Context: an optimization exercise on an open-source flow, tuned for small area, a short achievable clock period and few clock cycles. The choices shown serve that exercise and are no tape-out recipe. Where RTL was checked, it was by simulation tests only, not by an equivalence proof against the original. Not every run is shown, and edits may drop behaviour that the tests do not exercise. No functional check of the RTL was part of runs 2 to 6. Treat power and IR drop as tool artefacts here; the default activity estimate runs too high for this design.

### flow/config.mk
export PLATFORM = sky130hd
export DESIGN_NAME = fft_radix4_top
export DESIGN_NICKNAME = fft_radix4_top
export VERILOG_FILES = /design/flow/design.v
export SDC_FILE = /design/flow/constraint.sdc
export NUM_CORES = 8
export LEC_CHECK = 0
export CAP_MARGIN = 20
export CORE_MARGIN = 2
export CORE_UTILIZATION = 40
export SLEW_MARGIN = 20
### flow/constraint.sdc
create_clock -name core_clock -period 20.0 [get_ports {clk}]
set_input_delay 4.0000 -clock core_clock [delete_from_list [all_inputs] [get_ports {clk}]]
set_output_delay 4.0000 -clock core_clock [all_outputs]
set_load 0.01 [all_outputs]
### flow/design.v
module complex_adder #(
    parameter WIDTH = 16
)(
    input  signed [WIDTH-1:0] a_real,
    input  signed [WIDTH-1:0] a_imag,
    input  signed [WIDTH-1:0] b_real,
    input  signed [WIDTH-1:0] b_imag,
    output signed [WIDTH-1:0] sum_real,
    output signed [WIDTH-1:0] sum_imag,
    output                    overflow
);
    wire signed [WIDTH:0] temp_real;
    wire signed [WIDTH:0] temp_imag;
    assign temp_real = {a_real[WIDTH-1], a_real} + {b_real[WIDTH-1], b_real};
    assign temp_imag = {a_imag[WIDTH-1], a_imag} + {b_imag[WIDTH-1], b_imag};
    wire overflow_real = (temp_real > 17'sd32767) | (temp_real < -17'sd32768);
    wire overflow_imag = (temp_imag > 17'sd32767) | (temp_imag < -17'sd32768);
    assign overflow = overflow_real | overflow_imag;
    assign sum_real = overflow_real ? 
                      (temp_real[WIDTH] ? 16'sh8000 : 16'sh7FFF) :
                      temp_real[WIDTH-1:0];
    assign sum_imag = overflow_imag ? 
                      (temp_imag[WIDTH] ? 16'sh8000 : 16'sh7FFF) :
                      temp_imag[WIDTH-1:0];
endmodule
module complex_subtractor #(
    parameter WIDTH = 16
)(
    input  signed [WIDTH-1:0] a_real,
    input  signed [WIDTH-1:0] a_imag,
    input  signed [WIDTH-1:0] b_real,
    input  signed [WIDTH-1:0] b_imag,
    output signed [WIDTH-1:0] diff_real,
    output signed [WIDTH-1:0] diff_imag,
    output                    overflow
);
    wire signed [WIDTH:0] temp_real;
    wire signed [WIDTH:0] temp_imag;
    assign temp_real = {a_real[WIDTH-1], a_real} - {b_real[WIDTH-1], b_real};
    assign temp_imag = {a_imag[WIDTH-1], a_imag} - {b_imag[WIDTH-1], b_imag};
    wire overflow_real = (temp_real > 17'sd32767) | (temp_real < -17'sd32768);
    wire overflow_imag = (temp_imag > 17'sd32767) | (temp_imag < -17'sd32768);
    assign overflow = overflow_real | overflow_imag;
    assign diff_real = overflow_real ? 
                       (temp_real[WIDTH] ? 16'sh8000 : 16'sh7FFF) :
                       temp_real[WIDTH-1:0];
    assign diff_imag = overflow_imag ? 
                       (temp_imag[WIDTH] ? 16'sh8000 : 16'sh7FFF) :
                       temp_imag[WIDTH-1:0];
endmodule
module complex_multiplier #(
    parameter WIDTH = 16
)(
    input                     clk,
    input                     rst_n,
    input                     enable,
    input  signed [WIDTH-1:0] a_real,
    input  signed [WIDTH-1:0] a_imag,
    input  signed [WIDTH-1:0] b_real,
    input  signed [WIDTH-1:0] b_imag,
    output signed [WIDTH-1:0] result_real,
    output signed [WIDTH-1:0] result_imag,
    output reg                valid
);
    wire signed [31:0] ac, bd, ad, bc;
    assign ac = a_real * b_real;
    assign bd = a_imag * b_imag;
    assign ad = a_real * b_imag;
    assign bc = a_imag * b_real;
    wire signed [32:0] real_temp, imag_temp;
    assign real_temp = ac - bd;
    assign imag_temp = ad + bc;
    wire signed [WIDTH-1:0] real_scaled, imag_scaled;
    assign real_scaled = real_temp[30:15];   
    assign imag_scaled = imag_temp[30:15];
    reg signed [WIDTH-1:0] result_real_reg;
    reg signed [WIDTH-1:0] result_imag_reg;
    always @(posedge clk or negedge rst_n) begin
        if (!rst_n) begin
            result_real_reg <= 16'sd0;
            result_imag_reg <= 16'sd0;
            valid <= 1'b0;
        end else if (enable) begin
            result_real_reg <= real_scaled;
            result_imag_reg <= imag_scaled;
            valid <= 1'b1;
        end else begin
            valid <= 1'b0;
        end
    end
    assign result_real = result_real_reg;
    assign result_imag = result_imag_reg;
endmodule
module register_bank #(
    parameter WIDTH = 16,
    parameter DEPTH = 16
)(
    input wire clk,
    input wire rst_n,
    input wire we,           
    input wire signed [WIDTH*DEPTH-1:0] data_in_real,    
    input wire signed [WIDTH*DEPTH-1:0] data_in_imag,
    output wire signed [WIDTH*DEPTH-1:0] data_out_real,
    output wire signed [WIDTH*DEPTH-1:0] data_out_imag
);
    reg signed [WIDTH-1:0] regs_real [0:DEPTH-1];
    reg signed [WIDTH-1:0] regs_imag [0:DEPTH-1];
    integer i;
    always @(posedge clk or negedge rst_n) begin
        if (!rst_n) begin
            for (i = 0; i < DEPTH; i = i + 1) begin
                regs_real[i] <= {WIDTH{1'b0}};
                regs_imag[i] <= {WIDTH{1'b0}};
            end
        end else if (we) begin
            for (i = 0; i < DEPTH; i = i + 1) begin
                regs_real[i] <= data_in_real[(i+1)*WIDTH-1 -: WIDTH];
                regs_imag[i] <= data_in_imag[(i+1)*WIDTH-1 -: WIDTH];
            end
        end
    end
    genvar j;
    generate
        for (j = 0; j < DEPTH; j = j + 1) begin : flatten_output
            assign data_out_real[(j+1)*WIDTH-1 -: WIDTH] = regs_real[j];
            assign data_out_imag[(j+1)*WIDTH-1 -: WIDTH] = regs_imag[j];
        end
    endgenerate
endmodule
`timescale 1ns / 1ps
module twiddle_rom_radix4 #(
    parameter WIDTH = 16
)(
    input wire [3:0] addr,
    output reg signed [WIDTH-1:0] tw_real,
    output reg signed [WIDTH-1:0] tw_imag
);
    always @(*) begin
        case(addr)
            4'd0: begin   
                tw_real = 16'sd32767;
                tw_imag = 16'sd0;
            end
            4'd1: begin   
                tw_real = 16'sd30273;
                tw_imag = -16'sd12540;
            end
            4'd2: begin   
                tw_real = 16'sd23170;
                tw_imag = -16'sd23170;
            end
            4'd3: begin   
                tw_real = 16'sd12540;
                tw_imag = -16'sd30273;
            end
            4'd4: begin   
                tw_real = 16'sd0;
                tw_imag = -16'sd32767;
            end
            4'd5: begin   
                tw_real = -16'sd12540;
                tw_imag = -16'sd30273;
            end
            4'd6: begin   
                tw_real = -16'sd23170;
                tw_imag = -16'sd23170;
            end
            4'd7: begin   
                tw_real = -16'sd30273;
                tw_imag = -16'sd12540;
            end
            4'd8: begin   
                tw_real = -16'sd32767;
                tw_imag = 16'sd0;
            end
            4'd9: begin   
                tw_real = -16'sd30273;
                tw_imag = 16'sd12540;
            end
            4'd10: begin   
                tw_real = -16'sd23170;
                tw_imag = 16'sd23170;
            end
            4'd11: begin   
                tw_real = -16'sd12540;
                tw_imag = 16'sd30273;
            end
            4'd12: begin   
                tw_real = 16'sd0;
                tw_imag = 16'sd32767;
            end
            4'd13: begin   
                tw_real = 16'sd12540;
                tw_imag = 16'sd30273;
            end
            4'd14: begin   
                tw_real = 16'sd23170;
                tw_imag = 16'sd23170;
            end
            4'd15: begin   
                tw_real = 16'sd30273;
                tw_imag = 16'sd12540;
            end
        endcase
    end
endmodule
`timescale 1ns / 1ps
module butterfly_radix4 #(
    parameter WIDTH = 16
)(
    input wire clk,
    input wire rst_n,
    input wire enable,
    input wire signed [WIDTH-1:0] x0_real, x0_imag,
    input wire signed [WIDTH-1:0] x1_real, x1_imag,
    input wire signed [WIDTH-1:0] x2_real, x2_imag,
    input wire signed [WIDTH-1:0] x3_real, x3_imag,
    input wire signed [WIDTH-1:0] w1_real, w1_imag,
    input wire signed [WIDTH-1:0] w2_real, w2_imag,
    input wire signed [WIDTH-1:0] w3_real, w3_imag,
    output wire signed [WIDTH-1:0] y0_real, y0_imag,
    output wire signed [WIDTH-1:0] y1_real, y1_imag,
    output wire signed [WIDTH-1:0] y2_real, y2_imag,
    output wire signed [WIDTH-1:0] y3_real, y3_imag,
    output wire valid
);
    wire signed [WIDTH-1:0] a_real, a_imag;
    wire signed [WIDTH-1:0] b_real, b_imag;
    wire signed [WIDTH-1:0] c_real, c_imag;
    wire signed [WIDTH-1:0] d_real, d_imag;
    complex_adder #(.WIDTH(WIDTH)) add_a (
        .a_real(x0_real), .a_imag(x0_imag),
        .b_real(x2_real), .b_imag(x2_imag),
        .sum_real(a_real), .sum_imag(a_imag),
        .overflow()
    );
    complex_subtractor #(.WIDTH(WIDTH)) sub_b (
        .a_real(x0_real), .a_imag(x0_imag),
        .b_real(x2_real), .b_imag(x2_imag),
        .diff_real(b_real), .diff_imag(b_imag),
        .overflow()
    );
    complex_adder #(.WIDTH(WIDTH)) add_c (
        .a_real(x1_real), .a_imag(x1_imag),
        .b_real(x3_real), .b_imag(x3_imag),
        .sum_real(c_real), .sum_imag(c_imag),
        .overflow()
    );
    complex_subtractor #(.WIDTH(WIDTH)) sub_d (
        .a_real(x1_real), .a_imag(x1_imag),
        .b_real(x3_real), .b_imag(x3_imag),
        .diff_real(d_real), .diff_imag(d_imag),
        .overflow()
    );
    wire signed [WIDTH-1:0] sum0_real, sum0_imag;     
    wire signed [WIDTH-1:0] diff2_real, diff2_imag;   
    wire signed [WIDTH-1:0] b_jd_real, b_jd_imag;     
    wire signed [WIDTH-1:0] b_njd_real, b_njd_imag;   
    wire signed [WIDTH-1:0] jd_real = -d_imag;
    wire signed [WIDTH-1:0] jd_imag = d_real;
    complex_adder #(.WIDTH(WIDTH)) add_y0 (
        .a_real(a_real), .a_imag(a_imag),
        .b_real(c_real), .b_imag(c_imag),
        .sum_real(sum0_real), .sum_imag(sum0_imag),
        .overflow()
    );
    complex_subtractor #(.WIDTH(WIDTH)) sub_y2 (
        .a_real(a_real), .a_imag(a_imag),
        .b_real(c_real), .b_imag(c_imag),
        .diff_real(diff2_real), .diff_imag(diff2_imag),
        .overflow()
    );
    complex_adder #(.WIDTH(WIDTH)) add_bjd (
        .a_real(b_real), .a_imag(b_imag),
        .b_real(jd_real), .b_imag(jd_imag),
        .sum_real(b_jd_real), .sum_imag(b_jd_imag),
        .overflow()
    );
    complex_subtractor #(.WIDTH(WIDTH)) sub_bnjd (
        .a_real(b_real), .a_imag(b_imag),
        .b_real(jd_real), .b_imag(jd_imag),
        .diff_real(b_njd_real), .diff_imag(b_njd_imag),
        .overflow()
    );
    wire signed [WIDTH-1:0] mult1_real, mult1_imag;
    wire signed [WIDTH-1:0] mult2_real, mult2_imag;
    wire signed [WIDTH-1:0] mult3_real, mult3_imag;
    wire mult1_valid, mult2_valid, mult3_valid;
    assign y0_real = sum0_real;
    assign y0_imag = sum0_imag;
    complex_multiplier #(.WIDTH(WIDTH)) mult_y1 (
        .clk(clk),
        .rst_n(rst_n),
        .enable(enable),
        .a_real(b_njd_real),
        .a_imag(b_njd_imag),
        .b_real(w1_real),
        .b_imag(w1_imag),
        .result_real(mult1_real),
        .result_imag(mult1_imag),
        .valid(mult1_valid)
    );
    assign y1_real = mult1_real;
    assign y1_imag = mult1_imag;
    complex_multiplier #(.WIDTH(WIDTH)) mult_y2 (
        .clk(clk),
        .rst_n(rst_n),
        .enable(enable),
        .a_real(diff2_real),
        .a_imag(diff2_imag),
        .b_real(w2_real),
        .b_imag(w2_imag),
        .result_real(mult2_real),
        .result_imag(mult2_imag),
        .valid(mult2_valid)
    );
    assign y2_real = mult2_real;
    assign y2_imag = mult2_imag;
    complex_multiplier #(.WIDTH(WIDTH)) mult_y3 (
        .clk(clk),
        .rst_n(rst_n),
        .enable(enable),
        .a_real(b_jd_real),
        .a_imag(b_jd_imag),
        .b_real(w3_real),
        .b_imag(w3_imag),
        .result_real(mult3_real),
        .result_imag(mult3_imag),
        .valid(mult3_valid)
    );
    assign y3_real = mult3_real;
    assign y3_imag = mult3_imag;
    assign valid = mult1_valid & mult2_valid & mult3_valid;
endmodule
`timescale 1ns / 1ps
module control_radix4 #(
    parameter WIDTH = 16
)(
    input wire clk,
    input wire rst_n,
    input wire start,
    output reg stage,           
    output reg bf_enable,       
    output reg reg_we,          
    output reg mux_sel,         
    output reg done,
    output reg valid
);
    localparam IDLE      = 4'd0;
    localparam STAGE_0   = 4'd1;
    localparam WAIT_0    = 4'd2;
    localparam STAGE_1   = 4'd3;
    localparam WAIT_1    = 4'd4;
    localparam DONE      = 4'd5;
    reg [3:0] state, next_state;
    always @(posedge clk or negedge rst_n) begin
        if (!rst_n)
            state <= IDLE;
        else
            state <= next_state;
    end
    always @(*) begin
        next_state = state;
        case (state)
            IDLE: begin
                if (start)
                    next_state = STAGE_0;
            end
            STAGE_0: next_state = WAIT_0;
            WAIT_0:  next_state = STAGE_1;
            STAGE_1: next_state = WAIT_1;
            WAIT_1:  next_state = DONE;
            DONE:    next_state = IDLE;
            default: next_state = IDLE;
        endcase
    end
    always @(*) begin
        stage = 1'b0;
        bf_enable = 1'b0;
        reg_we = 1'b0;
        mux_sel = 1'b0;
        done = 1'b0;
        valid = 1'b0;
        case (state)
            IDLE: begin
                stage = 1'b0;
                mux_sel = 1'b0;
            end
            STAGE_0: begin
                stage = 1'b0;
                bf_enable = 1'b1;
                mux_sel = 1'b0;   
            end
            WAIT_0: begin
                stage = 1'b0;
                reg_we = 1'b1;    
                mux_sel = 1'b0;
            end
            STAGE_1: begin
                stage = 1'b1;
                bf_enable = 1'b1;
                mux_sel = 1'b1;   
            end
            WAIT_1: begin
                stage = 1'b1;
                reg_we = 1'b1;    
                mux_sel = 1'b1;
            end
            DONE: begin
                done = 1'b1;
                valid = 1'b1;
            end
            default: begin
                stage = 1'b0;
                bf_enable = 1'b0;
                reg_we = 1'b0;
                mux_sel = 1'b0;
                done = 1'b0;
                valid = 1'b0;
            end
        endcase
    end
endmodule
`timescale 1ns / 1ps
module fft_radix4_top #(
    parameter WIDTH = 16
)(
    input wire clk,
    input wire rst_n,
    input wire start,
    input wire signed [WIDTH*16-1:0] data_in_real,
    input wire signed [WIDTH*16-1:0] data_in_imag,
    output wire signed [WIDTH*16-1:0] data_out_real,
    output wire signed [WIDTH*16-1:0] data_out_imag,
    output wire done,
    output wire valid
);
    wire stage;
    wire bf_enable;
    wire reg_we;
    wire mux_sel;
    control_radix4 #(.WIDTH(WIDTH)) ctrl (
        .clk(clk),
        .rst_n(rst_n),
        .start(start),
        .stage(stage),
        .bf_enable(bf_enable),
        .reg_we(reg_we),
        .mux_sel(mux_sel),
        .done(done),
        .valid(valid)
    );
    wire signed [WIDTH*16-1:0] reg_out_real;
    wire signed [WIDTH*16-1:0] reg_out_imag;
    reg  signed [WIDTH*16-1:0] bf_out_real;
    reg  signed [WIDTH*16-1:0] bf_out_imag;
    wire signed [WIDTH-1:0] y0_real_arr [0:3];
    wire signed [WIDTH-1:0] y0_imag_arr [0:3];
    wire signed [WIDTH-1:0] y1_real_arr [0:3];
    wire signed [WIDTH-1:0] y1_imag_arr [0:3];
    wire signed [WIDTH-1:0] y2_real_arr [0:3];
    wire signed [WIDTH-1:0] y2_imag_arr [0:3];
    wire signed [WIDTH-1:0] y3_real_arr [0:3];
    wire signed [WIDTH-1:0] y3_imag_arr [0:3];
    register_bank #(.WIDTH(WIDTH)) reg_bank (
        .clk(clk),
        .rst_n(rst_n),
        .we(reg_we),
        .data_in_real(bf_out_real),
        .data_in_imag(bf_out_imag),
        .data_out_real(reg_out_real),
        .data_out_imag(reg_out_imag)
    );
    wire signed [WIDTH*16-1:0] mux_out_real = mux_sel ? reg_out_real : data_in_real;
    wire signed [WIDTH*16-1:0] mux_out_imag = mux_sel ? reg_out_imag : data_in_imag;
    wire signed [WIDTH-1:0] tw_real, tw_imag;
    genvar i;
    generate
        for (i = 0; i < 4; i = i + 1) begin : butterfly_array
            wire signed [WIDTH-1:0] x0_real, x0_imag;
            wire signed [WIDTH-1:0] x1_real, x1_imag;
            wire signed [WIDTH-1:0] x2_real, x2_imag;
            wire signed [WIDTH-1:0] x3_real, x3_imag;
            wire signed [WIDTH-1:0] w1_real, w1_imag;
            wire signed [WIDTH-1:0] w2_real, w2_imag;
            wire signed [WIDTH-1:0] w3_real, w3_imag;
            wire signed [WIDTH-1:0] y0_real, y0_imag;
            wire signed [WIDTH-1:0] y1_real, y1_imag;
            wire signed [WIDTH-1:0] y2_real, y2_imag;
            wire signed [WIDTH-1:0] y3_real, y3_imag;
            reg [3:0] idx0, idx1, idx2, idx3;
            always @(*) begin
                if (stage == 0) begin
                    idx0 = i[3:0];           
                    idx1 = i[3:0] + 4'd4;    
                    idx2 = i[3:0] + 4'd8;    
                    idx3 = i[3:0] + 4'd12;   
                end else begin
                    idx0 = {i[1:0], 2'd0};          
                    idx1 = {i[1:0], 2'd0} + 4'd1;   
                    idx2 = {i[1:0], 2'd0} + 4'd2;   
                    idx3 = {i[1:0], 2'd0} + 4'd3;   
                end
            end
            assign x0_real = mux_out_real[(idx0+1)*WIDTH-1 -: WIDTH];
            assign x0_imag = mux_out_imag[(idx0+1)*WIDTH-1 -: WIDTH];
            assign x1_real = mux_out_real[(idx1+1)*WIDTH-1 -: WIDTH];
            assign x1_imag = mux_out_imag[(idx1+1)*WIDTH-1 -: WIDTH];
            assign x2_real = mux_out_real[(idx2+1)*WIDTH-1 -: WIDTH];
            assign x2_imag = mux_out_imag[(idx2+1)*WIDTH-1 -: WIDTH];
            assign x3_real = mux_out_real[(idx3+1)*WIDTH-1 -: WIDTH];
            assign x3_imag = mux_out_imag[(idx3+1)*WIDTH-1 -: WIDTH];
            reg [3:0] tw1_addr, tw2_addr, tw3_addr;
            always @(*) begin
                if (stage == 0) begin
                    tw1_addr = i[3:0];            
                    tw2_addr = (i*2) & 4'hF;      
                    tw3_addr = (i*3) & 4'hF;      
                end else begin
                    tw1_addr = 4'd0;
                    tw2_addr = 4'd0;
                    tw3_addr = 4'd0;
                end
            end
            twiddle_rom_radix4 #(.WIDTH(WIDTH)) tw_rom1 (
                .addr(tw1_addr),
                .tw_real(w1_real),
                .tw_imag(w1_imag)
            );
            twiddle_rom_radix4 #(.WIDTH(WIDTH)) tw_rom2 (
                .addr(tw2_addr),
                .tw_real(w2_real),
                .tw_imag(w2_imag)
            );
            twiddle_rom_radix4 #(.WIDTH(WIDTH)) tw_rom3 (
                .addr(tw3_addr),
                .tw_real(w3_real),
                .tw_imag(w3_imag)
            );
            butterfly_radix4 #(.WIDTH(WIDTH)) butterfly (
                .clk(clk),
                .rst_n(rst_n),
                .enable(bf_enable),
                .x0_real(x0_real), .x0_imag(x0_imag),
                .x1_real(x1_real), .x1_imag(x1_imag),
                .x2_real(x2_real), .x2_imag(x2_imag),
                .x3_real(x3_real), .x3_imag(x3_imag),
                .w1_real(w1_real), .w1_imag(w1_imag),
                .w2_real(w2_real), .w2_imag(w2_imag),
                .w3_real(w3_real), .w3_imag(w3_imag),
                .y0_real(y0_real), .y0_imag(y0_imag),
                .y1_real(y1_real), .y1_imag(y1_imag),
                .y2_real(y2_real), .y2_imag(y2_imag),
                .y3_real(y3_real), .y3_imag(y3_imag),
                .valid()
            );
            assign y0_real_arr[i] = y0_real;
            assign y0_imag_arr[i] = y0_imag;
            assign y1_real_arr[i] = y1_real;
            assign y1_imag_arr[i] = y1_imag;
            assign y2_real_arr[i] = y2_real;
            assign y2_imag_arr[i] = y2_imag;
            assign y3_real_arr[i] = y3_real;
            assign y3_imag_arr[i] = y3_imag;
        end
    endgenerate
    integer k;
    always @(*) begin
        bf_out_real = {(WIDTH*16){1'b0}};
        bf_out_imag = {(WIDTH*16){1'b0}};
        for (k = 0; k < 4; k = k + 1) begin : map_outputs
            reg [3:0] out_idx0, out_idx1, out_idx2, out_idx3;
            if (stage == 0) begin
                out_idx0 = k[3:0];          
                out_idx1 = k[3:0] + 4'd4;   
                out_idx2 = k[3:0] + 4'd8;   
                out_idx3 = k[3:0] + 4'd12;  
            end else begin
                out_idx0 = {k[1:0], 2'd0};          
                out_idx1 = {k[1:0], 2'd0} + 4'd1;   
                out_idx2 = {k[1:0], 2'd0} + 4'd2;   
                out_idx3 = {k[1:0], 2'd0} + 4'd3;   
            end
            bf_out_real[(out_idx0+1)*WIDTH-1 -: WIDTH] = y0_real_arr[k];
            bf_out_imag[(out_idx0+1)*WIDTH-1 -: WIDTH] = y0_imag_arr[k];
            bf_out_real[(out_idx1+1)*WIDTH-1 -: WIDTH] = y1_real_arr[k];
            bf_out_imag[(out_idx1+1)*WIDTH-1 -: WIDTH] = y1_imag_arr[k];
            bf_out_real[(out_idx2+1)*WIDTH-1 -: WIDTH] = y2_real_arr[k];
            bf_out_imag[(out_idx2+1)*WIDTH-1 -: WIDTH] = y2_imag_arr[k];
            bf_out_real[(out_idx3+1)*WIDTH-1 -: WIDTH] = y3_real_arr[k];
            bf_out_imag[(out_idx3+1)*WIDTH-1 -: WIDTH] = y3_imag_arr[k];
        end
    end
    assign data_out_real = reg_out_real;
    assign data_out_imag = reg_out_imag;
endmodule
### flow/run.sh
#!/bin/bash
# synth_recipe.tcl (not shown) runs the flow's synth.tcl, then flattens the netlist and writes it again
# the make line also repeats each setting of config.mk as NAME=value (left out here)
make -C /OpenROAD-flow-scripts/flow DESIGN_CONFIG=/design/flow/config.mk WORK_HOME=/design/flow/orfs CLKGATE_MAP_FILE= SYNTH_SCRIPT=/design/flow/synth_recipe.tcl finish
Run 1, metal layers overlaid:
Two of the layers only.
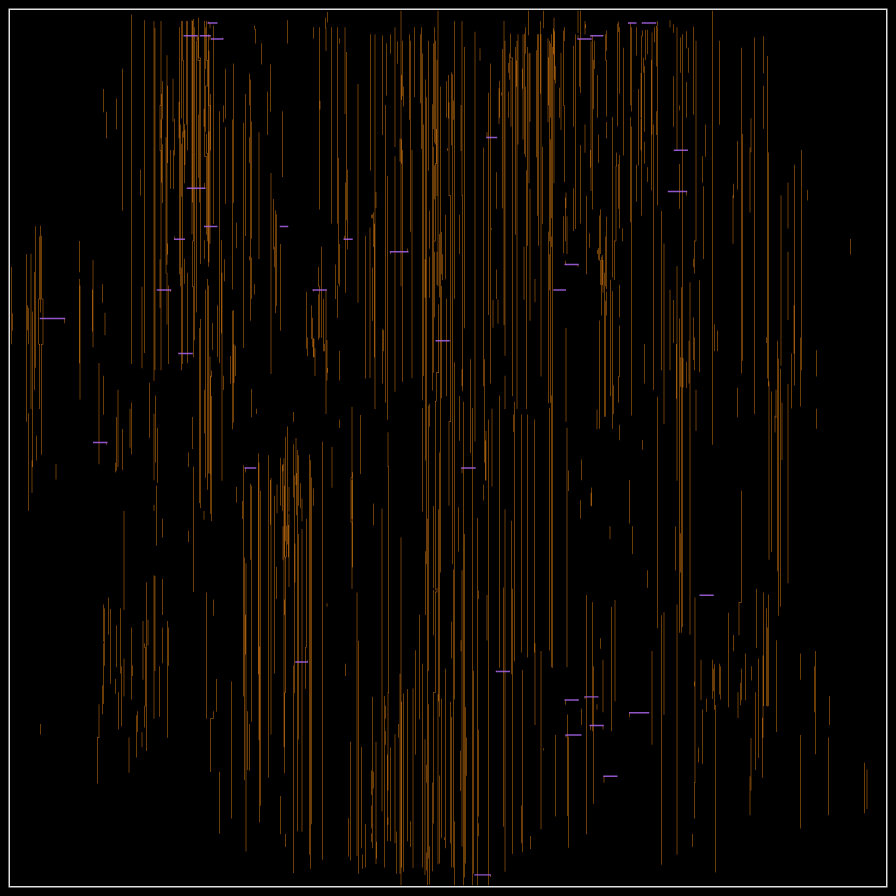
- metal 5: purple (wire length 503 µm)
- metal 4: orange (wire length 84.2 mm)

Run 1, static IR drop:
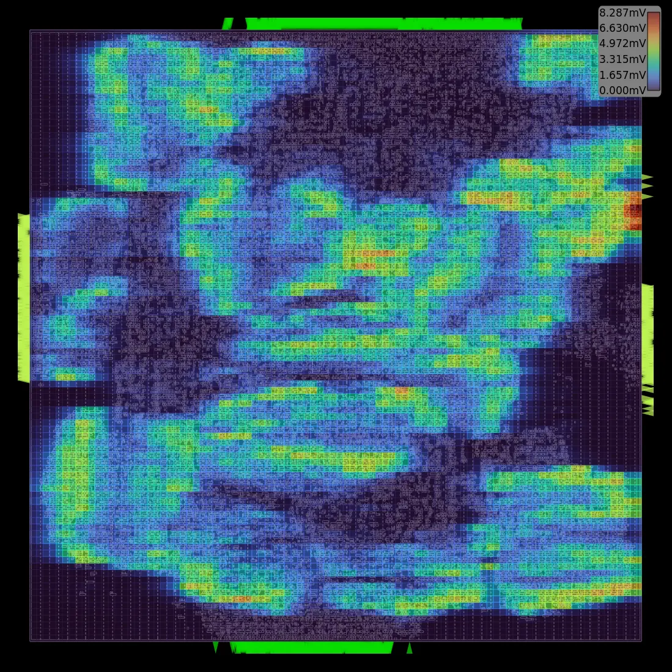

==> run summary, run 1 <==
All-Layer GR Usage=32.7%; Hold Vio Cnt, Final=0; die height=approximately 940 µm; #MultiIn Comb=~26000; layout cells sized above 1=4.50%; max_slew headroom=15.7%; largest area contributor in the netlist=fa_1; RR Startpoint=ctrl.state[2]; fmax=between 50 and 60 MHz; Final #Nets=52400; # Max-Cap Violations=0; final worst slack=around 0.61 ns; share of the yosys chip area belonging to registers=about 6.5%; most frequent cells in the layout=inv_1, fa_1, ha_1, nand2_1, nor2_1; initial antenna violation count=about 180; via/cell ratio=roughly 5.2; drt drc=0; Compound-Gate Fraction of Synth Area=8.68%; Initial Utilization=40.1%; Synth Instances=about 38000; Antenna diodes=roughly 140; fin. max-slew vios=0; yosys warns=7; Final clock-cell share=~1.3%; H-tree depth=4; ys async rst share=100%; TNS Setup=0 ns; Design Area, Final=a little under 400000 µm²; Worst-path clk slew=about 0.070 ns; Die Footprint=878000 µm²; grt total ovfl=0; DP HPWL=approximately 1300 mm; WHS Path Cells=2; largest net degree at the start of global routing=153; largest registers=reg_bank.regs_imag (256), reg_bank.regs_real (256); CP startpoint kind=input port; Post-Synth Simple-Gate Area=under 10%; crit path from=data_in_imag[225]; synth-to-layout area growth=10.6%; commonest non-fill, non-tap cell in the layout=inv_1; synth unique cells=110; first-pass GRT wire length=2040 mm; ys flop type=dfrtp_1; inverters=approximately 11000; Crit path largest cell delay=~0.59 ns; WL/cell=27.9 µm; placed inst area=380000 µm²; vias in the first global route=between 200k and 300k; top cells by count, synth=inv_1, fa_1, ha_1; hold_ws=around 0.46 ns; GP Congestion=around 1.0; Post-Syn Area=around 350000 µm²; Seq/total area=roughly 6%; Site Rows=342; Post-Route WL=~1400 mm; fillcell total=between 80000 and 90000; First-pass DRT Iterations=9; total CTS buffers=between 100 and 150; status=no timing/DRC/antenna violations; number of clock buffers in the layout=about 170; post-synthesis xor/xnor area fraction=around 4.3%; CP max FO=14; worst hold-check path type=reg -> reg; final core utilization=between 40% and 50%; core area=around 870000 µm²; Max-area cell class=multi-input gates; Crit. End Element=flip-flop; CTS root buffer=clkbuf_16; top-count cell post-synth=inv_1; area of the multi-input gates=approximately 280000 µm²; CTS tree=yes; r2r worst-path depth=67; Final non-clock buffer share=around 5.2%; critical path's slowest cell=a211oi_1; R2R Setup Slk=around 1.4 ns; EDFF count, synth=0; number of synthesized register bits=between 800 and 900; final setup fails=0; min Tclk post-route=between 15 and 20 ns; fraction of area in multi-input gates=between 70% and 80%; register area=about 23000 µm²; critical path arrival=20.22 ns; part of the cycle the worst path needs=a little over nine tenths; die span in x=937 µm; Avg Cell Area, Syn=between 9 and 10 µm²; drt initial violations=~23000; Tightest Pin Transition=about 1.3 ns; largest family of logic cells by synthesized area=adder cells; Critical Path RT=roughly 21 ns; synth top area cells=fa_1, ha_1, inv_1; Setup Skew=about 0.10 ns; IO Count=1029; clock latency on the worst-skew pair=~1 ns; critical setup path kind=in -> reg; sink of the worst hold path=reg_bank.regs_real[15][1]; FF+latch count=899; post-synthesis mux area share=less than 1%; clock sinks=roughly 900; TAP cells=between 10000 and 15000; fin cells=between 50000 and 60000; Antenna Nets Post-Route=0; DR vias=267000; Synth Area in Adders=59.3%; RSZ-0062 raised after global routing=no; postcts setup bufs=0; Cell Count Post-Placement=51200; nonclk buf count=between 2000 and 2500; Synth top area share=between 40% and 50%; clock tree buffer depth=4; I/O Buffers=1028; pre-CTS setup slack=-0.253 ns
Testbench counts for the RTL of run 1, summed over its fixed seeds: cycles 3,064.
Run 1, metal 2:
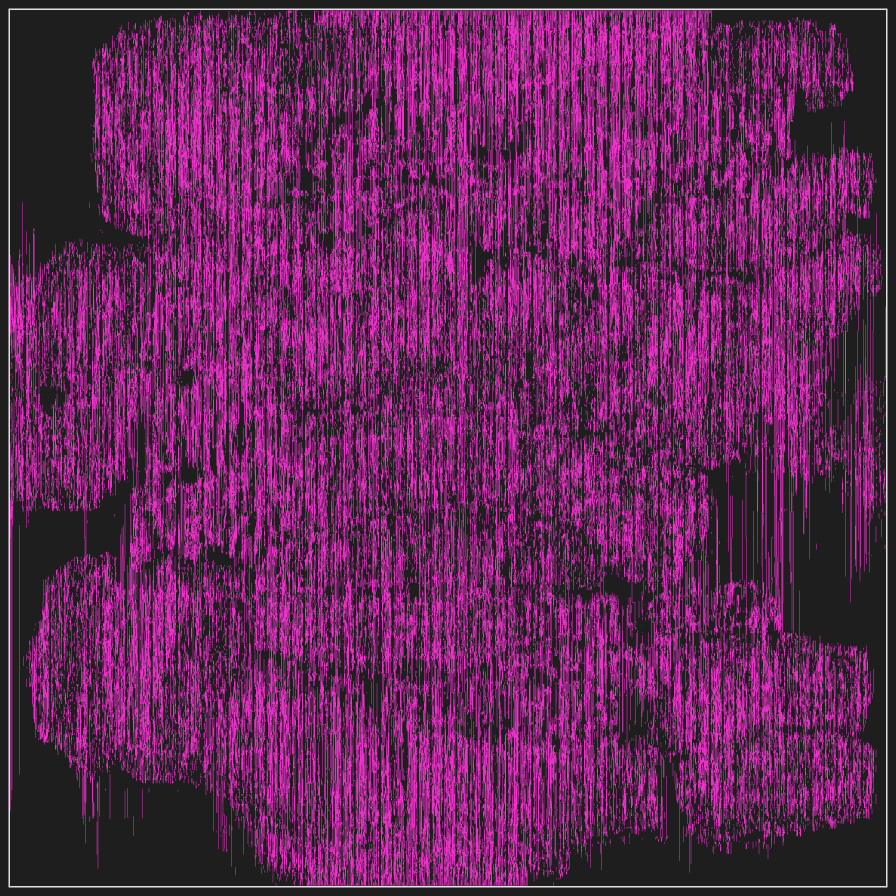
- nets with wire on the layer: 43800
- wire length on this layer: 611 mm
- main direction: vertical
- longest straight run: 303 µm

[run 1: critical path: cells and delay by family]
kind | cells | cell delay (ns)
AOI/OAI and AO/OA | 22 | 5.22
adders and majority gates | 12 | 4.96
and+or+nand+nor | 14 | 3.41
buffers and inverters | 13 | 2.40
xor gates and xnor gates | 1 | 0.16
[run 1: timing repair]
item / CTS / global route
endpoints found under the hold margin: 0 / 0
hold buffers: 0 / 0
setup endpoints to repair: 0 / 34
gates resized for setup: 0 / 41
[run 1: per-layer routing]
| layer | GRT usage [%] | vias to the layer above | share of wire (%) |
|---|---|---|---|
| met5 | 0.158 | - | 0.035 |
| met4 | 15.3 | 74 | 5.9 |
| met3 | 9.15 | 1653 | 9.4 |
| met2 | 48.5 | 9476 | 43 |
| met1 | 44.3 | 137000 | 42 |
| li1 | - | 119000 | - |
Run 1, routed clock nets over the placement:
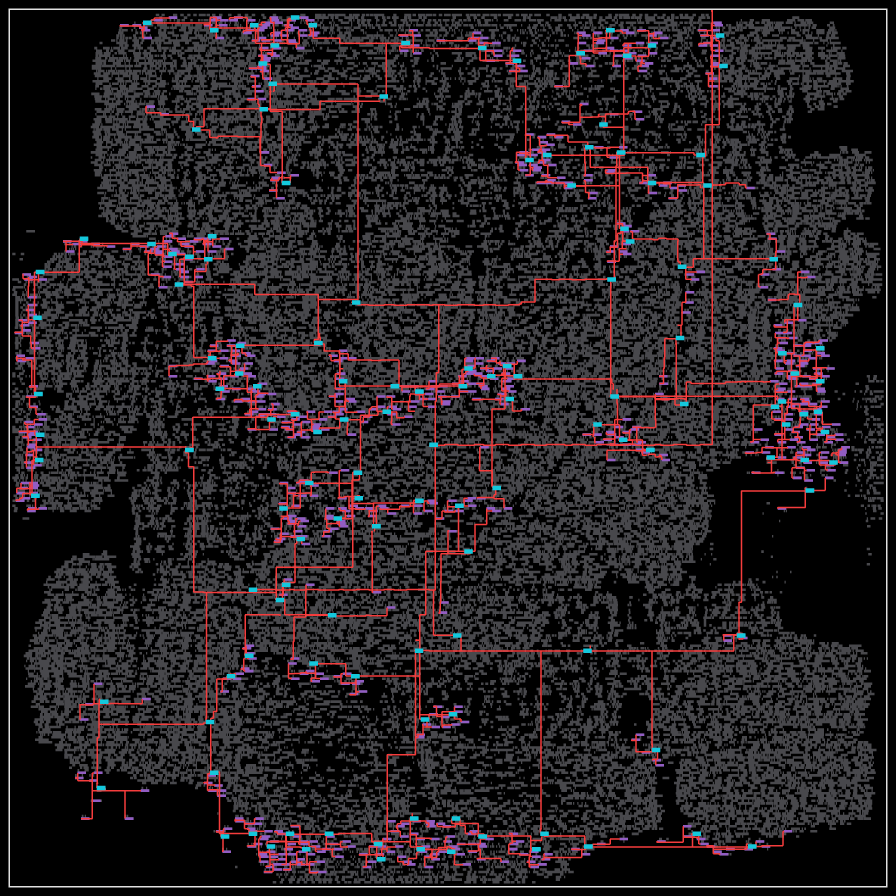

==> run 2: a larger rewrite; changed files in full <==
==> flow/design.v <==
module complex_adder (
    input  wire [15:0] a,
    input  wire [15:0] b,
    output wire [15:0] y
);
    wire [16:0] t = {a[15], a} + {b[15], b};
    assign y = (t[16] != t[15]) ? {t[16], {15{~t[16]}}} : t[15:0];
endmodule
module complex_subtractor (
    input  wire [15:0] a,
    input  wire [15:0] b,
    output wire [15:0] y
);
    wire [16:0] t = {a[15], a} - {b[15], b};
    assign y = (t[16] != t[15]) ? {t[16], {15{~t[16]}}} : t[15:0];
endmodule
module complex_multiplier #(
    parameter K = 0
)(
    input  wire [15:0] a_real,
    input  wire [15:0] a_imag,
    output wire [15:0] result_real,
    output wire [15:0] result_imag
);
    wire signed [31:0] r = {{16{a_real[15]}}, a_real};
    wire signed [31:0] i = {{16{a_imag[15]}}, a_imag};
    function [15:0] w0;   
        input [15:0] x;
        w0 = (!x[15] && x != 16'd0) ? x - 16'd1 : (x == 16'h8000) ? 16'h8001 : x;
    endfunction
    wire signed [31:0] er, ei;
    generate
        if (K == 0) begin : k0
            assign result_real = w0(a_real);
            assign result_imag = w0(a_imag);
        end else begin : kx
            if (K == 1) begin : k1
                assign er = (r <<< 15) - (r <<< 11) - (r <<< 9) + (r <<< 6) + r
                          + (i <<< 14) - (i <<< 12) + (i <<< 8) - (i <<< 2);
                assign ei = (i <<< 15) - (i <<< 11) - (i <<< 9) + (i <<< 6) + i
                          - (r <<< 14) + (r <<< 12) - (r <<< 8) + (r <<< 2);
            end else if (K == 3) begin : k3
                assign er = (i <<< 15) - (i <<< 11) - (i <<< 9) + (i <<< 6) + i
                          + (r <<< 14) - (r <<< 12) + (r <<< 8) - (r <<< 2);
                assign ei = - (r <<< 15) + (r <<< 11) + (r <<< 9) - (r <<< 6) - r
                          + (i <<< 14) - (i <<< 12) + (i <<< 8) - (i <<< 2);
            end else if (K == 9) begin : k9
                assign er = - (r <<< 15) + (r <<< 11) + (r <<< 9) - (r <<< 6) - r
                          - (i <<< 14) + (i <<< 12) - (i <<< 8) + (i <<< 2);
                assign ei = - (i <<< 15) + (i <<< 11) + (i <<< 9) - (i <<< 6) - i
                          + (r <<< 14) - (r <<< 12) + (r <<< 8) - (r <<< 2);
            end else if (K == 2) begin : k2
                wire signed [31:0] u = r + i;
                wire signed [31:0] v = i - r;
                assign er = (u <<< 14) + (u <<< 13) - (u <<< 11) + (u <<< 9) + (u <<< 7) + (u <<< 1);
                assign ei = (v <<< 14) + (v <<< 13) - (v <<< 11) + (v <<< 9) + (v <<< 7) + (v <<< 1);
            end else if (K == 6) begin : k6
                wire signed [31:0] u = i - r;
                wire signed [31:0] v = - r - i;
                assign er = (u <<< 14) + (u <<< 13) - (u <<< 11) + (u <<< 9) + (u <<< 7) + (u <<< 1);
                assign ei = (v <<< 14) + (v <<< 13) - (v <<< 11) + (v <<< 9) + (v <<< 7) + (v <<< 1);
            end else begin : k4
                assign er = 32'sd0;
                assign ei = 32'sd0;
            end
            if (K == 4) begin : o4
                assign result_real = w0(a_imag);
                assign result_imag = a_real[15] ? ~a_real : -a_real;
            end else begin : ox
                assign result_real = er[30:15];
                assign result_imag = ei[30:15];
            end
        end
    endgenerate
endmodule
module register_bank (
    input wire clk,
    input wire [255:0] data_in_real,
    input wire [255:0] data_in_imag,
    output reg [255:0] data_out_real,
    output reg [255:0] data_out_imag
);
    always @(posedge clk) begin
        data_out_real <= data_in_real;
        data_out_imag <= data_in_imag;
    end
endmodule
`timescale 1ns / 1ps
module twiddle_rom_radix4 #(
    parameter WIDTH = 16
)(
    input wire [3:0] addr,
    output reg signed [WIDTH-1:0] tw_real,
    output reg signed [WIDTH-1:0] tw_imag
);
    always @(*) begin
        case(addr)
            4'd0: begin   
                tw_real = 16'sd32767;
                tw_imag = 16'sd0;
            end
            4'd1: begin   
                tw_real = 16'sd30273;
                tw_imag = -16'sd12540;
            end
            4'd2: begin   
                tw_real = 16'sd23170;
                tw_imag = -16'sd23170;
            end
            4'd3: begin   
                tw_real = 16'sd12540;
                tw_imag = -16'sd30273;
            end
            4'd4: begin   
                tw_real = 16'sd0;
                tw_imag = -16'sd32767;
            end
            4'd5: begin   
                tw_real = -16'sd12540;
                tw_imag = -16'sd30273;
            end
            4'd6: begin   
                tw_real = -16'sd23170;
                tw_imag = -16'sd23170;
            end
            4'd7: begin   
                tw_real = -16'sd30273;
                tw_imag = -16'sd12540;
            end
            4'd8: begin   
                tw_real = -16'sd32767;
                tw_imag = 16'sd0;
            end
            4'd9: begin   
                tw_real = -16'sd30273;
                tw_imag = 16'sd12540;
            end
            4'd10: begin   
                tw_real = -16'sd23170;
                tw_imag = 16'sd23170;
            end
            4'd11: begin   
                tw_real = -16'sd12540;
                tw_imag = 16'sd30273;
            end
            4'd12: begin   
                tw_real = 16'sd0;
                tw_imag = 16'sd32767;
            end
            4'd13: begin   
                tw_real = 16'sd12540;
                tw_imag = 16'sd30273;
            end
            4'd14: begin   
                tw_real = 16'sd23170;
                tw_imag = 16'sd23170;
            end
            4'd15: begin   
                tw_real = 16'sd30273;
                tw_imag = 16'sd12540;
            end
        endcase
    end
endmodule
module butterfly_radix4 (
    input  wire [15:0] x0_real, x0_imag, x1_real, x1_imag,
    input  wire [15:0] x2_real, x2_imag, x3_real, x3_imag,
    output wire [15:0] y0_real, y0_imag, y1_real, y1_imag,
    output wire [15:0] y2_real, y2_imag, y3_real, y3_imag
);
    wire [15:0] ar, ai, br, bi, cr, ci, dr, di;
    complex_adder      a_r (.a(x0_real), .b(x2_real), .y(ar));
    complex_adder      a_i (.a(x0_imag), .b(x2_imag), .y(ai));
    complex_subtractor b_r (.a(x0_real), .b(x2_real), .y(br));
    complex_subtractor b_i (.a(x0_imag), .b(x2_imag), .y(bi));
    complex_adder      c_r (.a(x1_real), .b(x3_real), .y(cr));
    complex_adder      c_i (.a(x1_imag), .b(x3_imag), .y(ci));
    complex_subtractor d_r (.a(x1_real), .b(x3_real), .y(dr));
    complex_subtractor d_i (.a(x1_imag), .b(x3_imag), .y(di));
    wire [15:0] jdr = -di;
    complex_adder      y0r (.a(ar), .b(cr), .y(y0_real));
    complex_adder      y0i (.a(ai), .b(ci), .y(y0_imag));
    complex_subtractor y2r (.a(ar), .b(cr), .y(y2_real));
    complex_subtractor y2i (.a(ai), .b(ci), .y(y2_imag));
    complex_subtractor y1r (.a(br), .b(jdr), .y(y1_real));
    complex_subtractor y1i (.a(bi), .b(dr), .y(y1_imag));
    complex_adder      y3r (.a(br), .b(jdr), .y(y3_real));
    complex_adder      y3i (.a(bi), .b(dr), .y(y3_imag));
endmodule
`timescale 1ns / 1ps
module control_radix4 (
    input wire clk,
    input wire rst_n,
    input wire start,
    output wire stage,
    output wire done,
    output wire valid
);
    reg busy;
    always @(posedge clk or negedge rst_n) begin
        if (!rst_n)
            busy <= 1'b0;
        else
            busy <= start;
    end
    assign stage = busy;
    assign done = busy;
    assign valid = busy;
endmodule
`timescale 1ns / 1ps
module fft_radix4_top #(
    parameter WIDTH = 16
)(
    input wire clk,
    input wire rst_n,
    input wire start,
    input wire signed [WIDTH*16-1:0] data_in_real,
    input wire signed [WIDTH*16-1:0] data_in_imag,
    output wire signed [WIDTH*16-1:0] data_out_real,
    output wire signed [WIDTH*16-1:0] data_out_imag,
    output wire done,
    output wire valid
);
    wire stage;
    control_radix4 ctrl (.clk(clk), .rst_n(rst_n), .start(start), .stage(stage), .done(done), .valid(valid));
    wire [255:0] s_real, s_imag;    
    reg  [255:0] p1_real, p1_imag;  
    genvar b;
    generate
        for (b = 0; b < 4; b = b + 1) begin : bf
            wire [15:0] x0r = stage ? s_real[16*(4*b+0) +: 16] : data_in_real[16*(b+0) +: 16];
            wire [15:0] x1r = stage ? s_real[16*(4*b+1) +: 16] : data_in_real[16*(b+4) +: 16];
            wire [15:0] x2r = stage ? s_real[16*(4*b+2) +: 16] : data_in_real[16*(b+8) +: 16];
            wire [15:0] x3r = stage ? s_real[16*(4*b+3) +: 16] : data_in_real[16*(b+12) +: 16];
            wire [15:0] x0i = stage ? s_imag[16*(4*b+0) +: 16] : data_in_imag[16*(b+0) +: 16];
            wire [15:0] x1i = stage ? s_imag[16*(4*b+1) +: 16] : data_in_imag[16*(b+4) +: 16];
            wire [15:0] x2i = stage ? s_imag[16*(4*b+2) +: 16] : data_in_imag[16*(b+8) +: 16];
            wire [15:0] x3i = stage ? s_imag[16*(4*b+3) +: 16] : data_in_imag[16*(b+12) +: 16];
            wire [15:0] t0r, t0i, t1r, t1i, t2r, t2i, t3r, t3i;
            butterfly_radix4 u (
                .x0_real(x0r), .x0_imag(x0i), .x1_real(x1r), .x1_imag(x1i),
                .x2_real(x2r), .x2_imag(x2i), .x3_real(x3r), .x3_imag(x3i),
                .y0_real(t0r), .y0_imag(t0i), .y1_real(t1r), .y1_imag(t1i),
                .y2_real(t2r), .y2_imag(t2i), .y3_real(t3r), .y3_imag(t3i));
            wire [15:0] o1r, o1i, o2r, o2i, o3r, o3i;
            complex_multiplier #(.K(0)) w01 (.a_real(t1r), .a_imag(t1i), .result_real(o1r), .result_imag(o1i));
            complex_multiplier #(.K(0)) w02 (.a_real(t2r), .a_imag(t2i), .result_real(o2r), .result_imag(o2i));
            complex_multiplier #(.K(0)) w03 (.a_real(t3r), .a_imag(t3i), .result_real(o3r), .result_imag(o3i));
            assign data_out_real[16*(4*b+0) +: 16] = t0r;
            assign data_out_imag[16*(4*b+0) +: 16] = t0i;
            assign data_out_real[16*(4*b+1) +: 16] = o1r;
            assign data_out_imag[16*(4*b+1) +: 16] = o1i;
            assign data_out_real[16*(4*b+2) +: 16] = o2r;
            assign data_out_imag[16*(4*b+2) +: 16] = o2i;
            assign data_out_real[16*(4*b+3) +: 16] = o3r;
            assign data_out_imag[16*(4*b+3) +: 16] = o3i;
            wire [15:0] q1r, q1i, q2r, q2i, q3r, q3i;
            if (b == 0) begin : w0
                assign {q1r, q1i, q2r, q2i, q3r, q3i} = {o1r, o1i, o2r, o2i, o3r, o3i};
            end else begin : wk
                complex_multiplier #(.K(b))   m1 (.a_real(t1r), .a_imag(t1i), .result_real(q1r), .result_imag(q1i));
                complex_multiplier #(.K(2*b)) m2 (.a_real(t2r), .a_imag(t2i), .result_real(q2r), .result_imag(q2i));
                complex_multiplier #(.K(3*b)) m3 (.a_real(t3r), .a_imag(t3i), .result_real(q3r), .result_imag(q3i));
            end
            always @(*) begin
                p1_real[16*(b+0) +: 16] = t0r;  p1_imag[16*(b+0) +: 16] = t0i;
                p1_real[16*(b+4) +: 16] = q1r;  p1_imag[16*(b+4) +: 16] = q1i;
                p1_real[16*(b+8) +: 16] = q2r;  p1_imag[16*(b+8) +: 16] = q2i;
                p1_real[16*(b+12) +: 16] = q3r; p1_imag[16*(b+12) +: 16] = q3i;
            end
        end
    endgenerate
    register_bank bank (.clk(clk), .data_in_real(p1_real), .data_in_imag(p1_imag),
                        .data_out_real(s_real), .data_out_imag(s_imag));
endmodule
Run 2, routed clock nets over the placement:
Drawn at 1 px/µm.
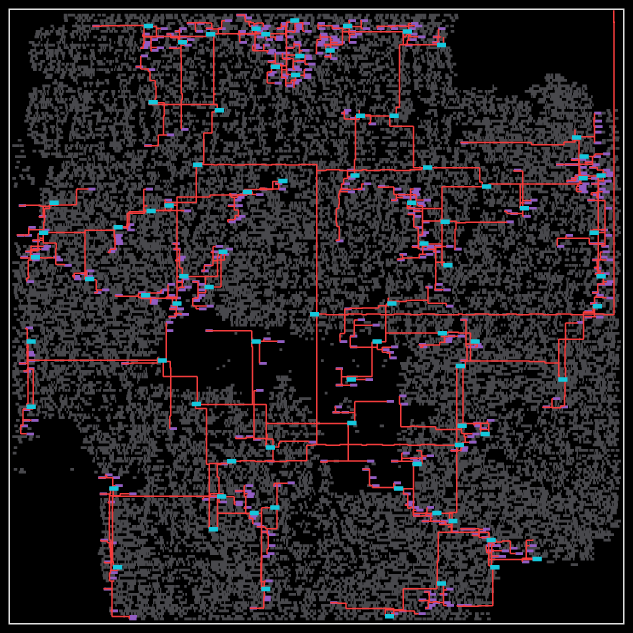
- clock wires: red (length 12600 µm)
- clock drivers: cyan (count 82)
- flip-flops: purple (count 513)
- flops lie: all over the die

Run 2, metal 2:
Drawn at 1 px/µm.
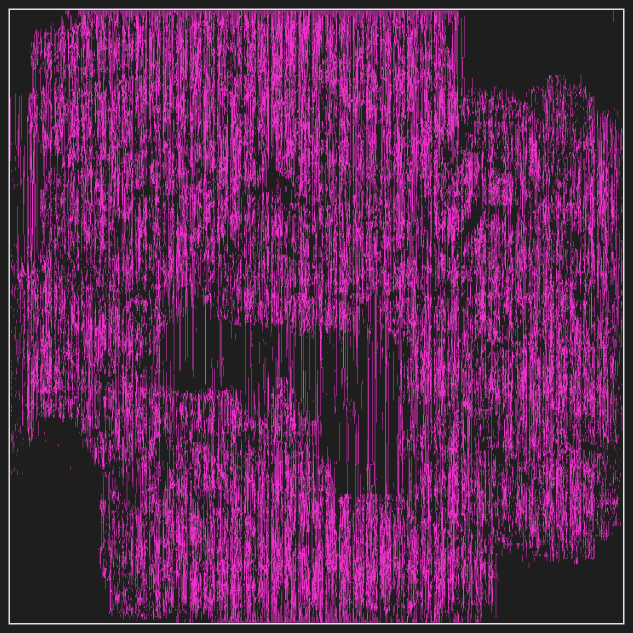
- nets with wire on the layer: 18949
- share of all routed wire: 42%

==> run summary, run 2 <==
layout cells sized above 1=under 10%; Max-area cell class=multi-input gates; Synth Area in Adders=between 30% and 40%; Compound-Gate Fraction of Synth Area=between 10% and 20%; Worst-path clk slew=about 0.070 ns; First-pass DRT Iterations=6; Final clock-cell share=between 1.5 and 2%; EDFF count, synth=0; final core utilization=between 40 and 50%; post-synthesis mux area share=about 4.2%; number of clock buffers in the layout=~110; inverters=a little over 3000; I/O Buffers=about 1000; placed inst area=about 160000 µm²; Synth Instances=18100; worst path buffer plus inverter count=5; Hold Vio Cnt, Final=0; WL/cell=26.5 µm; hold_ws=1.38 ns; # Max-Cap Violations=0; number of synthesized register bits=slightly above 500; TAP cells=between 4000 and 5000; pre-CTS setup slack=between 0.4 and 0.5 ns; post-synthesis xor/xnor area fraction=around 9%; initial antenna violation count=135; Post-Syn Area=roughly 150000 µm²; Synth top area share=around 20%; Design Area, Final=around 170000 µm²; fillcell total=around 37000; CTS root buffer=clkbuf_16; largest area contributor in the netlist=fa_1; Worst path top cell family by delay=compound AO/OA/AOI/OAI gates; share of the yosys chip area belonging to registers=6.93%; Cell Count Post-Placement=~24000; Post-CTS Resized=0; synth unique cells=approximately 120; nonclk buf count=~1400; CTS tree=yes; critical setup path kind=in -> out; FF+latch count=513; area of the multi-input gates=between 100000 and 150000 µm²; die height=~610 µm; #MultiIn Comb=approximately 14000; largest net degree at the start of global routing=between 80 and 90; synth-to-layout area growth=12.5%; Setup Skew=~0.11 ns; Antenna diodes=64; clock tree buffer depth=4; Post-Route WL=633 mm; worst hold-check path type=reg -> reg; Crit. End Element=output port; CP startpoint kind=input port; total CTS buffers=between 80 and 90; met2 global-route usage=about half; most frequent cells in the layout=inv_1, ha_1, fa_1, nor2_1, a21oi_1; part of the cycle the worst path needs=a little over nine tenths; register area=between 10000 and 15000 µm²; GP Congestion=1.06; fin. max-slew vios=0; Seq/total area=6.16%; core area=~370000 µm²; critical path's slowest cell=clkdlybuf4s50_1; commonest non-fill, non-tap cell in the layout=inv_1; yosys warns=5; CP max FO=17; IO Count=1029; die span in x=approximately 610 µm; # hold bufs at CTS=0; first-pass GRT wire length=889 mm; DR vias=132000; postcts setup bufs=0; WL met2=around 260 mm; Antenna Nets Post-Route=0; Initial Utilization=40.2%; status=no timing/DRC/antenna violations; drt drc=0; Site Rows=around 220; max_slew headroom=10.4%; clock sinks=between 500 and 600; Crit path largest cell delay=~0.63 ns; top-count cell post-synth=inv_1; Die Footprint=~380000 µm²; Avg Cell Area, Syn=8.20 µm²; synth top area cells=fa_1, ha_1, inv_1; grt total ovfl=0; largest family of logic cells by synthesized area=adder cells; largest registers=bank.data_out_imag (256), bank.data_out_real (256), ctrl.busy (1); fin cells=roughly 24000; H-tree depth=3; ys async rst share=less than 1%; via/cell ratio=5.55; DP HPWL=about 560 mm; WL met1=~270 mm; min Tclk post-route=19.51 ns; fmax=slightly above 50 MHz; drt initial violations=13300; Post-Synth Simple-Gate Area=roughly 12%; routed length on met3=around 55 mm; final worst slack=between 0.4 and 0.5 ns; TNS Setup=0 ns; top routing layer in use=met5; Critical Path RT=16.00 ns; Tightest Pin Transition=about 1.3 ns
Run 2, static IR drop:
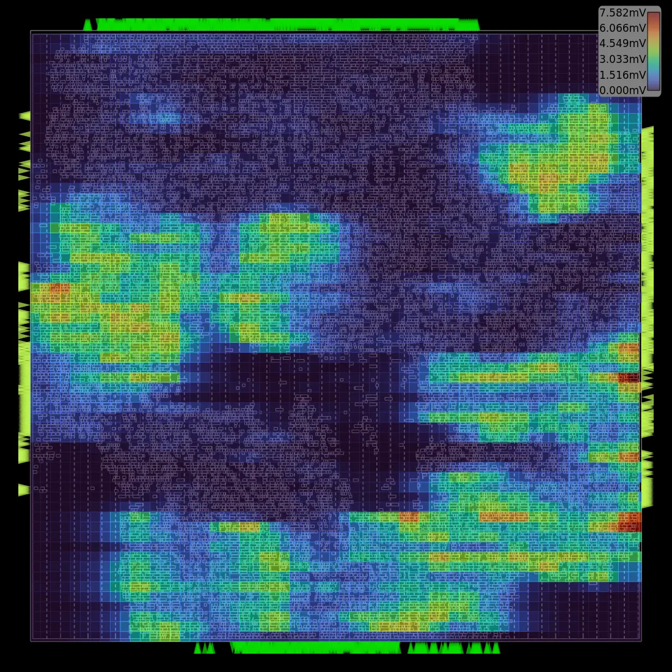

==> run 2: changes by cell type in the layout (fill, tap and decap cells not counted), sizes merged, moves of 284 or more <==
cell,change
inv,-7732
fa,-5750
nand2,-3150
ha,-2621
buf,-902
dfrtp,-898
dfxtp,+512
nor2,-435
o21ai,-284
==> run 2: worst paths after layout <==
check                                        from                       to  slack [ns]  cells after the start
max                              data_in_imag[80]       data_out_real[125]        0.49                     42
min                        bank.data_out_real[15]   bank.data_out_real[15]        1.38                      8
max reg2reg                             ctrl.busy  bank.data_out_real[239]        3.00                     60
min reg2reg                bank.data_out_real[15]   bank.data_out_real[15]        1.38                      8
max in group asynchronous                   rst_n                ctrl.busy       16.61                      1
min in group asynchronous                   rst_n                ctrl.busy        3.28                      1
==> run 2: kinds of logic after synthesis <==
family / Yosys count
xor+xnor: 1500
buf+inv: 3845
compound gates: 4087
fa+ha+maj: 3828
flops: 513
simple gates: 3738
mux: 583
Run 2, metal layers overlaid:
Drawn at 1 px/µm. Two of the layers only.
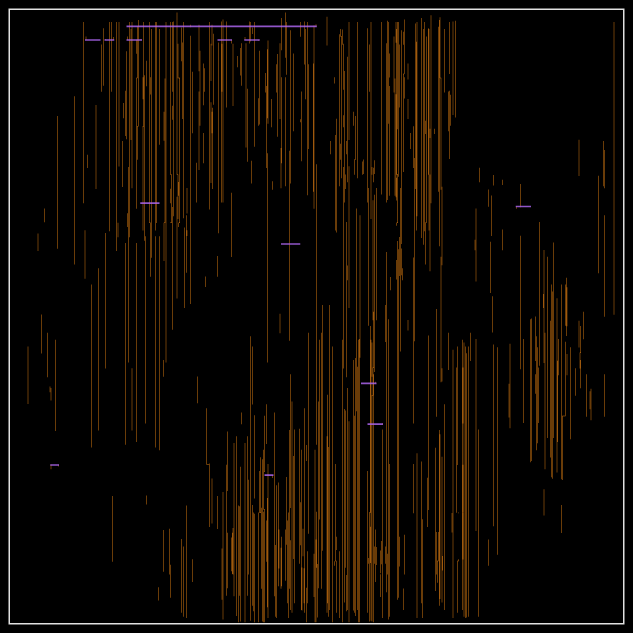

==> run 3: changes to the inputs <==
--- a/flow/config.mk
+++ b/flow/config.mk
@@ -7,5 +7,6 @@
 export LEC_CHECK = 0
 export CAP_MARGIN = 20
 export CORE_MARGIN = 2
-export CORE_UTILIZATION = 40
+export CORE_UTILIZATION = 55
+export SETUP_SLACK_MARGIN = 5
 export SLEW_MARGIN = 20
Run 3, metal layers overlaid:
Drawn at 1 px/µm. Two of the layers only.
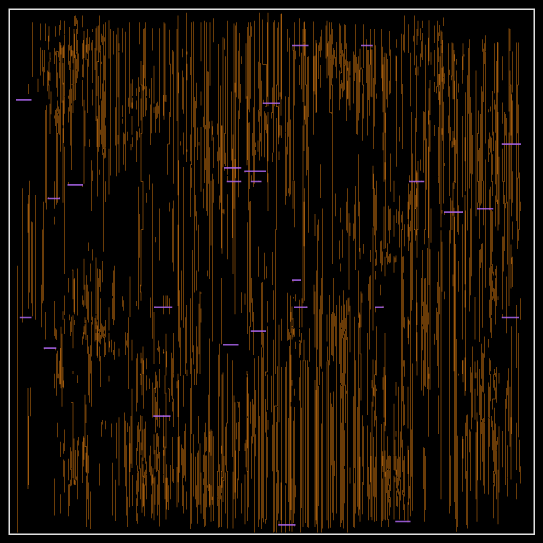
- metal 5: purple (wire length 353 µm)
- metal 4: orange (wire length 65.6 mm)

Run 3, static IR drop:
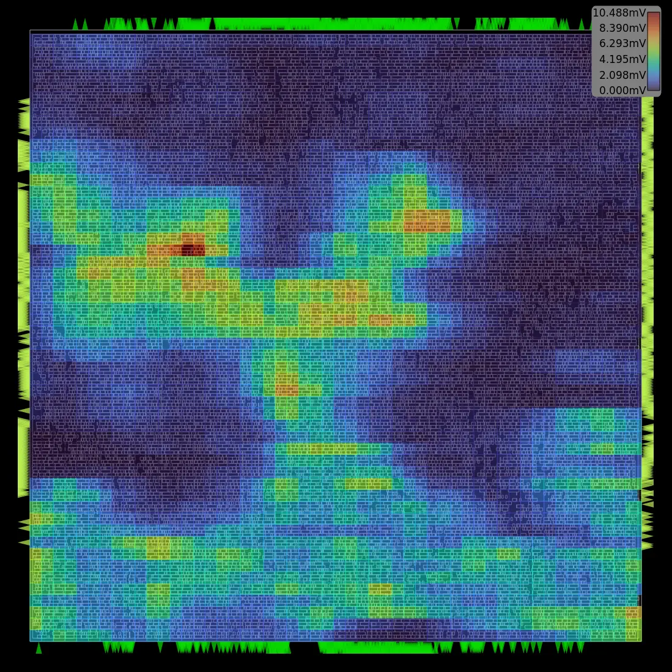

==> run summary, run 3 <==
status=no timing/DRC/antenna violations; ys async rst share=less than 1%; first-pass GRT wire length=approximately 930 mm; GP Congestion=approximately 1.1; Post-Syn Area=between 100000 and 150000 µm²; top routing layer in use=met5; ys flop type=dfxtp_1; most frequent cells in the layout=inv_1, buf_4, ha_1, fa_1, nor2_1; part of the cycle the worst path needs=roughly 83%; Synth Instances=approximately 18000; # Max-Cap Violations=0; yosys warns=5; TNS Setup=0 ns; Crit path largest cell delay=~0.5 ns; Final clock-cell share=under 10%; Worst path top cell family by delay=simple AND/OR/NAND/NOR gates; Seq/total area=4.82%; R2R Setup Slk=around 5.4 ns; DR vias=around 160k; Final #Nets=25700; worst hold-check path type=reg -> reg; register area=roughly 10000 µm²; Antenna Nets Post-Route=0; Die Footprint=~270000 µm²; critical path depth=45; met2 global-route usage=between 60 and 70%; CP max FO=6; FF+latch count=about 510; synth-to-layout area growth=43.8%; # hold bufs at CTS=0; Max-area cell class=multi-input gates; die height=approximately 520 µm; top-count cell post-synth=inv_1; final core utilization=around four fifths; worst path buffer plus inverter count=9; core area=268000 µm²; via/cell ratio=around 6.2; inverters=a little over 3000; Post-Route WL=between 600 and 700 mm; Crit. End Element=output port; DP HPWL=504 mm; share of the yosys chip area belonging to registers=6.93%; EDFF count, synth=0; Cell Count Post-Placement=~22000; fillcell total=about 17000; All-Layer GR Usage=approximately 46%; WL/cell=27.5 µm; Tightest Pin Transition=approximately 1.3 ns; nonclk buf count=about 4000; number of synthesized register bits=513; clock sinks=approximately 500; critical path's slowest cell=clkdlybuf4s50_1; Synth top area share=19.7%; critical setup path kind=in -> out; CTS root buffer=clkbuf_16; RR Startpoint=ctrl.busy; min Tclk post-route=roughly 17 ns; Hold Vio Cnt, Final=0; vias in the first global route=around 150k; HP Start=bank.data_out_imag[0]; I/O Buffers=approximately 1000; First-pass DRT Iterations=10; IO Count=between 1000 and 1500; grt total ovfl=0; r2r worst-path depth=between 60 and 70; fin. max-slew vios=0; Avg Cell Area, Syn=a little over 8 µm²; total CTS buffers=75; TAP cells=about 3600; Critical Path RT=roughly 16 ns; top cells by count, synth=inv_1, ha_1, fa_1; commonest non-fill, non-tap cell in the layout=inv_1
Run 3, routed clock nets over the placement:
Drawn at 1 px/µm.
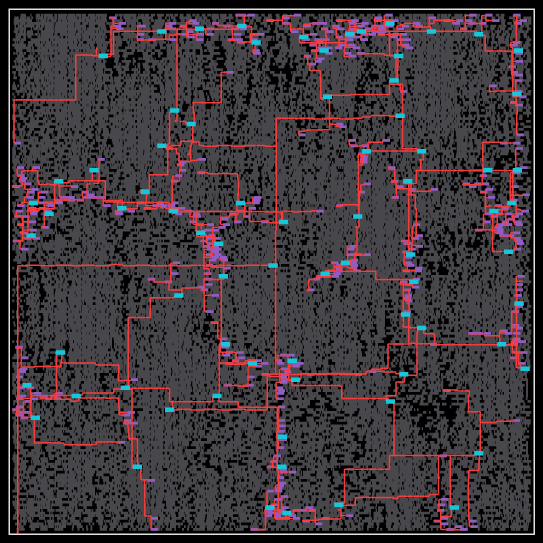
- clock drivers: cyan (count 75)
- clock wires: red (length 11700 µm)
- flip-flops: purple (count 513)
- flops lie: all over the die

[run 3: cell counts after synthesis]
No cell type changed its count.
[run 3: worst min-delay path by stage]
stage                                   endpoint  slack [ns]  cells past startpoint
after floorplan           bank.data_out_imag[48]        1.08                      6
after global routing       bank.data_out_imag[0]        1.58                      6
final                      bank.data_out_imag[0]        1.49                      6
after global placement    bank.data_out_imag[19]        1.44                      8
after CTS                 bank.data_out_imag[16]        1.45                      6
after detailed placement  bank.data_out_imag[17]        1.46                      8
[run 3: through the flow]
stage	setup WS [ns]	instance area [µm²]
global placement	1.17	166000
floorplan	3.83	154000
CTS	3.84	198000
detailed placement	0.999	166000
finish	3.47	213000
global route	3.25	213000
[run 3: cells by family (layout without fill, tap and decap cells)]
kind of cell | Yosys count | count (layout) | share of synthesized area [%]
compound gates | 4087 | 4092 | 17.7
mux | 583 | 584 | 4.16
xor+xnor | 1500 | 1500 | 8.88
fa+ha+maj | 3828 | 3828 | 39.6
flops | 513 | 513 | 6.93
other cells | 0 | 64 | 0
simple gates | 3738 | 3752 | 12.4
buf+inv | 3845 | 7179 | 10.4
Run 3, metal 2:
Drawn at 1.5 px/µm.
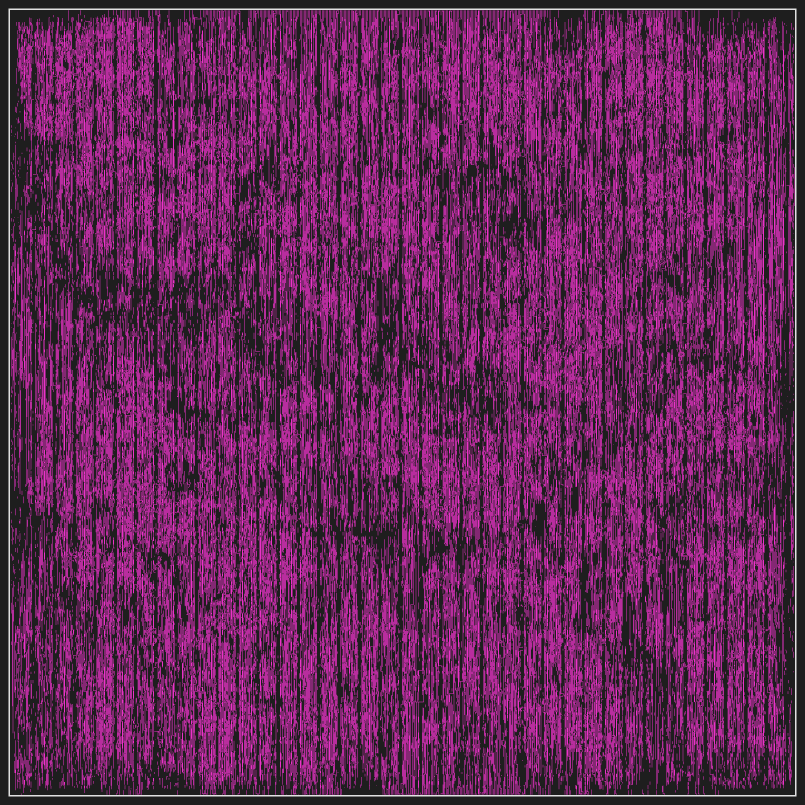

--- run 4: outline of the changes from run 3 ---
flow/design.v: 275 -> 3051 lines; modules unchanged: 2
  complex_adder: edited, 8 -> 16 lines
  complex_subtractor: edited, 8 -> 34 lines
  cmul_w1: new, 475 lines
  cmul_w2: new, 683 lines
  cmul_w3: new, 475 lines
  cmul_w6: new, 697 lines
  cmul_w9: new, 463 lines
  ks_carry: new, 70 lines
  butterfly_radix4: edited, 25 -> 39 lines
  fft_radix4_top: edited, 65 -> 66 lines
  removed: complex_multiplier, twiddle_rom_radix4
==> module ks_carry as of run 4 <==
module ks_carry #(
    parameter N = 16,
    parameter STYLE = 0
)(
    input  wire [N-1:0] p,
    input  wire [N-1:0] g,
    input  wire         cin,
    output wire [N-1:0] c
);
    localparam M = N + 1;
    localparam L = $clog2(M);
    wire [M-1:0] G [0:2*L];
    wire [M-1:0] P [0:2*L];
    assign G[0] = {g, cin};
    assign P[0] = {p, 1'b0};
    genvar l, i;
    generate
        if (STYLE == 0) begin : kogge_stone
            for (l = 0; l < L; l = l + 1) begin : lv
                for (i = 0; i < M; i = i + 1) begin : bt
                    if (i >= (1 << l)) begin : op
                        assign G[l+1][i] = G[l][i] | (P[l][i] & G[l][i-(1<<l)]);
                        assign P[l+1][i] = P[l][i] & P[l][i-(1<<l)];
                    end else begin : th
                        assign G[l+1][i] = G[l][i];
                        assign P[l+1][i] = P[l][i];
                    end
                end
            end
            assign c = G[L][N-1:0];
        end else if (STYLE == 1) begin : sklansky
            for (l = 0; l < L; l = l + 1) begin : lv
                for (i = 0; i < M; i = i + 1) begin : bt
                    if ((i >> l) & 1) begin : op
                        assign G[l+1][i] = G[l][i] | (P[l][i] & G[l][((i >> l) << l) - 1]);
                        assign P[l+1][i] = P[l][i] & P[l][((i >> l) << l) - 1];
                    end else begin : th
                        assign G[l+1][i] = G[l][i];
                        assign P[l+1][i] = P[l][i];
                    end
                end
            end
            assign c = G[L][N-1:0];
        end else begin : brent_kung
            for (l = 0; l < L; l = l + 1) begin : up
                for (i = 0; i < M; i = i + 1) begin : bt
                    if (((i + 1) % (2 << l)) == 0) begin : op
                        assign G[l+1][i] = G[l][i] | (P[l][i] & G[l][i-(1<<l)]);
                        assign P[l+1][i] = P[l][i] & P[l][i-(1<<l)];
                    end else begin : th
                        assign G[l+1][i] = G[l][i];
                        assign P[l+1][i] = P[l][i];
                    end
                end
            end
            for (l = L - 1; l >= 0; l = l - 1) begin : dn
                for (i = 0; i < M; i = i + 1) begin : bt
                    if (((i + 1) % (2 << l)) == (1 << l) && i > (1 << l)) begin : op
                        assign G[2*L-l][i] = G[2*L-l-1][i] | (P[2*L-l-1][i] & G[2*L-l-1][i-(1<<l)]);
                        assign P[2*L-l][i] = P[2*L-l-1][i] & P[2*L-l-1][i-(1<<l)];
                    end else begin : th
                        assign G[2*L-l][i] = G[2*L-l-1][i];
                        assign P[2*L-l][i] = P[2*L-l-1][i];
                    end
                end
            end
            assign c = G[2*L][N-1:0];
        end
    endgenerate
endmodule
==> module fft_radix4_top as of run 4 <==
module fft_radix4_top #(
    parameter WIDTH = 16
)(
    input wire clk,
    input wire rst_n,
    input wire start,
    input wire signed [WIDTH*16-1:0] data_in_real,
    input wire signed [WIDTH*16-1:0] data_in_imag,
    output wire signed [WIDTH*16-1:0] data_out_real,
    output wire signed [WIDTH*16-1:0] data_out_imag,
    output wire done,
    output wire valid
);
    wire stage;
    control_radix4 ctrl (.clk(clk), .rst_n(rst_n), .start(start), .stage(stage),
                         .done(done), .valid(valid));
    wire [255:0] s_real, s_imag;    
    wire [255:0] p1_real, p1_imag;
    genvar b;
    generate
        for (b = 0; b < 4; b = b + 1) begin : bf
            wire [15:0] x0r = stage ? s_real[16*(4*b+0) +: 16] : data_in_real[16*(b+0) +: 16];
            wire [15:0] x1r = stage ? s_real[16*(4*b+1) +: 16] : data_in_real[16*(b+4) +: 16];
            wire [15:0] x2r = stage ? s_real[16*(4*b+2) +: 16] : data_in_real[16*(b+8) +: 16];
            wire [15:0] x3r = stage ? s_real[16*(4*b+3) +: 16] : data_in_real[16*(b+12) +: 16];
            wire [15:0] x0i = stage ? s_imag[16*(4*b+0) +: 16] : data_in_imag[16*(b+0) +: 16];
            wire [15:0] x1i = stage ? s_imag[16*(4*b+1) +: 16] : data_in_imag[16*(b+4) +: 16];
            wire [15:0] x2i = stage ? s_imag[16*(4*b+2) +: 16] : data_in_imag[16*(b+8) +: 16];
            wire [15:0] x3i = stage ? s_imag[16*(4*b+3) +: 16] : data_in_imag[16*(b+12) +: 16];
            wire [15:0] y0r, y0i, y1r, y1i, y2r, y2i, y3r, y3i;
            wire [15:0] f1r, f1i, f2r, f2i, f3r, f3i, g2r;
            butterfly_radix4 u (
                .x0_real(x0r), .x0_imag(x0i), .x1_real(x1r), .x1_imag(x1i),
                .x2_real(x2r), .x2_imag(x2i), .x3_real(x3r), .x3_imag(x3i),
                .y0_real(y0r), .y0_imag(y0i), .y1_real(y1r), .y1_imag(y1i),
                .y2_real(y2r), .y2_imag(y2i), .y3_real(y3r), .y3_imag(y3i),
                .f1_real(f1r), .f1_imag(f1i), .f2_real(f2r), .f2_imag(f2i),
                .f3_real(f3r), .f3_imag(f3i), .g2_real(g2r));
            assign data_out_real[16*(4*b) +: 64] = {f3r, f2r, f1r, y0r};
            assign data_out_imag[16*(4*b) +: 64] = {f3i, f2i, f1i, y0i};
            wire [15:0] q1r, q1i, q2r, q2i, q3r, q3i;
            if (b == 0) begin : w0
                assign {q1r, q1i, q2r, q2i, q3r, q3i} = {f1r, f1i, f2r, f2i, f3r, f3i};
            end else if (b == 1) begin : w123
                cmul_w1 m1 (.a_real(y1r), .a_imag(y1i), .result_real(q1r), .result_imag(q1i));
                cmul_w2 m2 (.a_real(y2r), .a_imag(y2i), .result_real(q2r), .result_imag(q2i));
                cmul_w3 m3 (.a_real(y3r), .a_imag(y3i), .result_real(q3r), .result_imag(q3i));
            end else if (b == 2) begin : w246
                cmul_w2 m1 (.a_real(y1r), .a_imag(y1i), .result_real(q1r), .result_imag(q1i));
                assign q2r = f2i;
                assign q2i = g2r;
                cmul_w6 m3 (.a_real(y3r), .a_imag(y3i), .result_real(q3r), .result_imag(q3i));
            end else begin : w369
                cmul_w3 m1 (.a_real(y1r), .a_imag(y1i), .result_real(q1r), .result_imag(q1i));
                cmul_w6 m2 (.a_real(y2r), .a_imag(y2i), .result_real(q2r), .result_imag(q2i));
                cmul_w9 m3 (.a_real(y3r), .a_imag(y3i), .result_real(q3r), .result_imag(q3i));
            end
            assign p1_real[16*(b+0) +: 16] = y0r;  assign p1_imag[16*(b+0) +: 16] = y0i;
            assign p1_real[16*(b+4) +: 16] = q1r;  assign p1_imag[16*(b+4) +: 16] = q1i;
            assign p1_real[16*(b+8) +: 16] = q2r;  assign p1_imag[16*(b+8) +: 16] = q2i;
            assign p1_real[16*(b+12) +: 16] = q3r; assign p1_imag[16*(b+12) +: 16] = q3i;
        end
    endgenerate
    register_bank bank (.clk(clk), .data_in_real(p1_real), .data_in_imag(p1_imag),
                        .data_out_real(s_real), .data_out_imag(s_imag));
endmodule
==> module butterfly_radix4 as of run 4 <==
module butterfly_radix4 (
    input  wire [15:0] x0_real, x0_imag, x1_real, x1_imag,
    input  wire [15:0] x2_real, x2_imag, x3_real, x3_imag,
    output wire [15:0] y0_real, y0_imag, y1_real, y1_imag,
    output wire [15:0] y2_real, y2_imag, y3_real, y3_imag,
    output wire [15:0] f1_real, f1_imag, f2_real, f2_imag,
    output wire [15:0] f3_real, f3_imag, g2_real
);
    wire [15:0] ar, ai, br, bi, cr, ci, dr, di;
    complex_adder #(0) a_r (.a(x0_real), .b(x2_real), .y(ar));
    complex_adder #(0) a_i (.a(x0_imag), .b(x2_imag), .y(ai));
    complex_adder #(1) b_r (.a(x0_real), .b(x2_real), .y(br));
    complex_adder #(1) b_i (.a(x0_imag), .b(x2_imag), .y(bi));
    complex_adder #(0) c_r (.a(x1_real), .b(x3_real), .y(cr));
    complex_adder #(0) c_i (.a(x1_imag), .b(x3_imag), .y(ci));
    complex_adder #(1) d_r (.a(x1_real), .b(x3_real), .y(dr));
    complex_adder #(1) d_i (.a(x1_imag), .b(x3_imag), .y(di));
    wire di_min = (di == 16'h8000);
    wire [16:0] sx_ar = {ar[15], ar}, sx_ai = {ai[15], ai};
    wire [16:0] sx_br = {br[15], br}, sx_bi = {bi[15], bi};
    wire [15:0] unused0, unused1, unused2, unused3, unused4, unused5, unused6;
    wire [15:0] unused7, unused8, unused9;
    complex_subtractor y0r (.a(sx_ar), .b({cr[15], cr}), .cin(1'b0),
                            .y(y0_real), .f(unused0), .g(unused1));
    complex_subtractor y0i (.a(sx_ai), .b({ci[15], ci}), .cin(1'b0),
                            .y(y0_imag), .f(unused2), .g(unused3));
    complex_subtractor y2r (.a(sx_ar), .b({~cr[15], ~cr}), .cin(1'b1),
                            .y(y2_real), .f(f2_real), .g(g2_real));
    complex_subtractor y2i (.a(sx_ai), .b({~ci[15], ~ci}), .cin(1'b1),
                            .y(y2_imag), .f(f2_imag), .g(unused4));
    complex_subtractor y1r (.a(sx_br), .b({di[15] & ~di_min, di}), .cin(1'b0),
                            .y(y1_real), .f(f1_real), .g(unused5));
    complex_subtractor y1i (.a(sx_bi), .b({~dr[15], ~dr}), .cin(1'b1),
                            .y(y1_imag), .f(f1_imag), .g(unused6));
    complex_subtractor y3r (.a(sx_br), .b({~di[15] | di_min, ~di}), .cin(1'b1),
                            .y(y3_real), .f(f3_real), .g(unused7));
    complex_subtractor y3i (.a(sx_bi), .b({dr[15], dr}), .cin(1'b0),
                            .y(y3_imag), .f(f3_imag), .g(unused8));
endmodule
==> module complex_adder as of run 4 <==
module complex_adder #(
    parameter SUB = 0,
    parameter STYLE = 0
)(
    input  wire [15:0] a,
    input  wire [15:0] b,
    output wire [15:0] y
);
    wire [15:0] bb = SUB ? ~b : b;
    wire [15:0] p = a ^ bb;
    wire [15:0] c;
    ks_carry #(.N(16), .STYLE(STYLE)) kc (.p(p), .g(a & bb), .cin(SUB != 0), .c(c));
    wire [15:0] s = p ^ c;
    wire ovf = ~(a[15] ^ bb[15]) & (c[15] ^ a[15]);
    assign y = ovf ? {a[15], {15{~a[15]}}} : s;
endmodule
==> module complex_subtractor as of run 4 <==
module complex_subtractor #(
    parameter STYLE = 0
)(
    input  wire [16:0] a,
    input  wire [16:0] b,
    input  wire        cin,
    output wire [15:0] y,
    output wire [15:0] f,
    output wire [15:0] g
);
    wire [16:0] p = a ^ b;
    wire [16:0] c;
    ks_carry #(.N(17), .STYLE(STYLE)) kc (.p(p), .g(a & b), .cin(cin), .c(c));
    wire [16:0] t = p ^ c;
    wire ovf = t[16] ^ t[15];
    wire [16:0] k = {a[15:0] | b[15:0], cin};
    wire [16:0] e = ~(p ^ k);
    wire [16:0] z;
    assign z[0] = 1'b1;
    genvar i;
    generate
        for (i = 1; i < 17; i = i + 1) begin : zm
            assign z[i] = &e[i-1:0];
        end
    endgenerate
    wire pos = ~t[16] & ~(z[16] & ~ovf) ;   
    wire [15:0] tm1 = t[15:0] ^ z[15:0];     
    wire is_min = t[15] & z[15];             
    assign y = ovf ? {t[16], {15{~t[16]}}} : t[15:0];
    assign f = ovf ? (t[16] ? 16'h8001 : 16'h7ffe) :
               pos ? tm1 : {t[15:1], t[0] | is_min};
    assign g = ovf ? (t[16] ? 16'h7fff : 16'h8001) :
               t[15] ? ~t[15:0] : ~tm1;
endmodule
--- a/flow/config.mk
+++ b/flow/config.mk
@@ -6,7 +6,7 @@
 export NUM_CORES = 8
 export LEC_CHECK = 0
+export ABC_AREA = 1
 export CAP_MARGIN = 20
 export CORE_MARGIN = 2
-export CORE_UTILIZATION = 55
-export SETUP_SLACK_MARGIN = 5
+export CORE_UTILIZATION = 40
 export SLEW_MARGIN = 20
Run 4, metal 2:
Drawn at 1 px/µm.
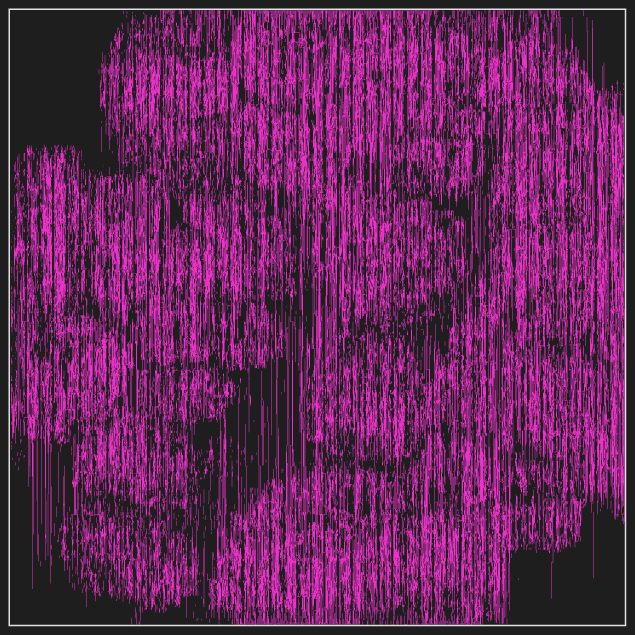
- share of all routed wire: 43%
- wire length on this layer: 284 mm

Run 4, routed clock nets over the placement:
Drawn at 1 px/µm.
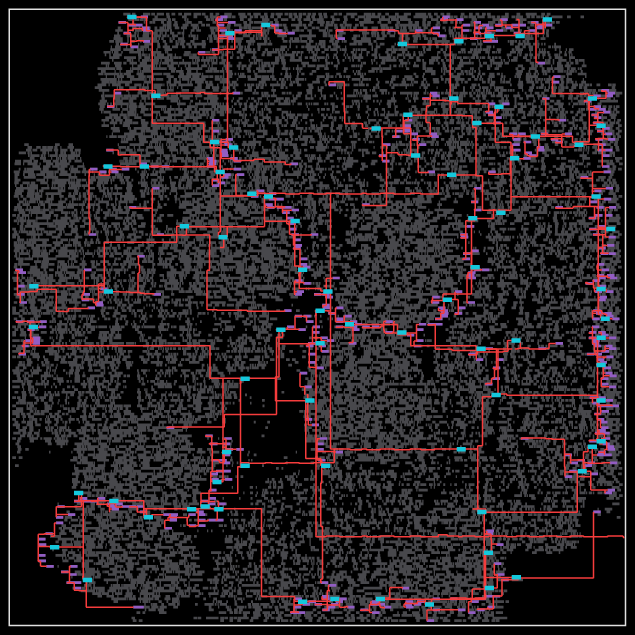
clock latency on the worst-skew pair: 0.88 ns
Setup Skew: 0.0811 ns

==> run summary, run 4 <==
TNS Setup=0 ns; min Tclk post-route=~18 ns; Max-area cell class=multi-input gates; top routing layer in use=met5; final worst slack=roughly 2 ns; post-synthesis mux area share=approximately 1.7%; Antenna Nets Post-Route=0; # hold bufs at CTS=0; postcts setup bufs=0; grt total ovfl=0; critical path arrival=14.04 ns; busiest layer in global routing=met2; RSZ-0062 raised after global routing=no; worst hold-check path type=reg -> reg; CTS tree=yes; met1 layer usage reported by global route=44.2%; Final clock-cell share=about 1.7%; top cells by count, synth=inv_1, nand2_1, ha_1; Compound-Gate Fraction of Synth Area=12.7%; RR Startpoint=ctrl.busy; routed length on met3=around 44 mm; GP Congestion=1.07; Die Footprint=between 300000 and 400000 µm²; share of the yosys chip area belonging to registers=approximately 6.9%; worst path buffer plus inverter count=7; CP startpoint kind=input port; post-synthesis xor/xnor area fraction=8.61%; Worst path top cell family by delay=compound AO/OA/AOI/OAI gates; IO Count=slightly above 1000; critical setup path kind=in -> out; synth unique cells=84; drt initial violations=~12000; DR vias=131000; Cell Count Post-Placement=around 25000; Site Rows=about 220; yosys warns=5; register area=roughly 10000 µm²; Post-Syn Area=roughly 150000 µm²; hold_ws=1.28 ns; r2r worst-path depth=between 50 and 60; WHS Path Cells=9; clock sinks=between 500 and 600; H-tree depth=3; number of synthesized register bits=~510; Post-Synth Simple-Gate Area=12.7%; fillcell total=around 38000; R2R Setup Slk=roughly 4.6 ns; inverters=~4700; status=no timing/DRC/antenna violations; HP Start=bank.data_out_imag[15]; Antenna diodes=54; synth-to-layout area growth=11.8%; synth top area cells=fa_1, ha_1, inv_1; Synth Instances=between 15000 and 20000; fraction of area in multi-input gates=70.5%; area of the multi-input gates=~120000 µm²; DP HPWL=between 500 and 600 mm; All-Layer GR Usage=around 34%; part of the cycle the worst path needs=roughly nine tenths; max_slew headroom=approximately 7.4%; die height=615 µm; Synth top area share=24.3%; Crit. End Element=output port; WL met1=roughly 270 mm; #MultiIn Comb=13500; I/O Buffers=around 1000; fin cells=25200; final core utilization=approximately 45%; TAP cells=around 5000; top-count cell post-synth=inv_1; Synth Area in Adders=a little over two fifths; Post-Route WL=around 650 mm; ys async rst share=less than 1%; pre-CTS setup slack=roughly 2.0 ns; fmax=55.4 MHz; total CTS buffers=approximately 80; clock tree buffer depth=4; via/cell ratio=5.19; met3 usage in global routing=around 4.9%
Run 4, metal layers overlaid:
Drawn at 1 px/µm. Two of the layers only.
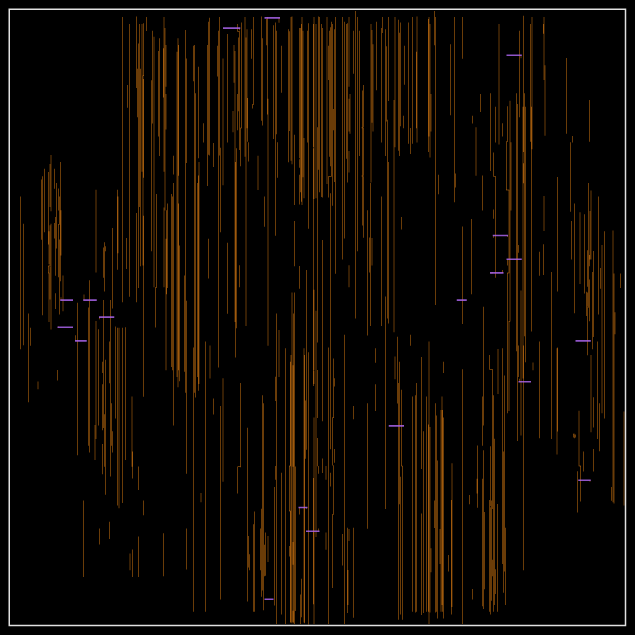
- metal 4: orange (wire length 50.3 mm)
- metal 5: purple (wire length 228 µm)

run 4: changes by cell type in the layout (fill, tap and decap cells not counted), sizes merged, moves of 258 or more:
cell           previous run  this run
inv                    2993      4714
buf                    3305       233
xor2                    329      1118
nor2                   1236       861
nand2                   661      2626
mux2i                   309         7
fa                     1461      1808
a21o                    307        49
clkdlybuf4s50           362      1028
xnor2                  1171       346
o21a                    298        17
run 4: worst max path at each step:
stage	depth (start not counted)	to	start
finish	41	data_out_imag[202]	data_in_imag[48]
floorplan	64	bank.data_out_real[223]	data_in_real[18]
detailed placement	43	data_out_imag[194]	data_in_imag[52]
global route	41	data_out_real[229]	data_in_real[181]
global placement	43	data_out_imag[192]	data_in_imag[52]
CTS	43	data_out_imag[194]	data_in_imag[52]
Run 4, static IR drop:
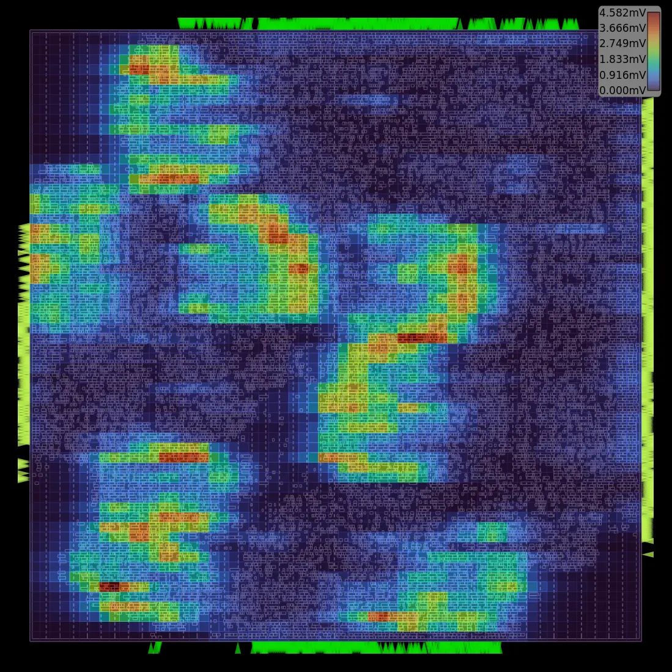

==> run 5: changes to the inputs <==
--- a/flow/design.v
+++ b/flow/design.v
@@ -1,6 +1,6 @@
 module complex_adder #(
     parameter SUB = 0,
-    parameter STYLE = 0
+    parameter STYLE = 1
 )(
     input  wire [15:0] a,
     input  wire [15:0] b,
@@ -15,7 +15,7 @@
     assign y = ovf ? {a[15], {15{~a[15]}}} : s;
 endmodule
 module complex_subtractor #(
-    parameter STYLE = 0
+    parameter STYLE = 2
 )(
     input  wire [16:0] a,
     input  wire [16:0] b,
Run 5, static IR drop:
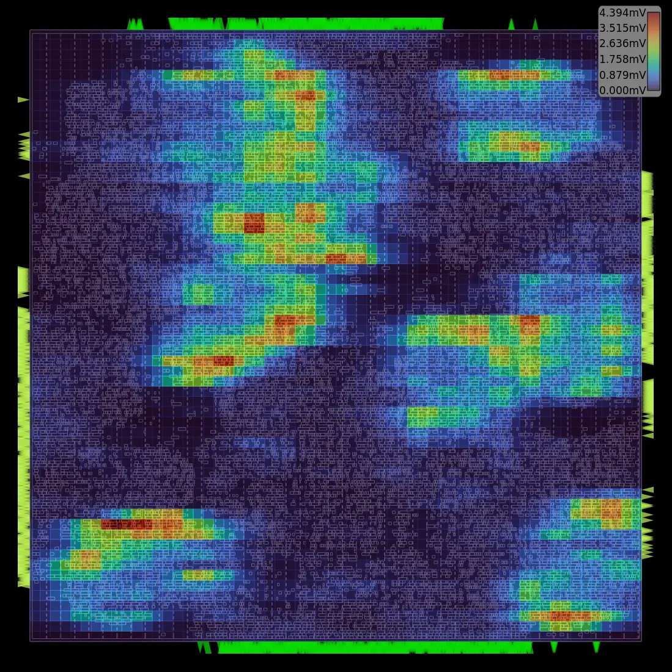

Run 5, metal 2:
Drawn at 1 px/µm.
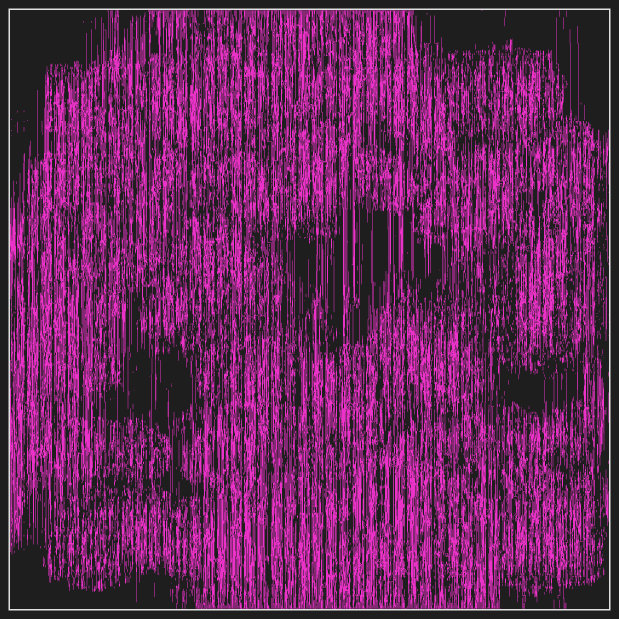
- share of all routed wire: 46%
- longest straight run: 283 µm
- wire length on this layer: 283 mm

==> run summary, run 5 <==
WL/cell=~27 µm; part of the cycle the worst path needs=95.6%; Seq/total area=under 10%; post-synthesis xor/xnor area fraction=6.65%; Initial Utilization=between 40% and 50%; status=no timing/DRC/antenna violations; yosys warns=5; top-count cell post-synth=inv_1; fin cells=around 23000; Synth Area in Adders=49.3%; largest registers=bank.data_out_imag (256), bank.data_out_real (256), ctrl.busy (1); clock sinks=a little over 500; Antenna diodes=52; synth unique cells=77; worst hold-check path type=reg -> reg; grt total ovfl=0; # hold bufs at CTS=0; layout cells sized above 1=about 5.3%; #MultiIn Comb=between 10000 and 15000; total CTS buffers=85; EDFF count, synth=0; Crit. End Element=output port; Cell Count Post-Placement=22900; placed inst area=157000 µm²; Worst-path clk slew=about 0.06 ns; fmax=roughly 52 MHz; critical path's slowest cell=fa_1; DR vias=between 100k and 150k; IO Count=between 1000 and 1500; register area=roughly 10000 µm²; CP max FO=13; Avg Cell Area, Syn=slightly above 8 µm²; Setup Skew=about 0.069 ns; FF+latch count=just over 500; Tightest Pin Transition=between 1 and 1.5 ns; GP Congestion=1.04; WHS Path Cells=7; clock tree buffer depth=4; vias in the first global route=118000; CTS tree=yes; RR Startpoint=ctrl.busy; critical path arrival=15.12 ns; Hold Vio Cnt, Final=0; First-pass DRT Iterations=9; drt drc=0; hold_ws=between 1 and 1.5 ns; largest net degree at the start of global routing=about 130; ys async rst share=less than 1%; DP HPWL=roughly 550 mm; Post-Route WL=slightly above 600 mm; area of the multi-input gates=roughly 110000 µm²; core area=between 300000 and 400000 µm²; Max-area cell class=multi-input gates; critical setup path kind=in -> out; post-synthesis mux area share=~1.7%; CTS root buffer=clkbuf_16; number of clock buffers in the layout=roughly 100; Design Area, Final=around 160000 µm²; reg2reg end=bank.data_out_imag[159]; synth top area cells=fa_1, ha_1, inv_1; HP Start=bank.data_out_imag[255]; nonclk buf count=about 1400; Synth top area share=30.2%; fraction of area in multi-input gates=69.4%; sink of the worst hold path=bank.data_out_imag[63]; die span in x=599 µm; initial antenna violation count=73; Die Footprint=around 360000 µm²; R2R Setup Slk=between 3 and 4 ns; commonest non-fill, non-tap cell in the layout=inv_1; largest family of logic cells by synthesized area=adder cells; synth-to-layout area growth=13.4%; r2r worst-path depth=79; drt initial violations=approximately 9000; min Tclk post-route=around 19 ns; first-pass GRT wire length=between 800 and 900 mm; share of the yosys chip area belonging to registers=under 10%; Final clock-cell share=1.81%; Post-Syn Area=142000 µm²; ys flop type=dfxtp_1; TAP cells=approximately 4700; most frequent CP cell=nand2_1; final core utilization=45.5%; inverters=between 4000 and 5000; max_slew headroom=a little under an eighth; All-Layer GR Usage=about a third; final setup fails=0; top cells by count, synth=inv_1, nand2_1, ha_1; TNS Setup=0 ns; Final #Nets=roughly 23000; Site Rows=218; CP startpoint kind=input port; fillcell total=around 36000; Post-Synth Simple-Gate Area=a little under an eighth; largest area contributor in the netlist=fa_1; via/cell ratio=between 5 and 6; fin. max-slew vios=0; H-tree depth=3; most frequent cells in the layout=inv_1, nand2_1, ha_1, fa_1, clkdlybuf4s50_1; Critical Path RT=16.00 ns; # Max-Cap Violations=0; Antenna Nets Post-Route=0; Compound-Gate Fraction of Synth Area=9.18%; final worst slack=about 0.88 ns; die height=between 500 and 600 µm; Synth Instances=approximately 17000; I/O Buffers=roughly 1000; clock latency on the worst-skew pair=just under 0.9 ns; number of synthesized register bits=between 500 and 600; pre-CTS setup slack=-0.0102 ns; Final non-clock buffer share=under 10%; Crit path largest cell delay=around 0.8 ns
Run 5, metal layers overlaid:
Drawn at 1 px/µm. Two of the layers only.
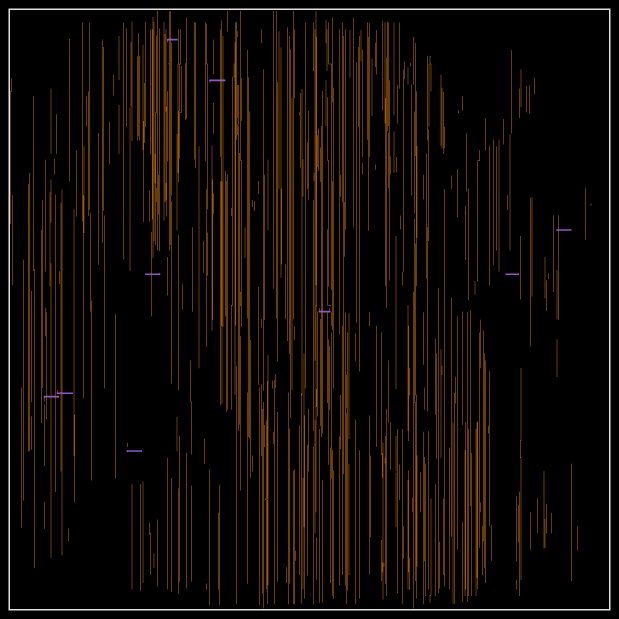
- metal 5: purple (wire length 116 µm)
- metal 4: orange (wire length 54.1 mm)

run 5: timing repair:
action | in CTS | in global routing
gates resized for setup | 0 | 35
endpoints found under the setup margin | 0 | 79
setup buffers | 0 | 0
run 5: worst max-delay path by stage:
stage | from | endpoint | slack (ns)
after floorplan | data_in_real[241] | bank.data_out_real[191] | 3.33
after global placement | data_in_real[113] | bank.data_out_real[191] | 0.29
after detailed placement | data_in_real[113] | bank.data_out_real[191] | -0.01
after CTS | data_in_real[113] | data_out_real[234] | 0.46
after global routing | data_in_imag[33] | data_out_imag[158] | -0.02
final | data_in_imag[49] | data_out_imag[253] | 0.88
run 5: per-layer routing:
metal	part of all wire [%]	track usage (%)	routed length, µm	vias to the layer above
met2	46	55.6	283000	3907
met4	8.8	24.3	54100	18
li1	-	-	-	54300
met5	0.019	0	115	-
met1	39	41.0	241000	57400
met3	6.0	5.17	36800	980
run 5: worst max-delay path, delay by kind of cell:
family,cells,cell delay (ns)
fa+ha+maj,3,1.50
compound gates,18,4.02
simple gates,23,3.42
buf+inv,9,2.11
Run 5, routed clock nets over the placement:
Drawn at 1 px/µm.
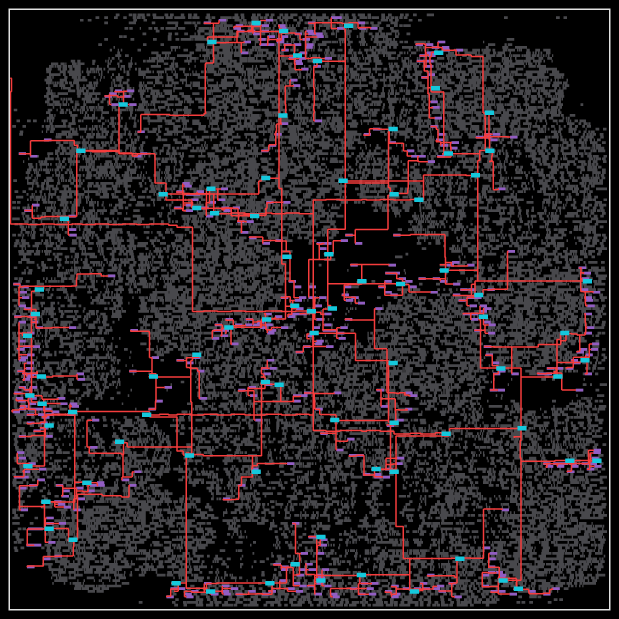

==> run 6: changes to the inputs <==
--- a/flow/design.v
+++ b/flow/design.v
@@ -1,6 +1,6 @@
 module complex_adder #(
     parameter SUB = 0,
-    parameter STYLE = 1
+    parameter STYLE = 0
 )(
     input  wire [15:0] a,
     input  wire [15:0] b,
@@ -15,7 +15,7 @@
     assign y = ovf ? {a[15], {15{~a[15]}}} : s;
 endmodule
 module complex_subtractor #(
-    parameter STYLE = 2
+    parameter STYLE = 0
 )(
     input  wire [16:0] a,
     input  wire [16:0] b,
--- a/flow/config.mk
+++ b/flow/config.mk
@@ -9,4 +9,6 @@
 export CAP_MARGIN = 20
 export CORE_MARGIN = 2
 export CORE_UTILIZATION = 40
+export SETUP_SLACK_MARGIN = 5
 export SLEW_MARGIN = 20
+export TNS_END_PERCENT = 0
Run 6, routed clock nets over the placement:
Drawn at 1 px/µm.
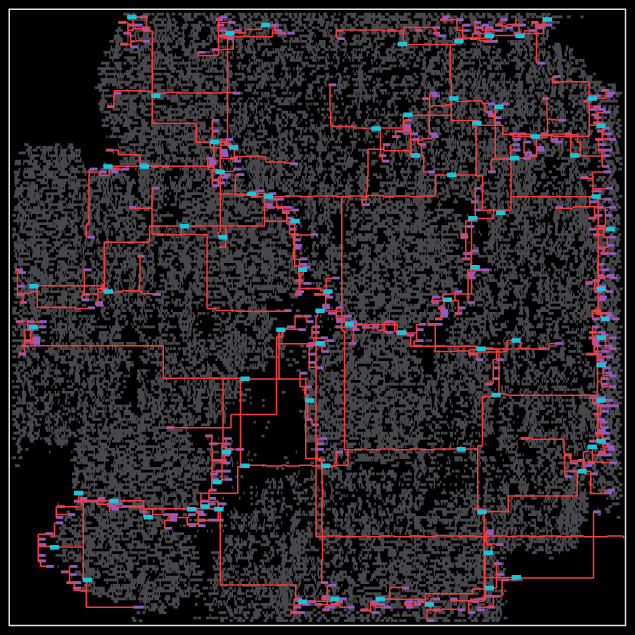
- clock wires: red (length 13200 µm)
- clock drivers: cyan (count 81)
- flip-flops: purple (count 513)
- routed clock nets: 82

Run 6, metal layers overlaid:
Drawn at 1 px/µm. Two of the layers only.
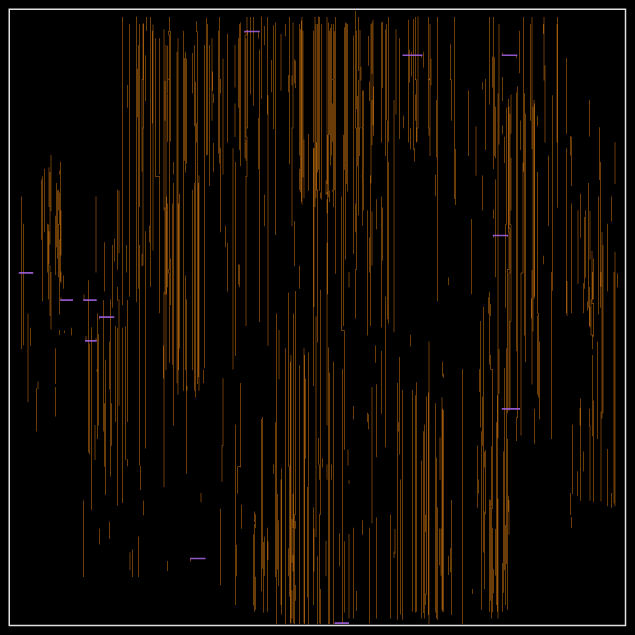
- metal 5: purple (wire length 163 µm)
- metal 4: orange (wire length 54.8 mm)

==> run summary, run 6 <==
Initial Utilization=between 40% and 50%; CTS root buffer=clkbuf_16; Synth Instances=roughly 19000; Setup Skew=~0.087 ns; Cell Count Post-Placement=25000; RR Startpoint=ctrl.busy; vias in the first global route=131000; share of the yosys chip area belonging to registers=between 6 and 7%; clock sinks=between 500 and 600; post-synthesis mux area share=between 1.5 and 2%; GP Congestion=1.07; total CTS buffers=between 80 and 90; Post-Route WL=666 mm; commonest non-fill, non-tap cell in the layout=inv_1; post-synthesis xor/xnor area fraction=between 8 and 9%; DP HPWL=between 500 and 600 mm; fin. max-slew vios=0; drt drc=0; WL met1=about 270 mm; Hold Vio Cnt, Final=0; most frequent CP cell=buf_4; clock latency on the worst-skew pair=around 0.89 ns; met2 global-route usage=52.7%; initial antenna violation count=85; r2r worst-path depth=51; reg2reg end=bank.data_out_real[239]; Worst path top cell family by delay=buffers and inverters; postcts setup bufs=approximately 250; clock tree buffer depth=4; First-pass DRT Iterations=7; largest registers=bank.data_out_imag (256), bank.data_out_real (256), ctrl.busy (1); critical setup path kind=in -> out; synth unique cells=84; Critical Path RT=approximately 16 ns; top cells by count, synth=inv_1, nand2_1, ha_1; drt initial violations=approximately 11000; pre-CTS setup slack=~2.0 ns; status=no timing/DRC/antenna violations; WL met2=between 200 and 300 mm; Compound-Gate Fraction of Synth Area=12.7%; routed length on met3=about 47 mm; largest area contributor in the netlist=fa_1; fmax=between 60 and 70 MHz; most frequent cells in the layout=inv_1, nand2_1, ha_1, fa_1, a21oi_1; H-tree depth=3; part of the cycle the worst path needs=between 70% and 80%; WL/cell=approximately 26 µm; EDFF count, synth=0; WHS Path Cells=10; die span in x=around 610 µm; first-pass GRT wire length=between 900 and 1000 mm; # hold bufs at CTS=0; synth-to-layout area growth=20.4%; fin cells=about 26000; Post-Synth Simple-Gate Area=about an eighth; Post-CTS Resized=between 1500 and 2000; capture point of the worst path=data_out_real[131]; core area=roughly 370000 µm²; min Tclk post-route=between 15 and 20 ns; synth top area cells=fa_1, ha_1, inv_1; max_slew headroom=12.9%; CP max FO=7; ys async rst share=less than 1%; critical path arrival=11.22 ns; TNS Setup=0 ns; worst hold-check path type=reg -> reg; top routing layer in use=met5; Synth Area in Adders=a little over two fifths; busiest layer in global routing=met2; layout cells sized above 1=between 10% and 20%; DR vias=134000; die height=615 µm; Die Footprint=378000 µm²; Synth top area share=roughly a quarter; largest family of logic cells by synthesized area=adder cells; worst path buffer plus inverter count=33; via/cell ratio=approximately 5.2; Crit path largest cell delay=about 0.41 ns; final worst slack=around 4.8 ns; top-count cell post-synth=inv_1; yosys warns=5; RSZ-0062 raised after global routing=yes; number of synthesized register bits=between 500 and 600; R2R Setup Slk=about 6.3 ns; ys flop type=dfxtp_1
Run 6, metal 2:
Drawn at 1 px/µm.
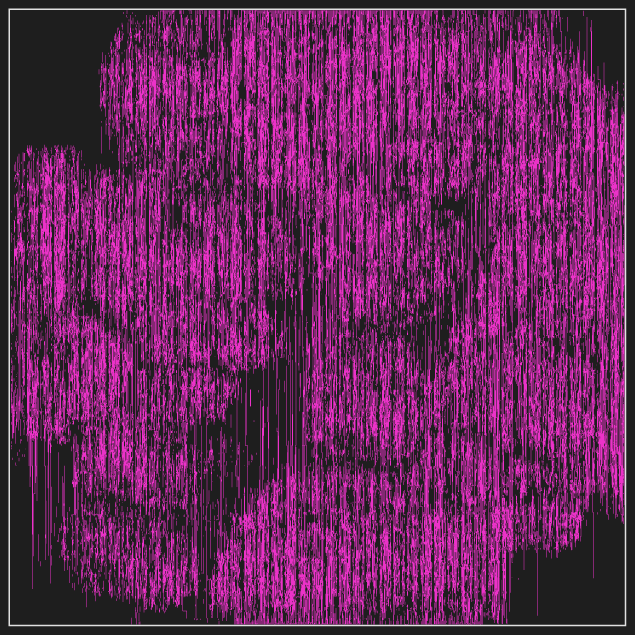
- main direction: vertical
- share of all routed wire: 43%
- nets with wire on the layer: 20481
- wire length on this layer: 289 mm
- longest straight run: 192 µm

-- run 6: cell count changes in the layout (fill, tap and decap cells not counted), moves of 130 or more --
cell             change
ha_1               -130
o21ai_0            -205
o21ai_2            +184
nand2_1            +134
clkdlybuf4s50_1    -262
xor2_1             +475
fa_1               -333
buf_4              +311
xnor2_1            -135
a21oi_1            +387
o21ai_1            +171
a21oi_2            +169
-- run 6: through the flow --
| step | hold slack (ns) | instance area [µm²] |
|---|---|---|
| 3_3_place_gp | 1.24 | 164000 |
| 4_1_cts | 1.39 | 174000 |
| 2_1_floorplan | 1.01 | 149000 |
| 3_5_place_dp | 1.24 | 164000 |
| 5_1_grt | 1.39 | 180000 |
| 6_report | 1.29 | 180000 |
-- run 6: cell type report --
class	instances	area, µm²
Antenna cell	49	123
Clock buffer	102	2230
Clock inverter	42	603
Fill cell	36900	192000
Inverter	4716	18000
Multi-Input combinational cell	13500	126000
Sequential cell	513	10300
Tap cell	4972	6220
Timing Repair Buffer	1753	16400
Timing Repair inverter	7	45.0
Run 6, static IR drop:
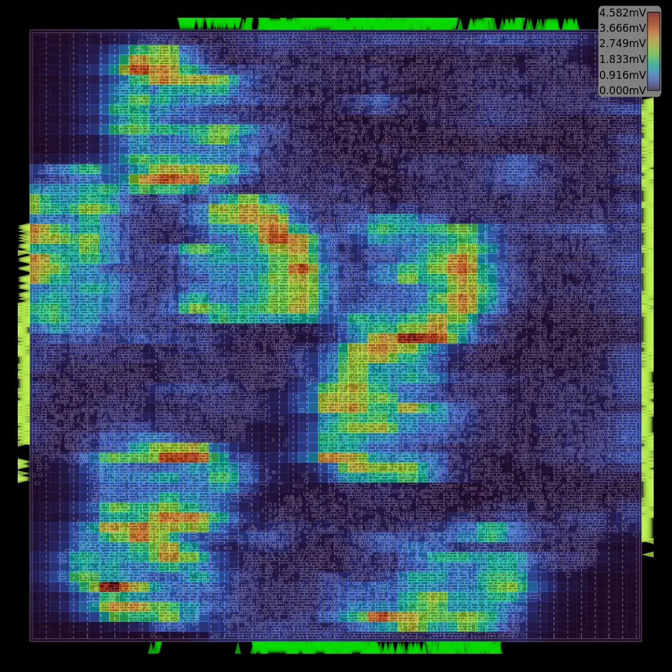

## Run 7: large edit since run 6, in outline
flow/design.v: 3051 -> 3077 lines; modules unchanged: 1
  complex_subtractor: edited, 34 -> 35 lines
  cmul_w1: edited, 475 -> 475 lines
  cmul_w2: edited, 683 -> 683 lines
  cmul_w3: edited, 475 -> 475 lines
  cmul_w6: edited, 697 -> 697 lines
  cmul_w9: edited, 463 -> 463 lines
  register_bank: edited, 12 -> 9 lines
  ks_gp: new, 73 lines
  ks_carry: edited, 70 -> 13 lines
  butterfly_radix4: edited, 39 -> 15 lines
  butterfly_radix4_out: new, 29 lines
  control_radix4: edited, 19 -> 22 lines
  fft_radix4_top: edited, 66 -> 70 lines
==> module ks_carry as of run 7 <==
module ks_carry #(
    parameter N = 16,
    parameter STYLE = 0
)(
    input  wire [N-1:0] p,
    input  wire [N-1:0] g,
    input  wire         cin,
    output wire [N-1:0] c
);
    wire [N-1:0] gg, pp;
    ks_gp #(.N(N), .STYLE(STYLE)) t (.p(p), .g(g), .gg(gg), .pp(pp));
    assign c = {gg[N-2:0] | (pp[N-2:0] & {(N-1){cin}}), cin};
endmodule
==> module complex_subtractor as of run 7 <==
module complex_subtractor #(
    parameter CIN = 0,
    parameter STYLE = 0
)(
    input  wire [16:0] a,
    input  wire [16:0] b,
    output wire [15:0] y,
    output wire [15:0] f,
    output wire [15:0] g
);
    wire [16:0] p = a ^ b;
    wire [16:0] gg, pp;
    ks_gp #(.N(17), .STYLE(STYLE)) kt (.p(p), .g(a & b), .gg(gg), .pp(pp));
    wire [16:0] t, u;
    generate
        if (CIN != 0) begin : c1
            assign t = p ^ {gg[15:0] | pp[15:0], 1'b1};
            assign u = p ^ {gg[15:0], 1'b0};
        end else begin : c0
            assign t = p ^ {gg[15:0], 1'b0};
            wire [16:0] s1 = ~p;
            wire [16:0] k1 = {a[15:0] | b[15:0], 1'b0};
            wire [16:0] pu = s1 ^ k1;
            wire [16:0] gu, pq;
            ks_gp #(.N(17), .STYLE(STYLE)) ku (.p(pu), .g(s1 & k1), .gg(gu), .pp(pq));
            assign u = pu ^ {gu[15:0], 1'b0};
        end
    endgenerate
    wire pos_ovf = ~t[16] & t[15];                        
    wire neg_ovf = t[16] & ~t[15];                        
    wire le_min  = neg_ovf | (u[16] & ~u[15]);            
    assign y = pos_ovf ? 16'h7fff : neg_ovf ? 16'h8000 : t[15:0];
    assign f = le_min ? 16'h8001 : pos_ovf ? 16'h7ffe : ~u[16] ? u[15:0] : t[15:0];
    assign g = neg_ovf ? 16'h7fff : pos_ovf ? 16'h8001 : ~t[16] ? ~u[15:0] : ~t[15:0];
endmodule
==> module register_bank as of run 7 <==
module register_bank (
    input wire clk,
    input wire [511:0] d,
    output reg [511:0] q
);
    always @(posedge clk) begin
        q <= d;
    end
endmodule
==> module butterfly_radix4 as of run 7 <==
module butterfly_radix4 (
    input  wire [15:0] x0_real, x0_imag, x1_real, x1_imag,
    input  wire [15:0] x2_real, x2_imag, x3_real, x3_imag,
    output wire [15:0] a_real, a_imag, b_real, b_imag,
    output wire [15:0] c_real, c_imag, d_real, d_imag
);
    complex_adder #(0) a_r (.a(x0_real), .b(x2_real), .y(a_real));
    complex_adder #(0) a_i (.a(x0_imag), .b(x2_imag), .y(a_imag));
    complex_adder #(1) b_r (.a(x0_real), .b(x2_real), .y(b_real));
    complex_adder #(1) b_i (.a(x0_imag), .b(x2_imag), .y(b_imag));
    complex_adder #(0) c_r (.a(x1_real), .b(x3_real), .y(c_real));
    complex_adder #(0) c_i (.a(x1_imag), .b(x3_imag), .y(c_imag));
    complex_adder #(1) d_r (.a(x1_real), .b(x3_real), .y(d_real));
    complex_adder #(1) d_i (.a(x1_imag), .b(x3_imag), .y(d_imag));
endmodule
==> module control_radix4 as of run 7 <==
module control_radix4 (
    input wire clk,
    input wire rst_n,
    input wire start,
    output wire stage1,
    output wire done,
    output wire valid
);
    reg s1, s2;
    always @(posedge clk or negedge rst_n) begin
        if (!rst_n) begin
            s1 <= 1'b0;
            s2 <= 1'b0;
        end else begin
            s1 <= start;
            s2 <= s1;
        end
    end
    assign stage1 = s1;
    assign done = s2;
    assign valid = s2;
endmodule
==> flow/flow/run.sh (new file) <==
#!/bin/bash
# Own layout flow: the standard ORFS flow (standard.sh) with
#  - the standard flow's synthesis script plus flow/synth_hooks.tcl (no full-adder
#    extraction, ABC mapping with flow/abc.script);
#  - ports buffered with sky130_fd_sc_hd__buf_1;
#  - setup repair aiming at SETUP_SLACK_MARGIN ns of slack, worst path only.
# Runs in the standard flow's work folder; the make output goes to own_flow.log there and
# each ORFS step writes its own log under orfs/logs.
set -euo pipefail
W=$(pwd)
sed -e "s#^source \$::env(SCRIPTS_DIR)/synth.tcl#source $W/flow/synth_hooks.tcl\n&#" \
    synth_recipe.tcl > own_synth.tcl
grep -q synth_hooks own_synth.tcl
sed -e "s#SYNTH_SCRIPT=[^ ]*synth_recipe.tcl#SYNTH_SCRIPT=$W/own_synth.tcl#" standard.sh > own_standard.sh
grep -q own_synth.tcl own_standard.sh
export OWN_ABC_SCRIPT=$W/flow/abc.script
export BUFFER_PORTS_ARGS="-buffer_cell sky130_fd_sc_hd__buf_1"
export SETUP_SLACK_MARGIN=13
export TNS_END_PERCENT=0
bash own_standard.sh > own_flow.log 2>&1
==> flow/flow/abc.script (new file) <==
strash
dch
map -D 6000
topo
stime -c
buffer -c
upsize -c -D 6000
dnsize -c -D 6000
==> flow/flow/synth_hooks.tcl (new file) <==
# Sourced by own_synth.tcl (the standard flow's synth_recipe.tcl) just before ORFS's
# synth.tcl. Two changes to the standard flow's synthesis, neither touching registers:
#  - Yosys's full-adder extraction is skipped, so ABC maps the adders;
#  - ABC maps with flow/abc.script (delay target) instead of ORFS's script.
proc extract_fa {args} {
  puts "own flow: full-adder extraction skipped"
}
proc abc {args} {
  set i [lsearch -exact $args -script]
  if { $i >= 0 && [info exists ::env(OWN_ABC_SCRIPT)] } {
    set args [lreplace $args [expr {$i + 1}] [expr {$i + 1}] $::env(OWN_ABC_SCRIPT)]
  }
  puts "own flow: abc $args"
  yosys abc {*}$args
}
==> flow/standard.sh (new file) <==
#!/bin/bash
# synth_recipe.tcl (not shown) runs the flow's synth.tcl, then flattens the netlist and writes it again
# the make line also repeats each setting of config.mk as NAME=value (left out here)
make -C /OpenROAD-flow-scripts/flow DESIGN_CONFIG=/design/flow/config.mk WORK_HOME=/design/flow/orfs CLKGATE_MAP_FILE= SYNTH_SCRIPT=/design/flow/synth_recipe.tcl "${@:-finish}"
--- a/flow/config.mk
+++ b/flow/config.mk
@@ -10,5 +10,3 @@
 export CORE_MARGIN = 2
 export CORE_UTILIZATION = 40
-export SETUP_SLACK_MARGIN = 5
 export SLEW_MARGIN = 20
-export TNS_END_PERCENT = 0
removed: flow/run.sh
Run 7, static IR drop:
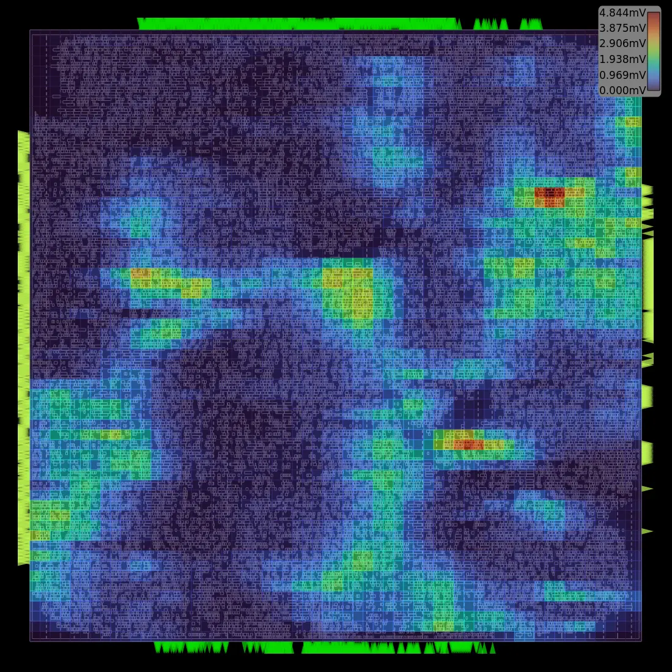

Run 7, sequential cells colored by instance or generate block:
Drawn at 1 px/µm. Other cells in gray.
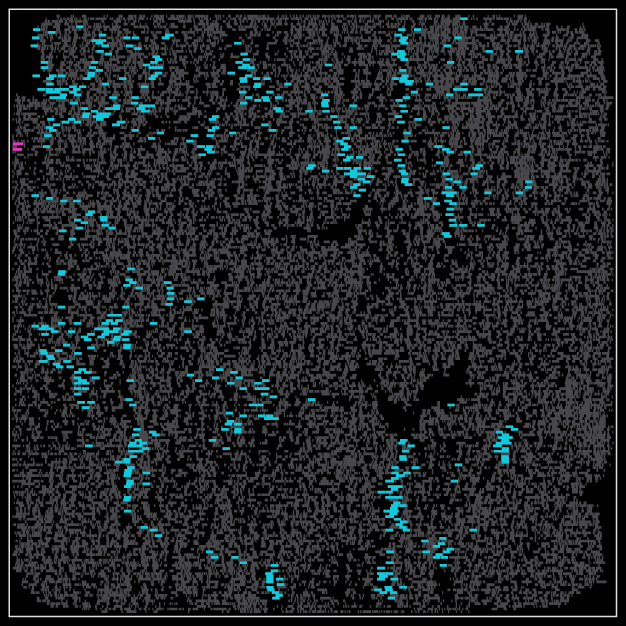
- `ctrl`: magenta (flops 2)
- `bank`: cyan (flops 512; where all over the die)

Run 7, metal layers overlaid:
Drawn at 1 px/µm. Two of the layers only.
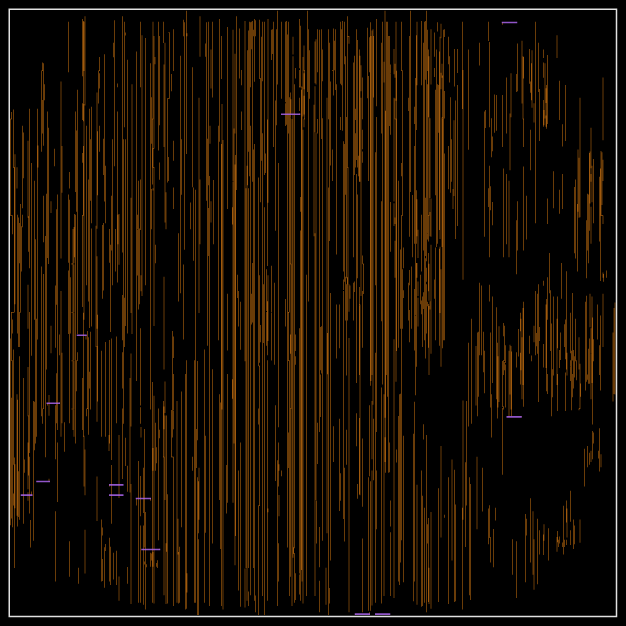
All-Layer GR Usage: 40.9%
DR vias: 188000

==> run summary, run 7 <==
status=no timing/DRC/antenna violations; largest area contributor in the netlist=nand2_1; WL met1=approximately 310 mm; CP max FO=8; Antenna diodes=between 150 and 200; Hold Vio Cnt, Final=0; Max-area cell class=multi-input gates; die height=just over 600 µm; CTS tree=yes; Synth top area share=between 10% and 20%; Synth Instances=28200; most frequent CP cell=nor2_1; fillcell total=40100; via/cell ratio=around 5.4; pre-CTS setup slack=between 8 and 9 ns; FF+latch count=514; Post-Synth Simple-Gate Area=41.5%; layout cells sized above 1=12.8%; commonest non-fill, non-tap cell in the layout=nand2_1; die span in x=a little over 600 µm; Critical Path RT=between 15 and 20 ns; RSZ-0062 raised after global routing=yes; part of the cycle the worst path needs=a little under half; Die Footprint=367000 µm²; clock tree buffer depth=3; largest registers=bank.q (512), ctrl.s1 (1), ctrl.s2 (1); EDFF count, synth=0; grt total ovfl=0; final core utilization=between 40% and 50%; fin. max-slew vios=0; worst hold-check path type=reg -> reg; Site Rows=220; post-synthesis xor/xnor area fraction=roughly 16%; max_slew headroom=between 10% and 20%; GP Congestion=between 1 and 1.5; ys flop type=dfxtp_1; Post-CTS Resized=between 1000 and 1500; register area=~10000 µm²; WL/cell=23.0 µm; Cell Count Post-Placement=between 30000 and 40000; first-pass GRT wire length=~1100 mm; H-tree depth=3; number of synthesized register bits=514; inverters=about 4600; fraction of area in multi-input gates=around 72%; Worst-path clk slew=around 0.060 ns; Antenna Nets Post-Route=0; Post-Syn Area=between 100000 and 150000 µm²; Tightest Pin Transition=between 1 and 1.5 ns; TNS Setup=0 ns; final setup fails=0; WL met2=338 mm; clock sinks=514; top routing layer in use=met5; post-synthesis mux area share=less than 1%; Synth Area in Adders=0.284%; Avg Cell Area, Syn=around 5.1 µm²; First-pass DRT Iterations=10; hold_ws=between 0.7 and 0.8 ns; critical path arrival=slightly above 5 ns; Crit path largest cell delay=roughly 0.54 ns; Post-Route WL=around 800 mm; top cells by count, synth=nand2_1, nor2_1, inv_1; share of the yosys chip area belonging to registers=between 7 and 8%; IO Count=about 1000; nonclk buf count=around 1700; number of clock buffers in the layout=84; largest net degree at the start of global routing=94; synth-to-layout area growth=18.8%; fin cells=34700; Compound-Gate Fraction of Synth Area=21.8%; routed length on met3=about 64 mm; Design Area, Final=between 150000 and 200000 µm²; CTS root buffer=clkbuf_16; most frequent cells in the layout=nand2_1, nor2_1, inv_1, a21oi_1, xor2_1; top-count cell post-synth=nand2_1; synth unique cells=~120; placed inst area=155000 µm²; Seq/total area=6.07%; largest family of logic cells by synthesized area=simple AND/OR/NAND/NOR gates; clock latency on the worst-skew pair=between 0.7 and 0.8 ns; vias in the first global route=around 170k; ys async rst share=less than 1%; Initial Utilization=about 40%; Final non-clock buffer share=5.86%; Crit. End Element=output port; # hold bufs at CTS=0; Final #Nets=30200; Final clock-cell share=approximately 1.5%; critical setup path kind=reg -> out; DP HPWL=between 600 and 700 mm; Largest register FFs=512; Setup Skew=approximately 0.079 ns; # Max-Cap Violations=0; min Tclk post-route=9.18 ns; drt drc=0; initial antenna violation count=between 100 and 150; area of the multi-input gates=roughly 120000 µm²; TAP cells=around 4800; CP startpoint kind=flip-flop; Most flops, register=bank.q; total CTS buffers=between 70 and 80; final worst slack=10.82 ns; #MultiIn Comb=around 23000; drt initial violations=19200; postcts setup bufs=approximately 240; I/O Buffers=1028; core area=360000 µm²; fmax=109 MHz; critical path's slowest cell=o211ai_1; yosys warns=6; synth top area cells=nand2_1, nor2_1, xor2_1
Testbench counts for the RTL of run 7, summed over its fixed seeds: cycles 1,528.
## run 7: cell count changes after synthesis, sizes merged, moves of 922 or more
cell | before | now
ha | 2226 | 0
xor2 | 1118 | 2040
nor2 | 861 | 5525
o21ai | 1159 | 2104
nand2 | 2626 | 6681
fa | 1808 | 0
## run 7: worst max-delay path, delay by kind of cell, from the launching register on
kind                   cells  cell delay, ns
buffers and inverters      8            0.97
AND/OR/NAND/NOR           12            1.86
flip-flops                 1            0.47
AO/OA/AOI/OAI              5            1.11
## run 7: worst paths after layout
path / end / from / cells after the start / slack [ns]
worst min-delay path: ctrl.s2 / ctrl.s1 / 0 / 0.76
min in group asynchronous: ctrl.s1 / rst_n / 1 / 3.02
worst min register to register: ctrl.s2 / ctrl.s1 / 0 / 0.76
worst max-delay path: data_out_real[19] / bank.q[39] / 25 / 10.82
worst max register to register: bank.q[448] / bank.q[233] / 43 / 10.99
max in group asynchronous: ctrl.s1 / rst_n / 1 / 16.84
## run 7: per-layer routing
layer / global-route usage (%) / up-vias
li1: - / 91900
met1: 49.4 / 85500
met2: 63.4 / 8205
met3: 6.04 / 1887
met4: 35.4 / 26
met5: 0 / -

-- port drivers added, routing unchanged --
In the flow no input, the clock included, has a driving cell. The finished layouts below were timed again as built, in two steps.
Step 1: set_driving_cell puts a clkbuf_16 on clk and a buf_2 on each other input, an assumption about the parent block.
Step 2, shift: input delay + t, output delay - t, t = (earliest + latest rising clock arrival at the registers) / 2. This alone moves slack from input paths to output paths.
Slacks: ideal ports / drivers / drivers and shift; pairs: ideal ports / drivers.
| run | t, ns | setup slack, ns | hold WS [ns] | worst setup path after step 2 |
|---|---|---|---|---|
| run 1 | 1.119 | 0.608 / 0.618 / -0.501 | 0.461 / 0.461 / 0.461 | input to register |
| run 2 | 0.955 | 0.490 / 0.443 / 0.246 | 1.382 / 1.382 / 1.382 | input to register |
| run 3 | 0.954 | 3.468 / 3.432 / 3.153 | 1.492 / 1.492 / 1.492 | input to register |
| run 4 | 0.961 | 1.960 / 1.932 / 1.820 | 1.280 / 1.280 / 1.280 | input to register |
| run 5 | 0.947 | 0.878 / 0.849 / 0.659 | 1.389 / 1.389 / 1.389 | input to register |
| run 6 | 0.968 | 4.777 / 4.663 / 4.079 | 1.290 / 1.290 / 1.290 | input to register |
| run 7 | 0.825 | 10.824 / 10.720 / 10.525 | 0.758 / 0.758 / 0.758 | input to register |
Met with ideal ports but missed after step 2: setup timing in run 1. The setup slack of run 1, which loses most, moves by +0.010 ns with the drivers and by -1.109 ns with both steps.
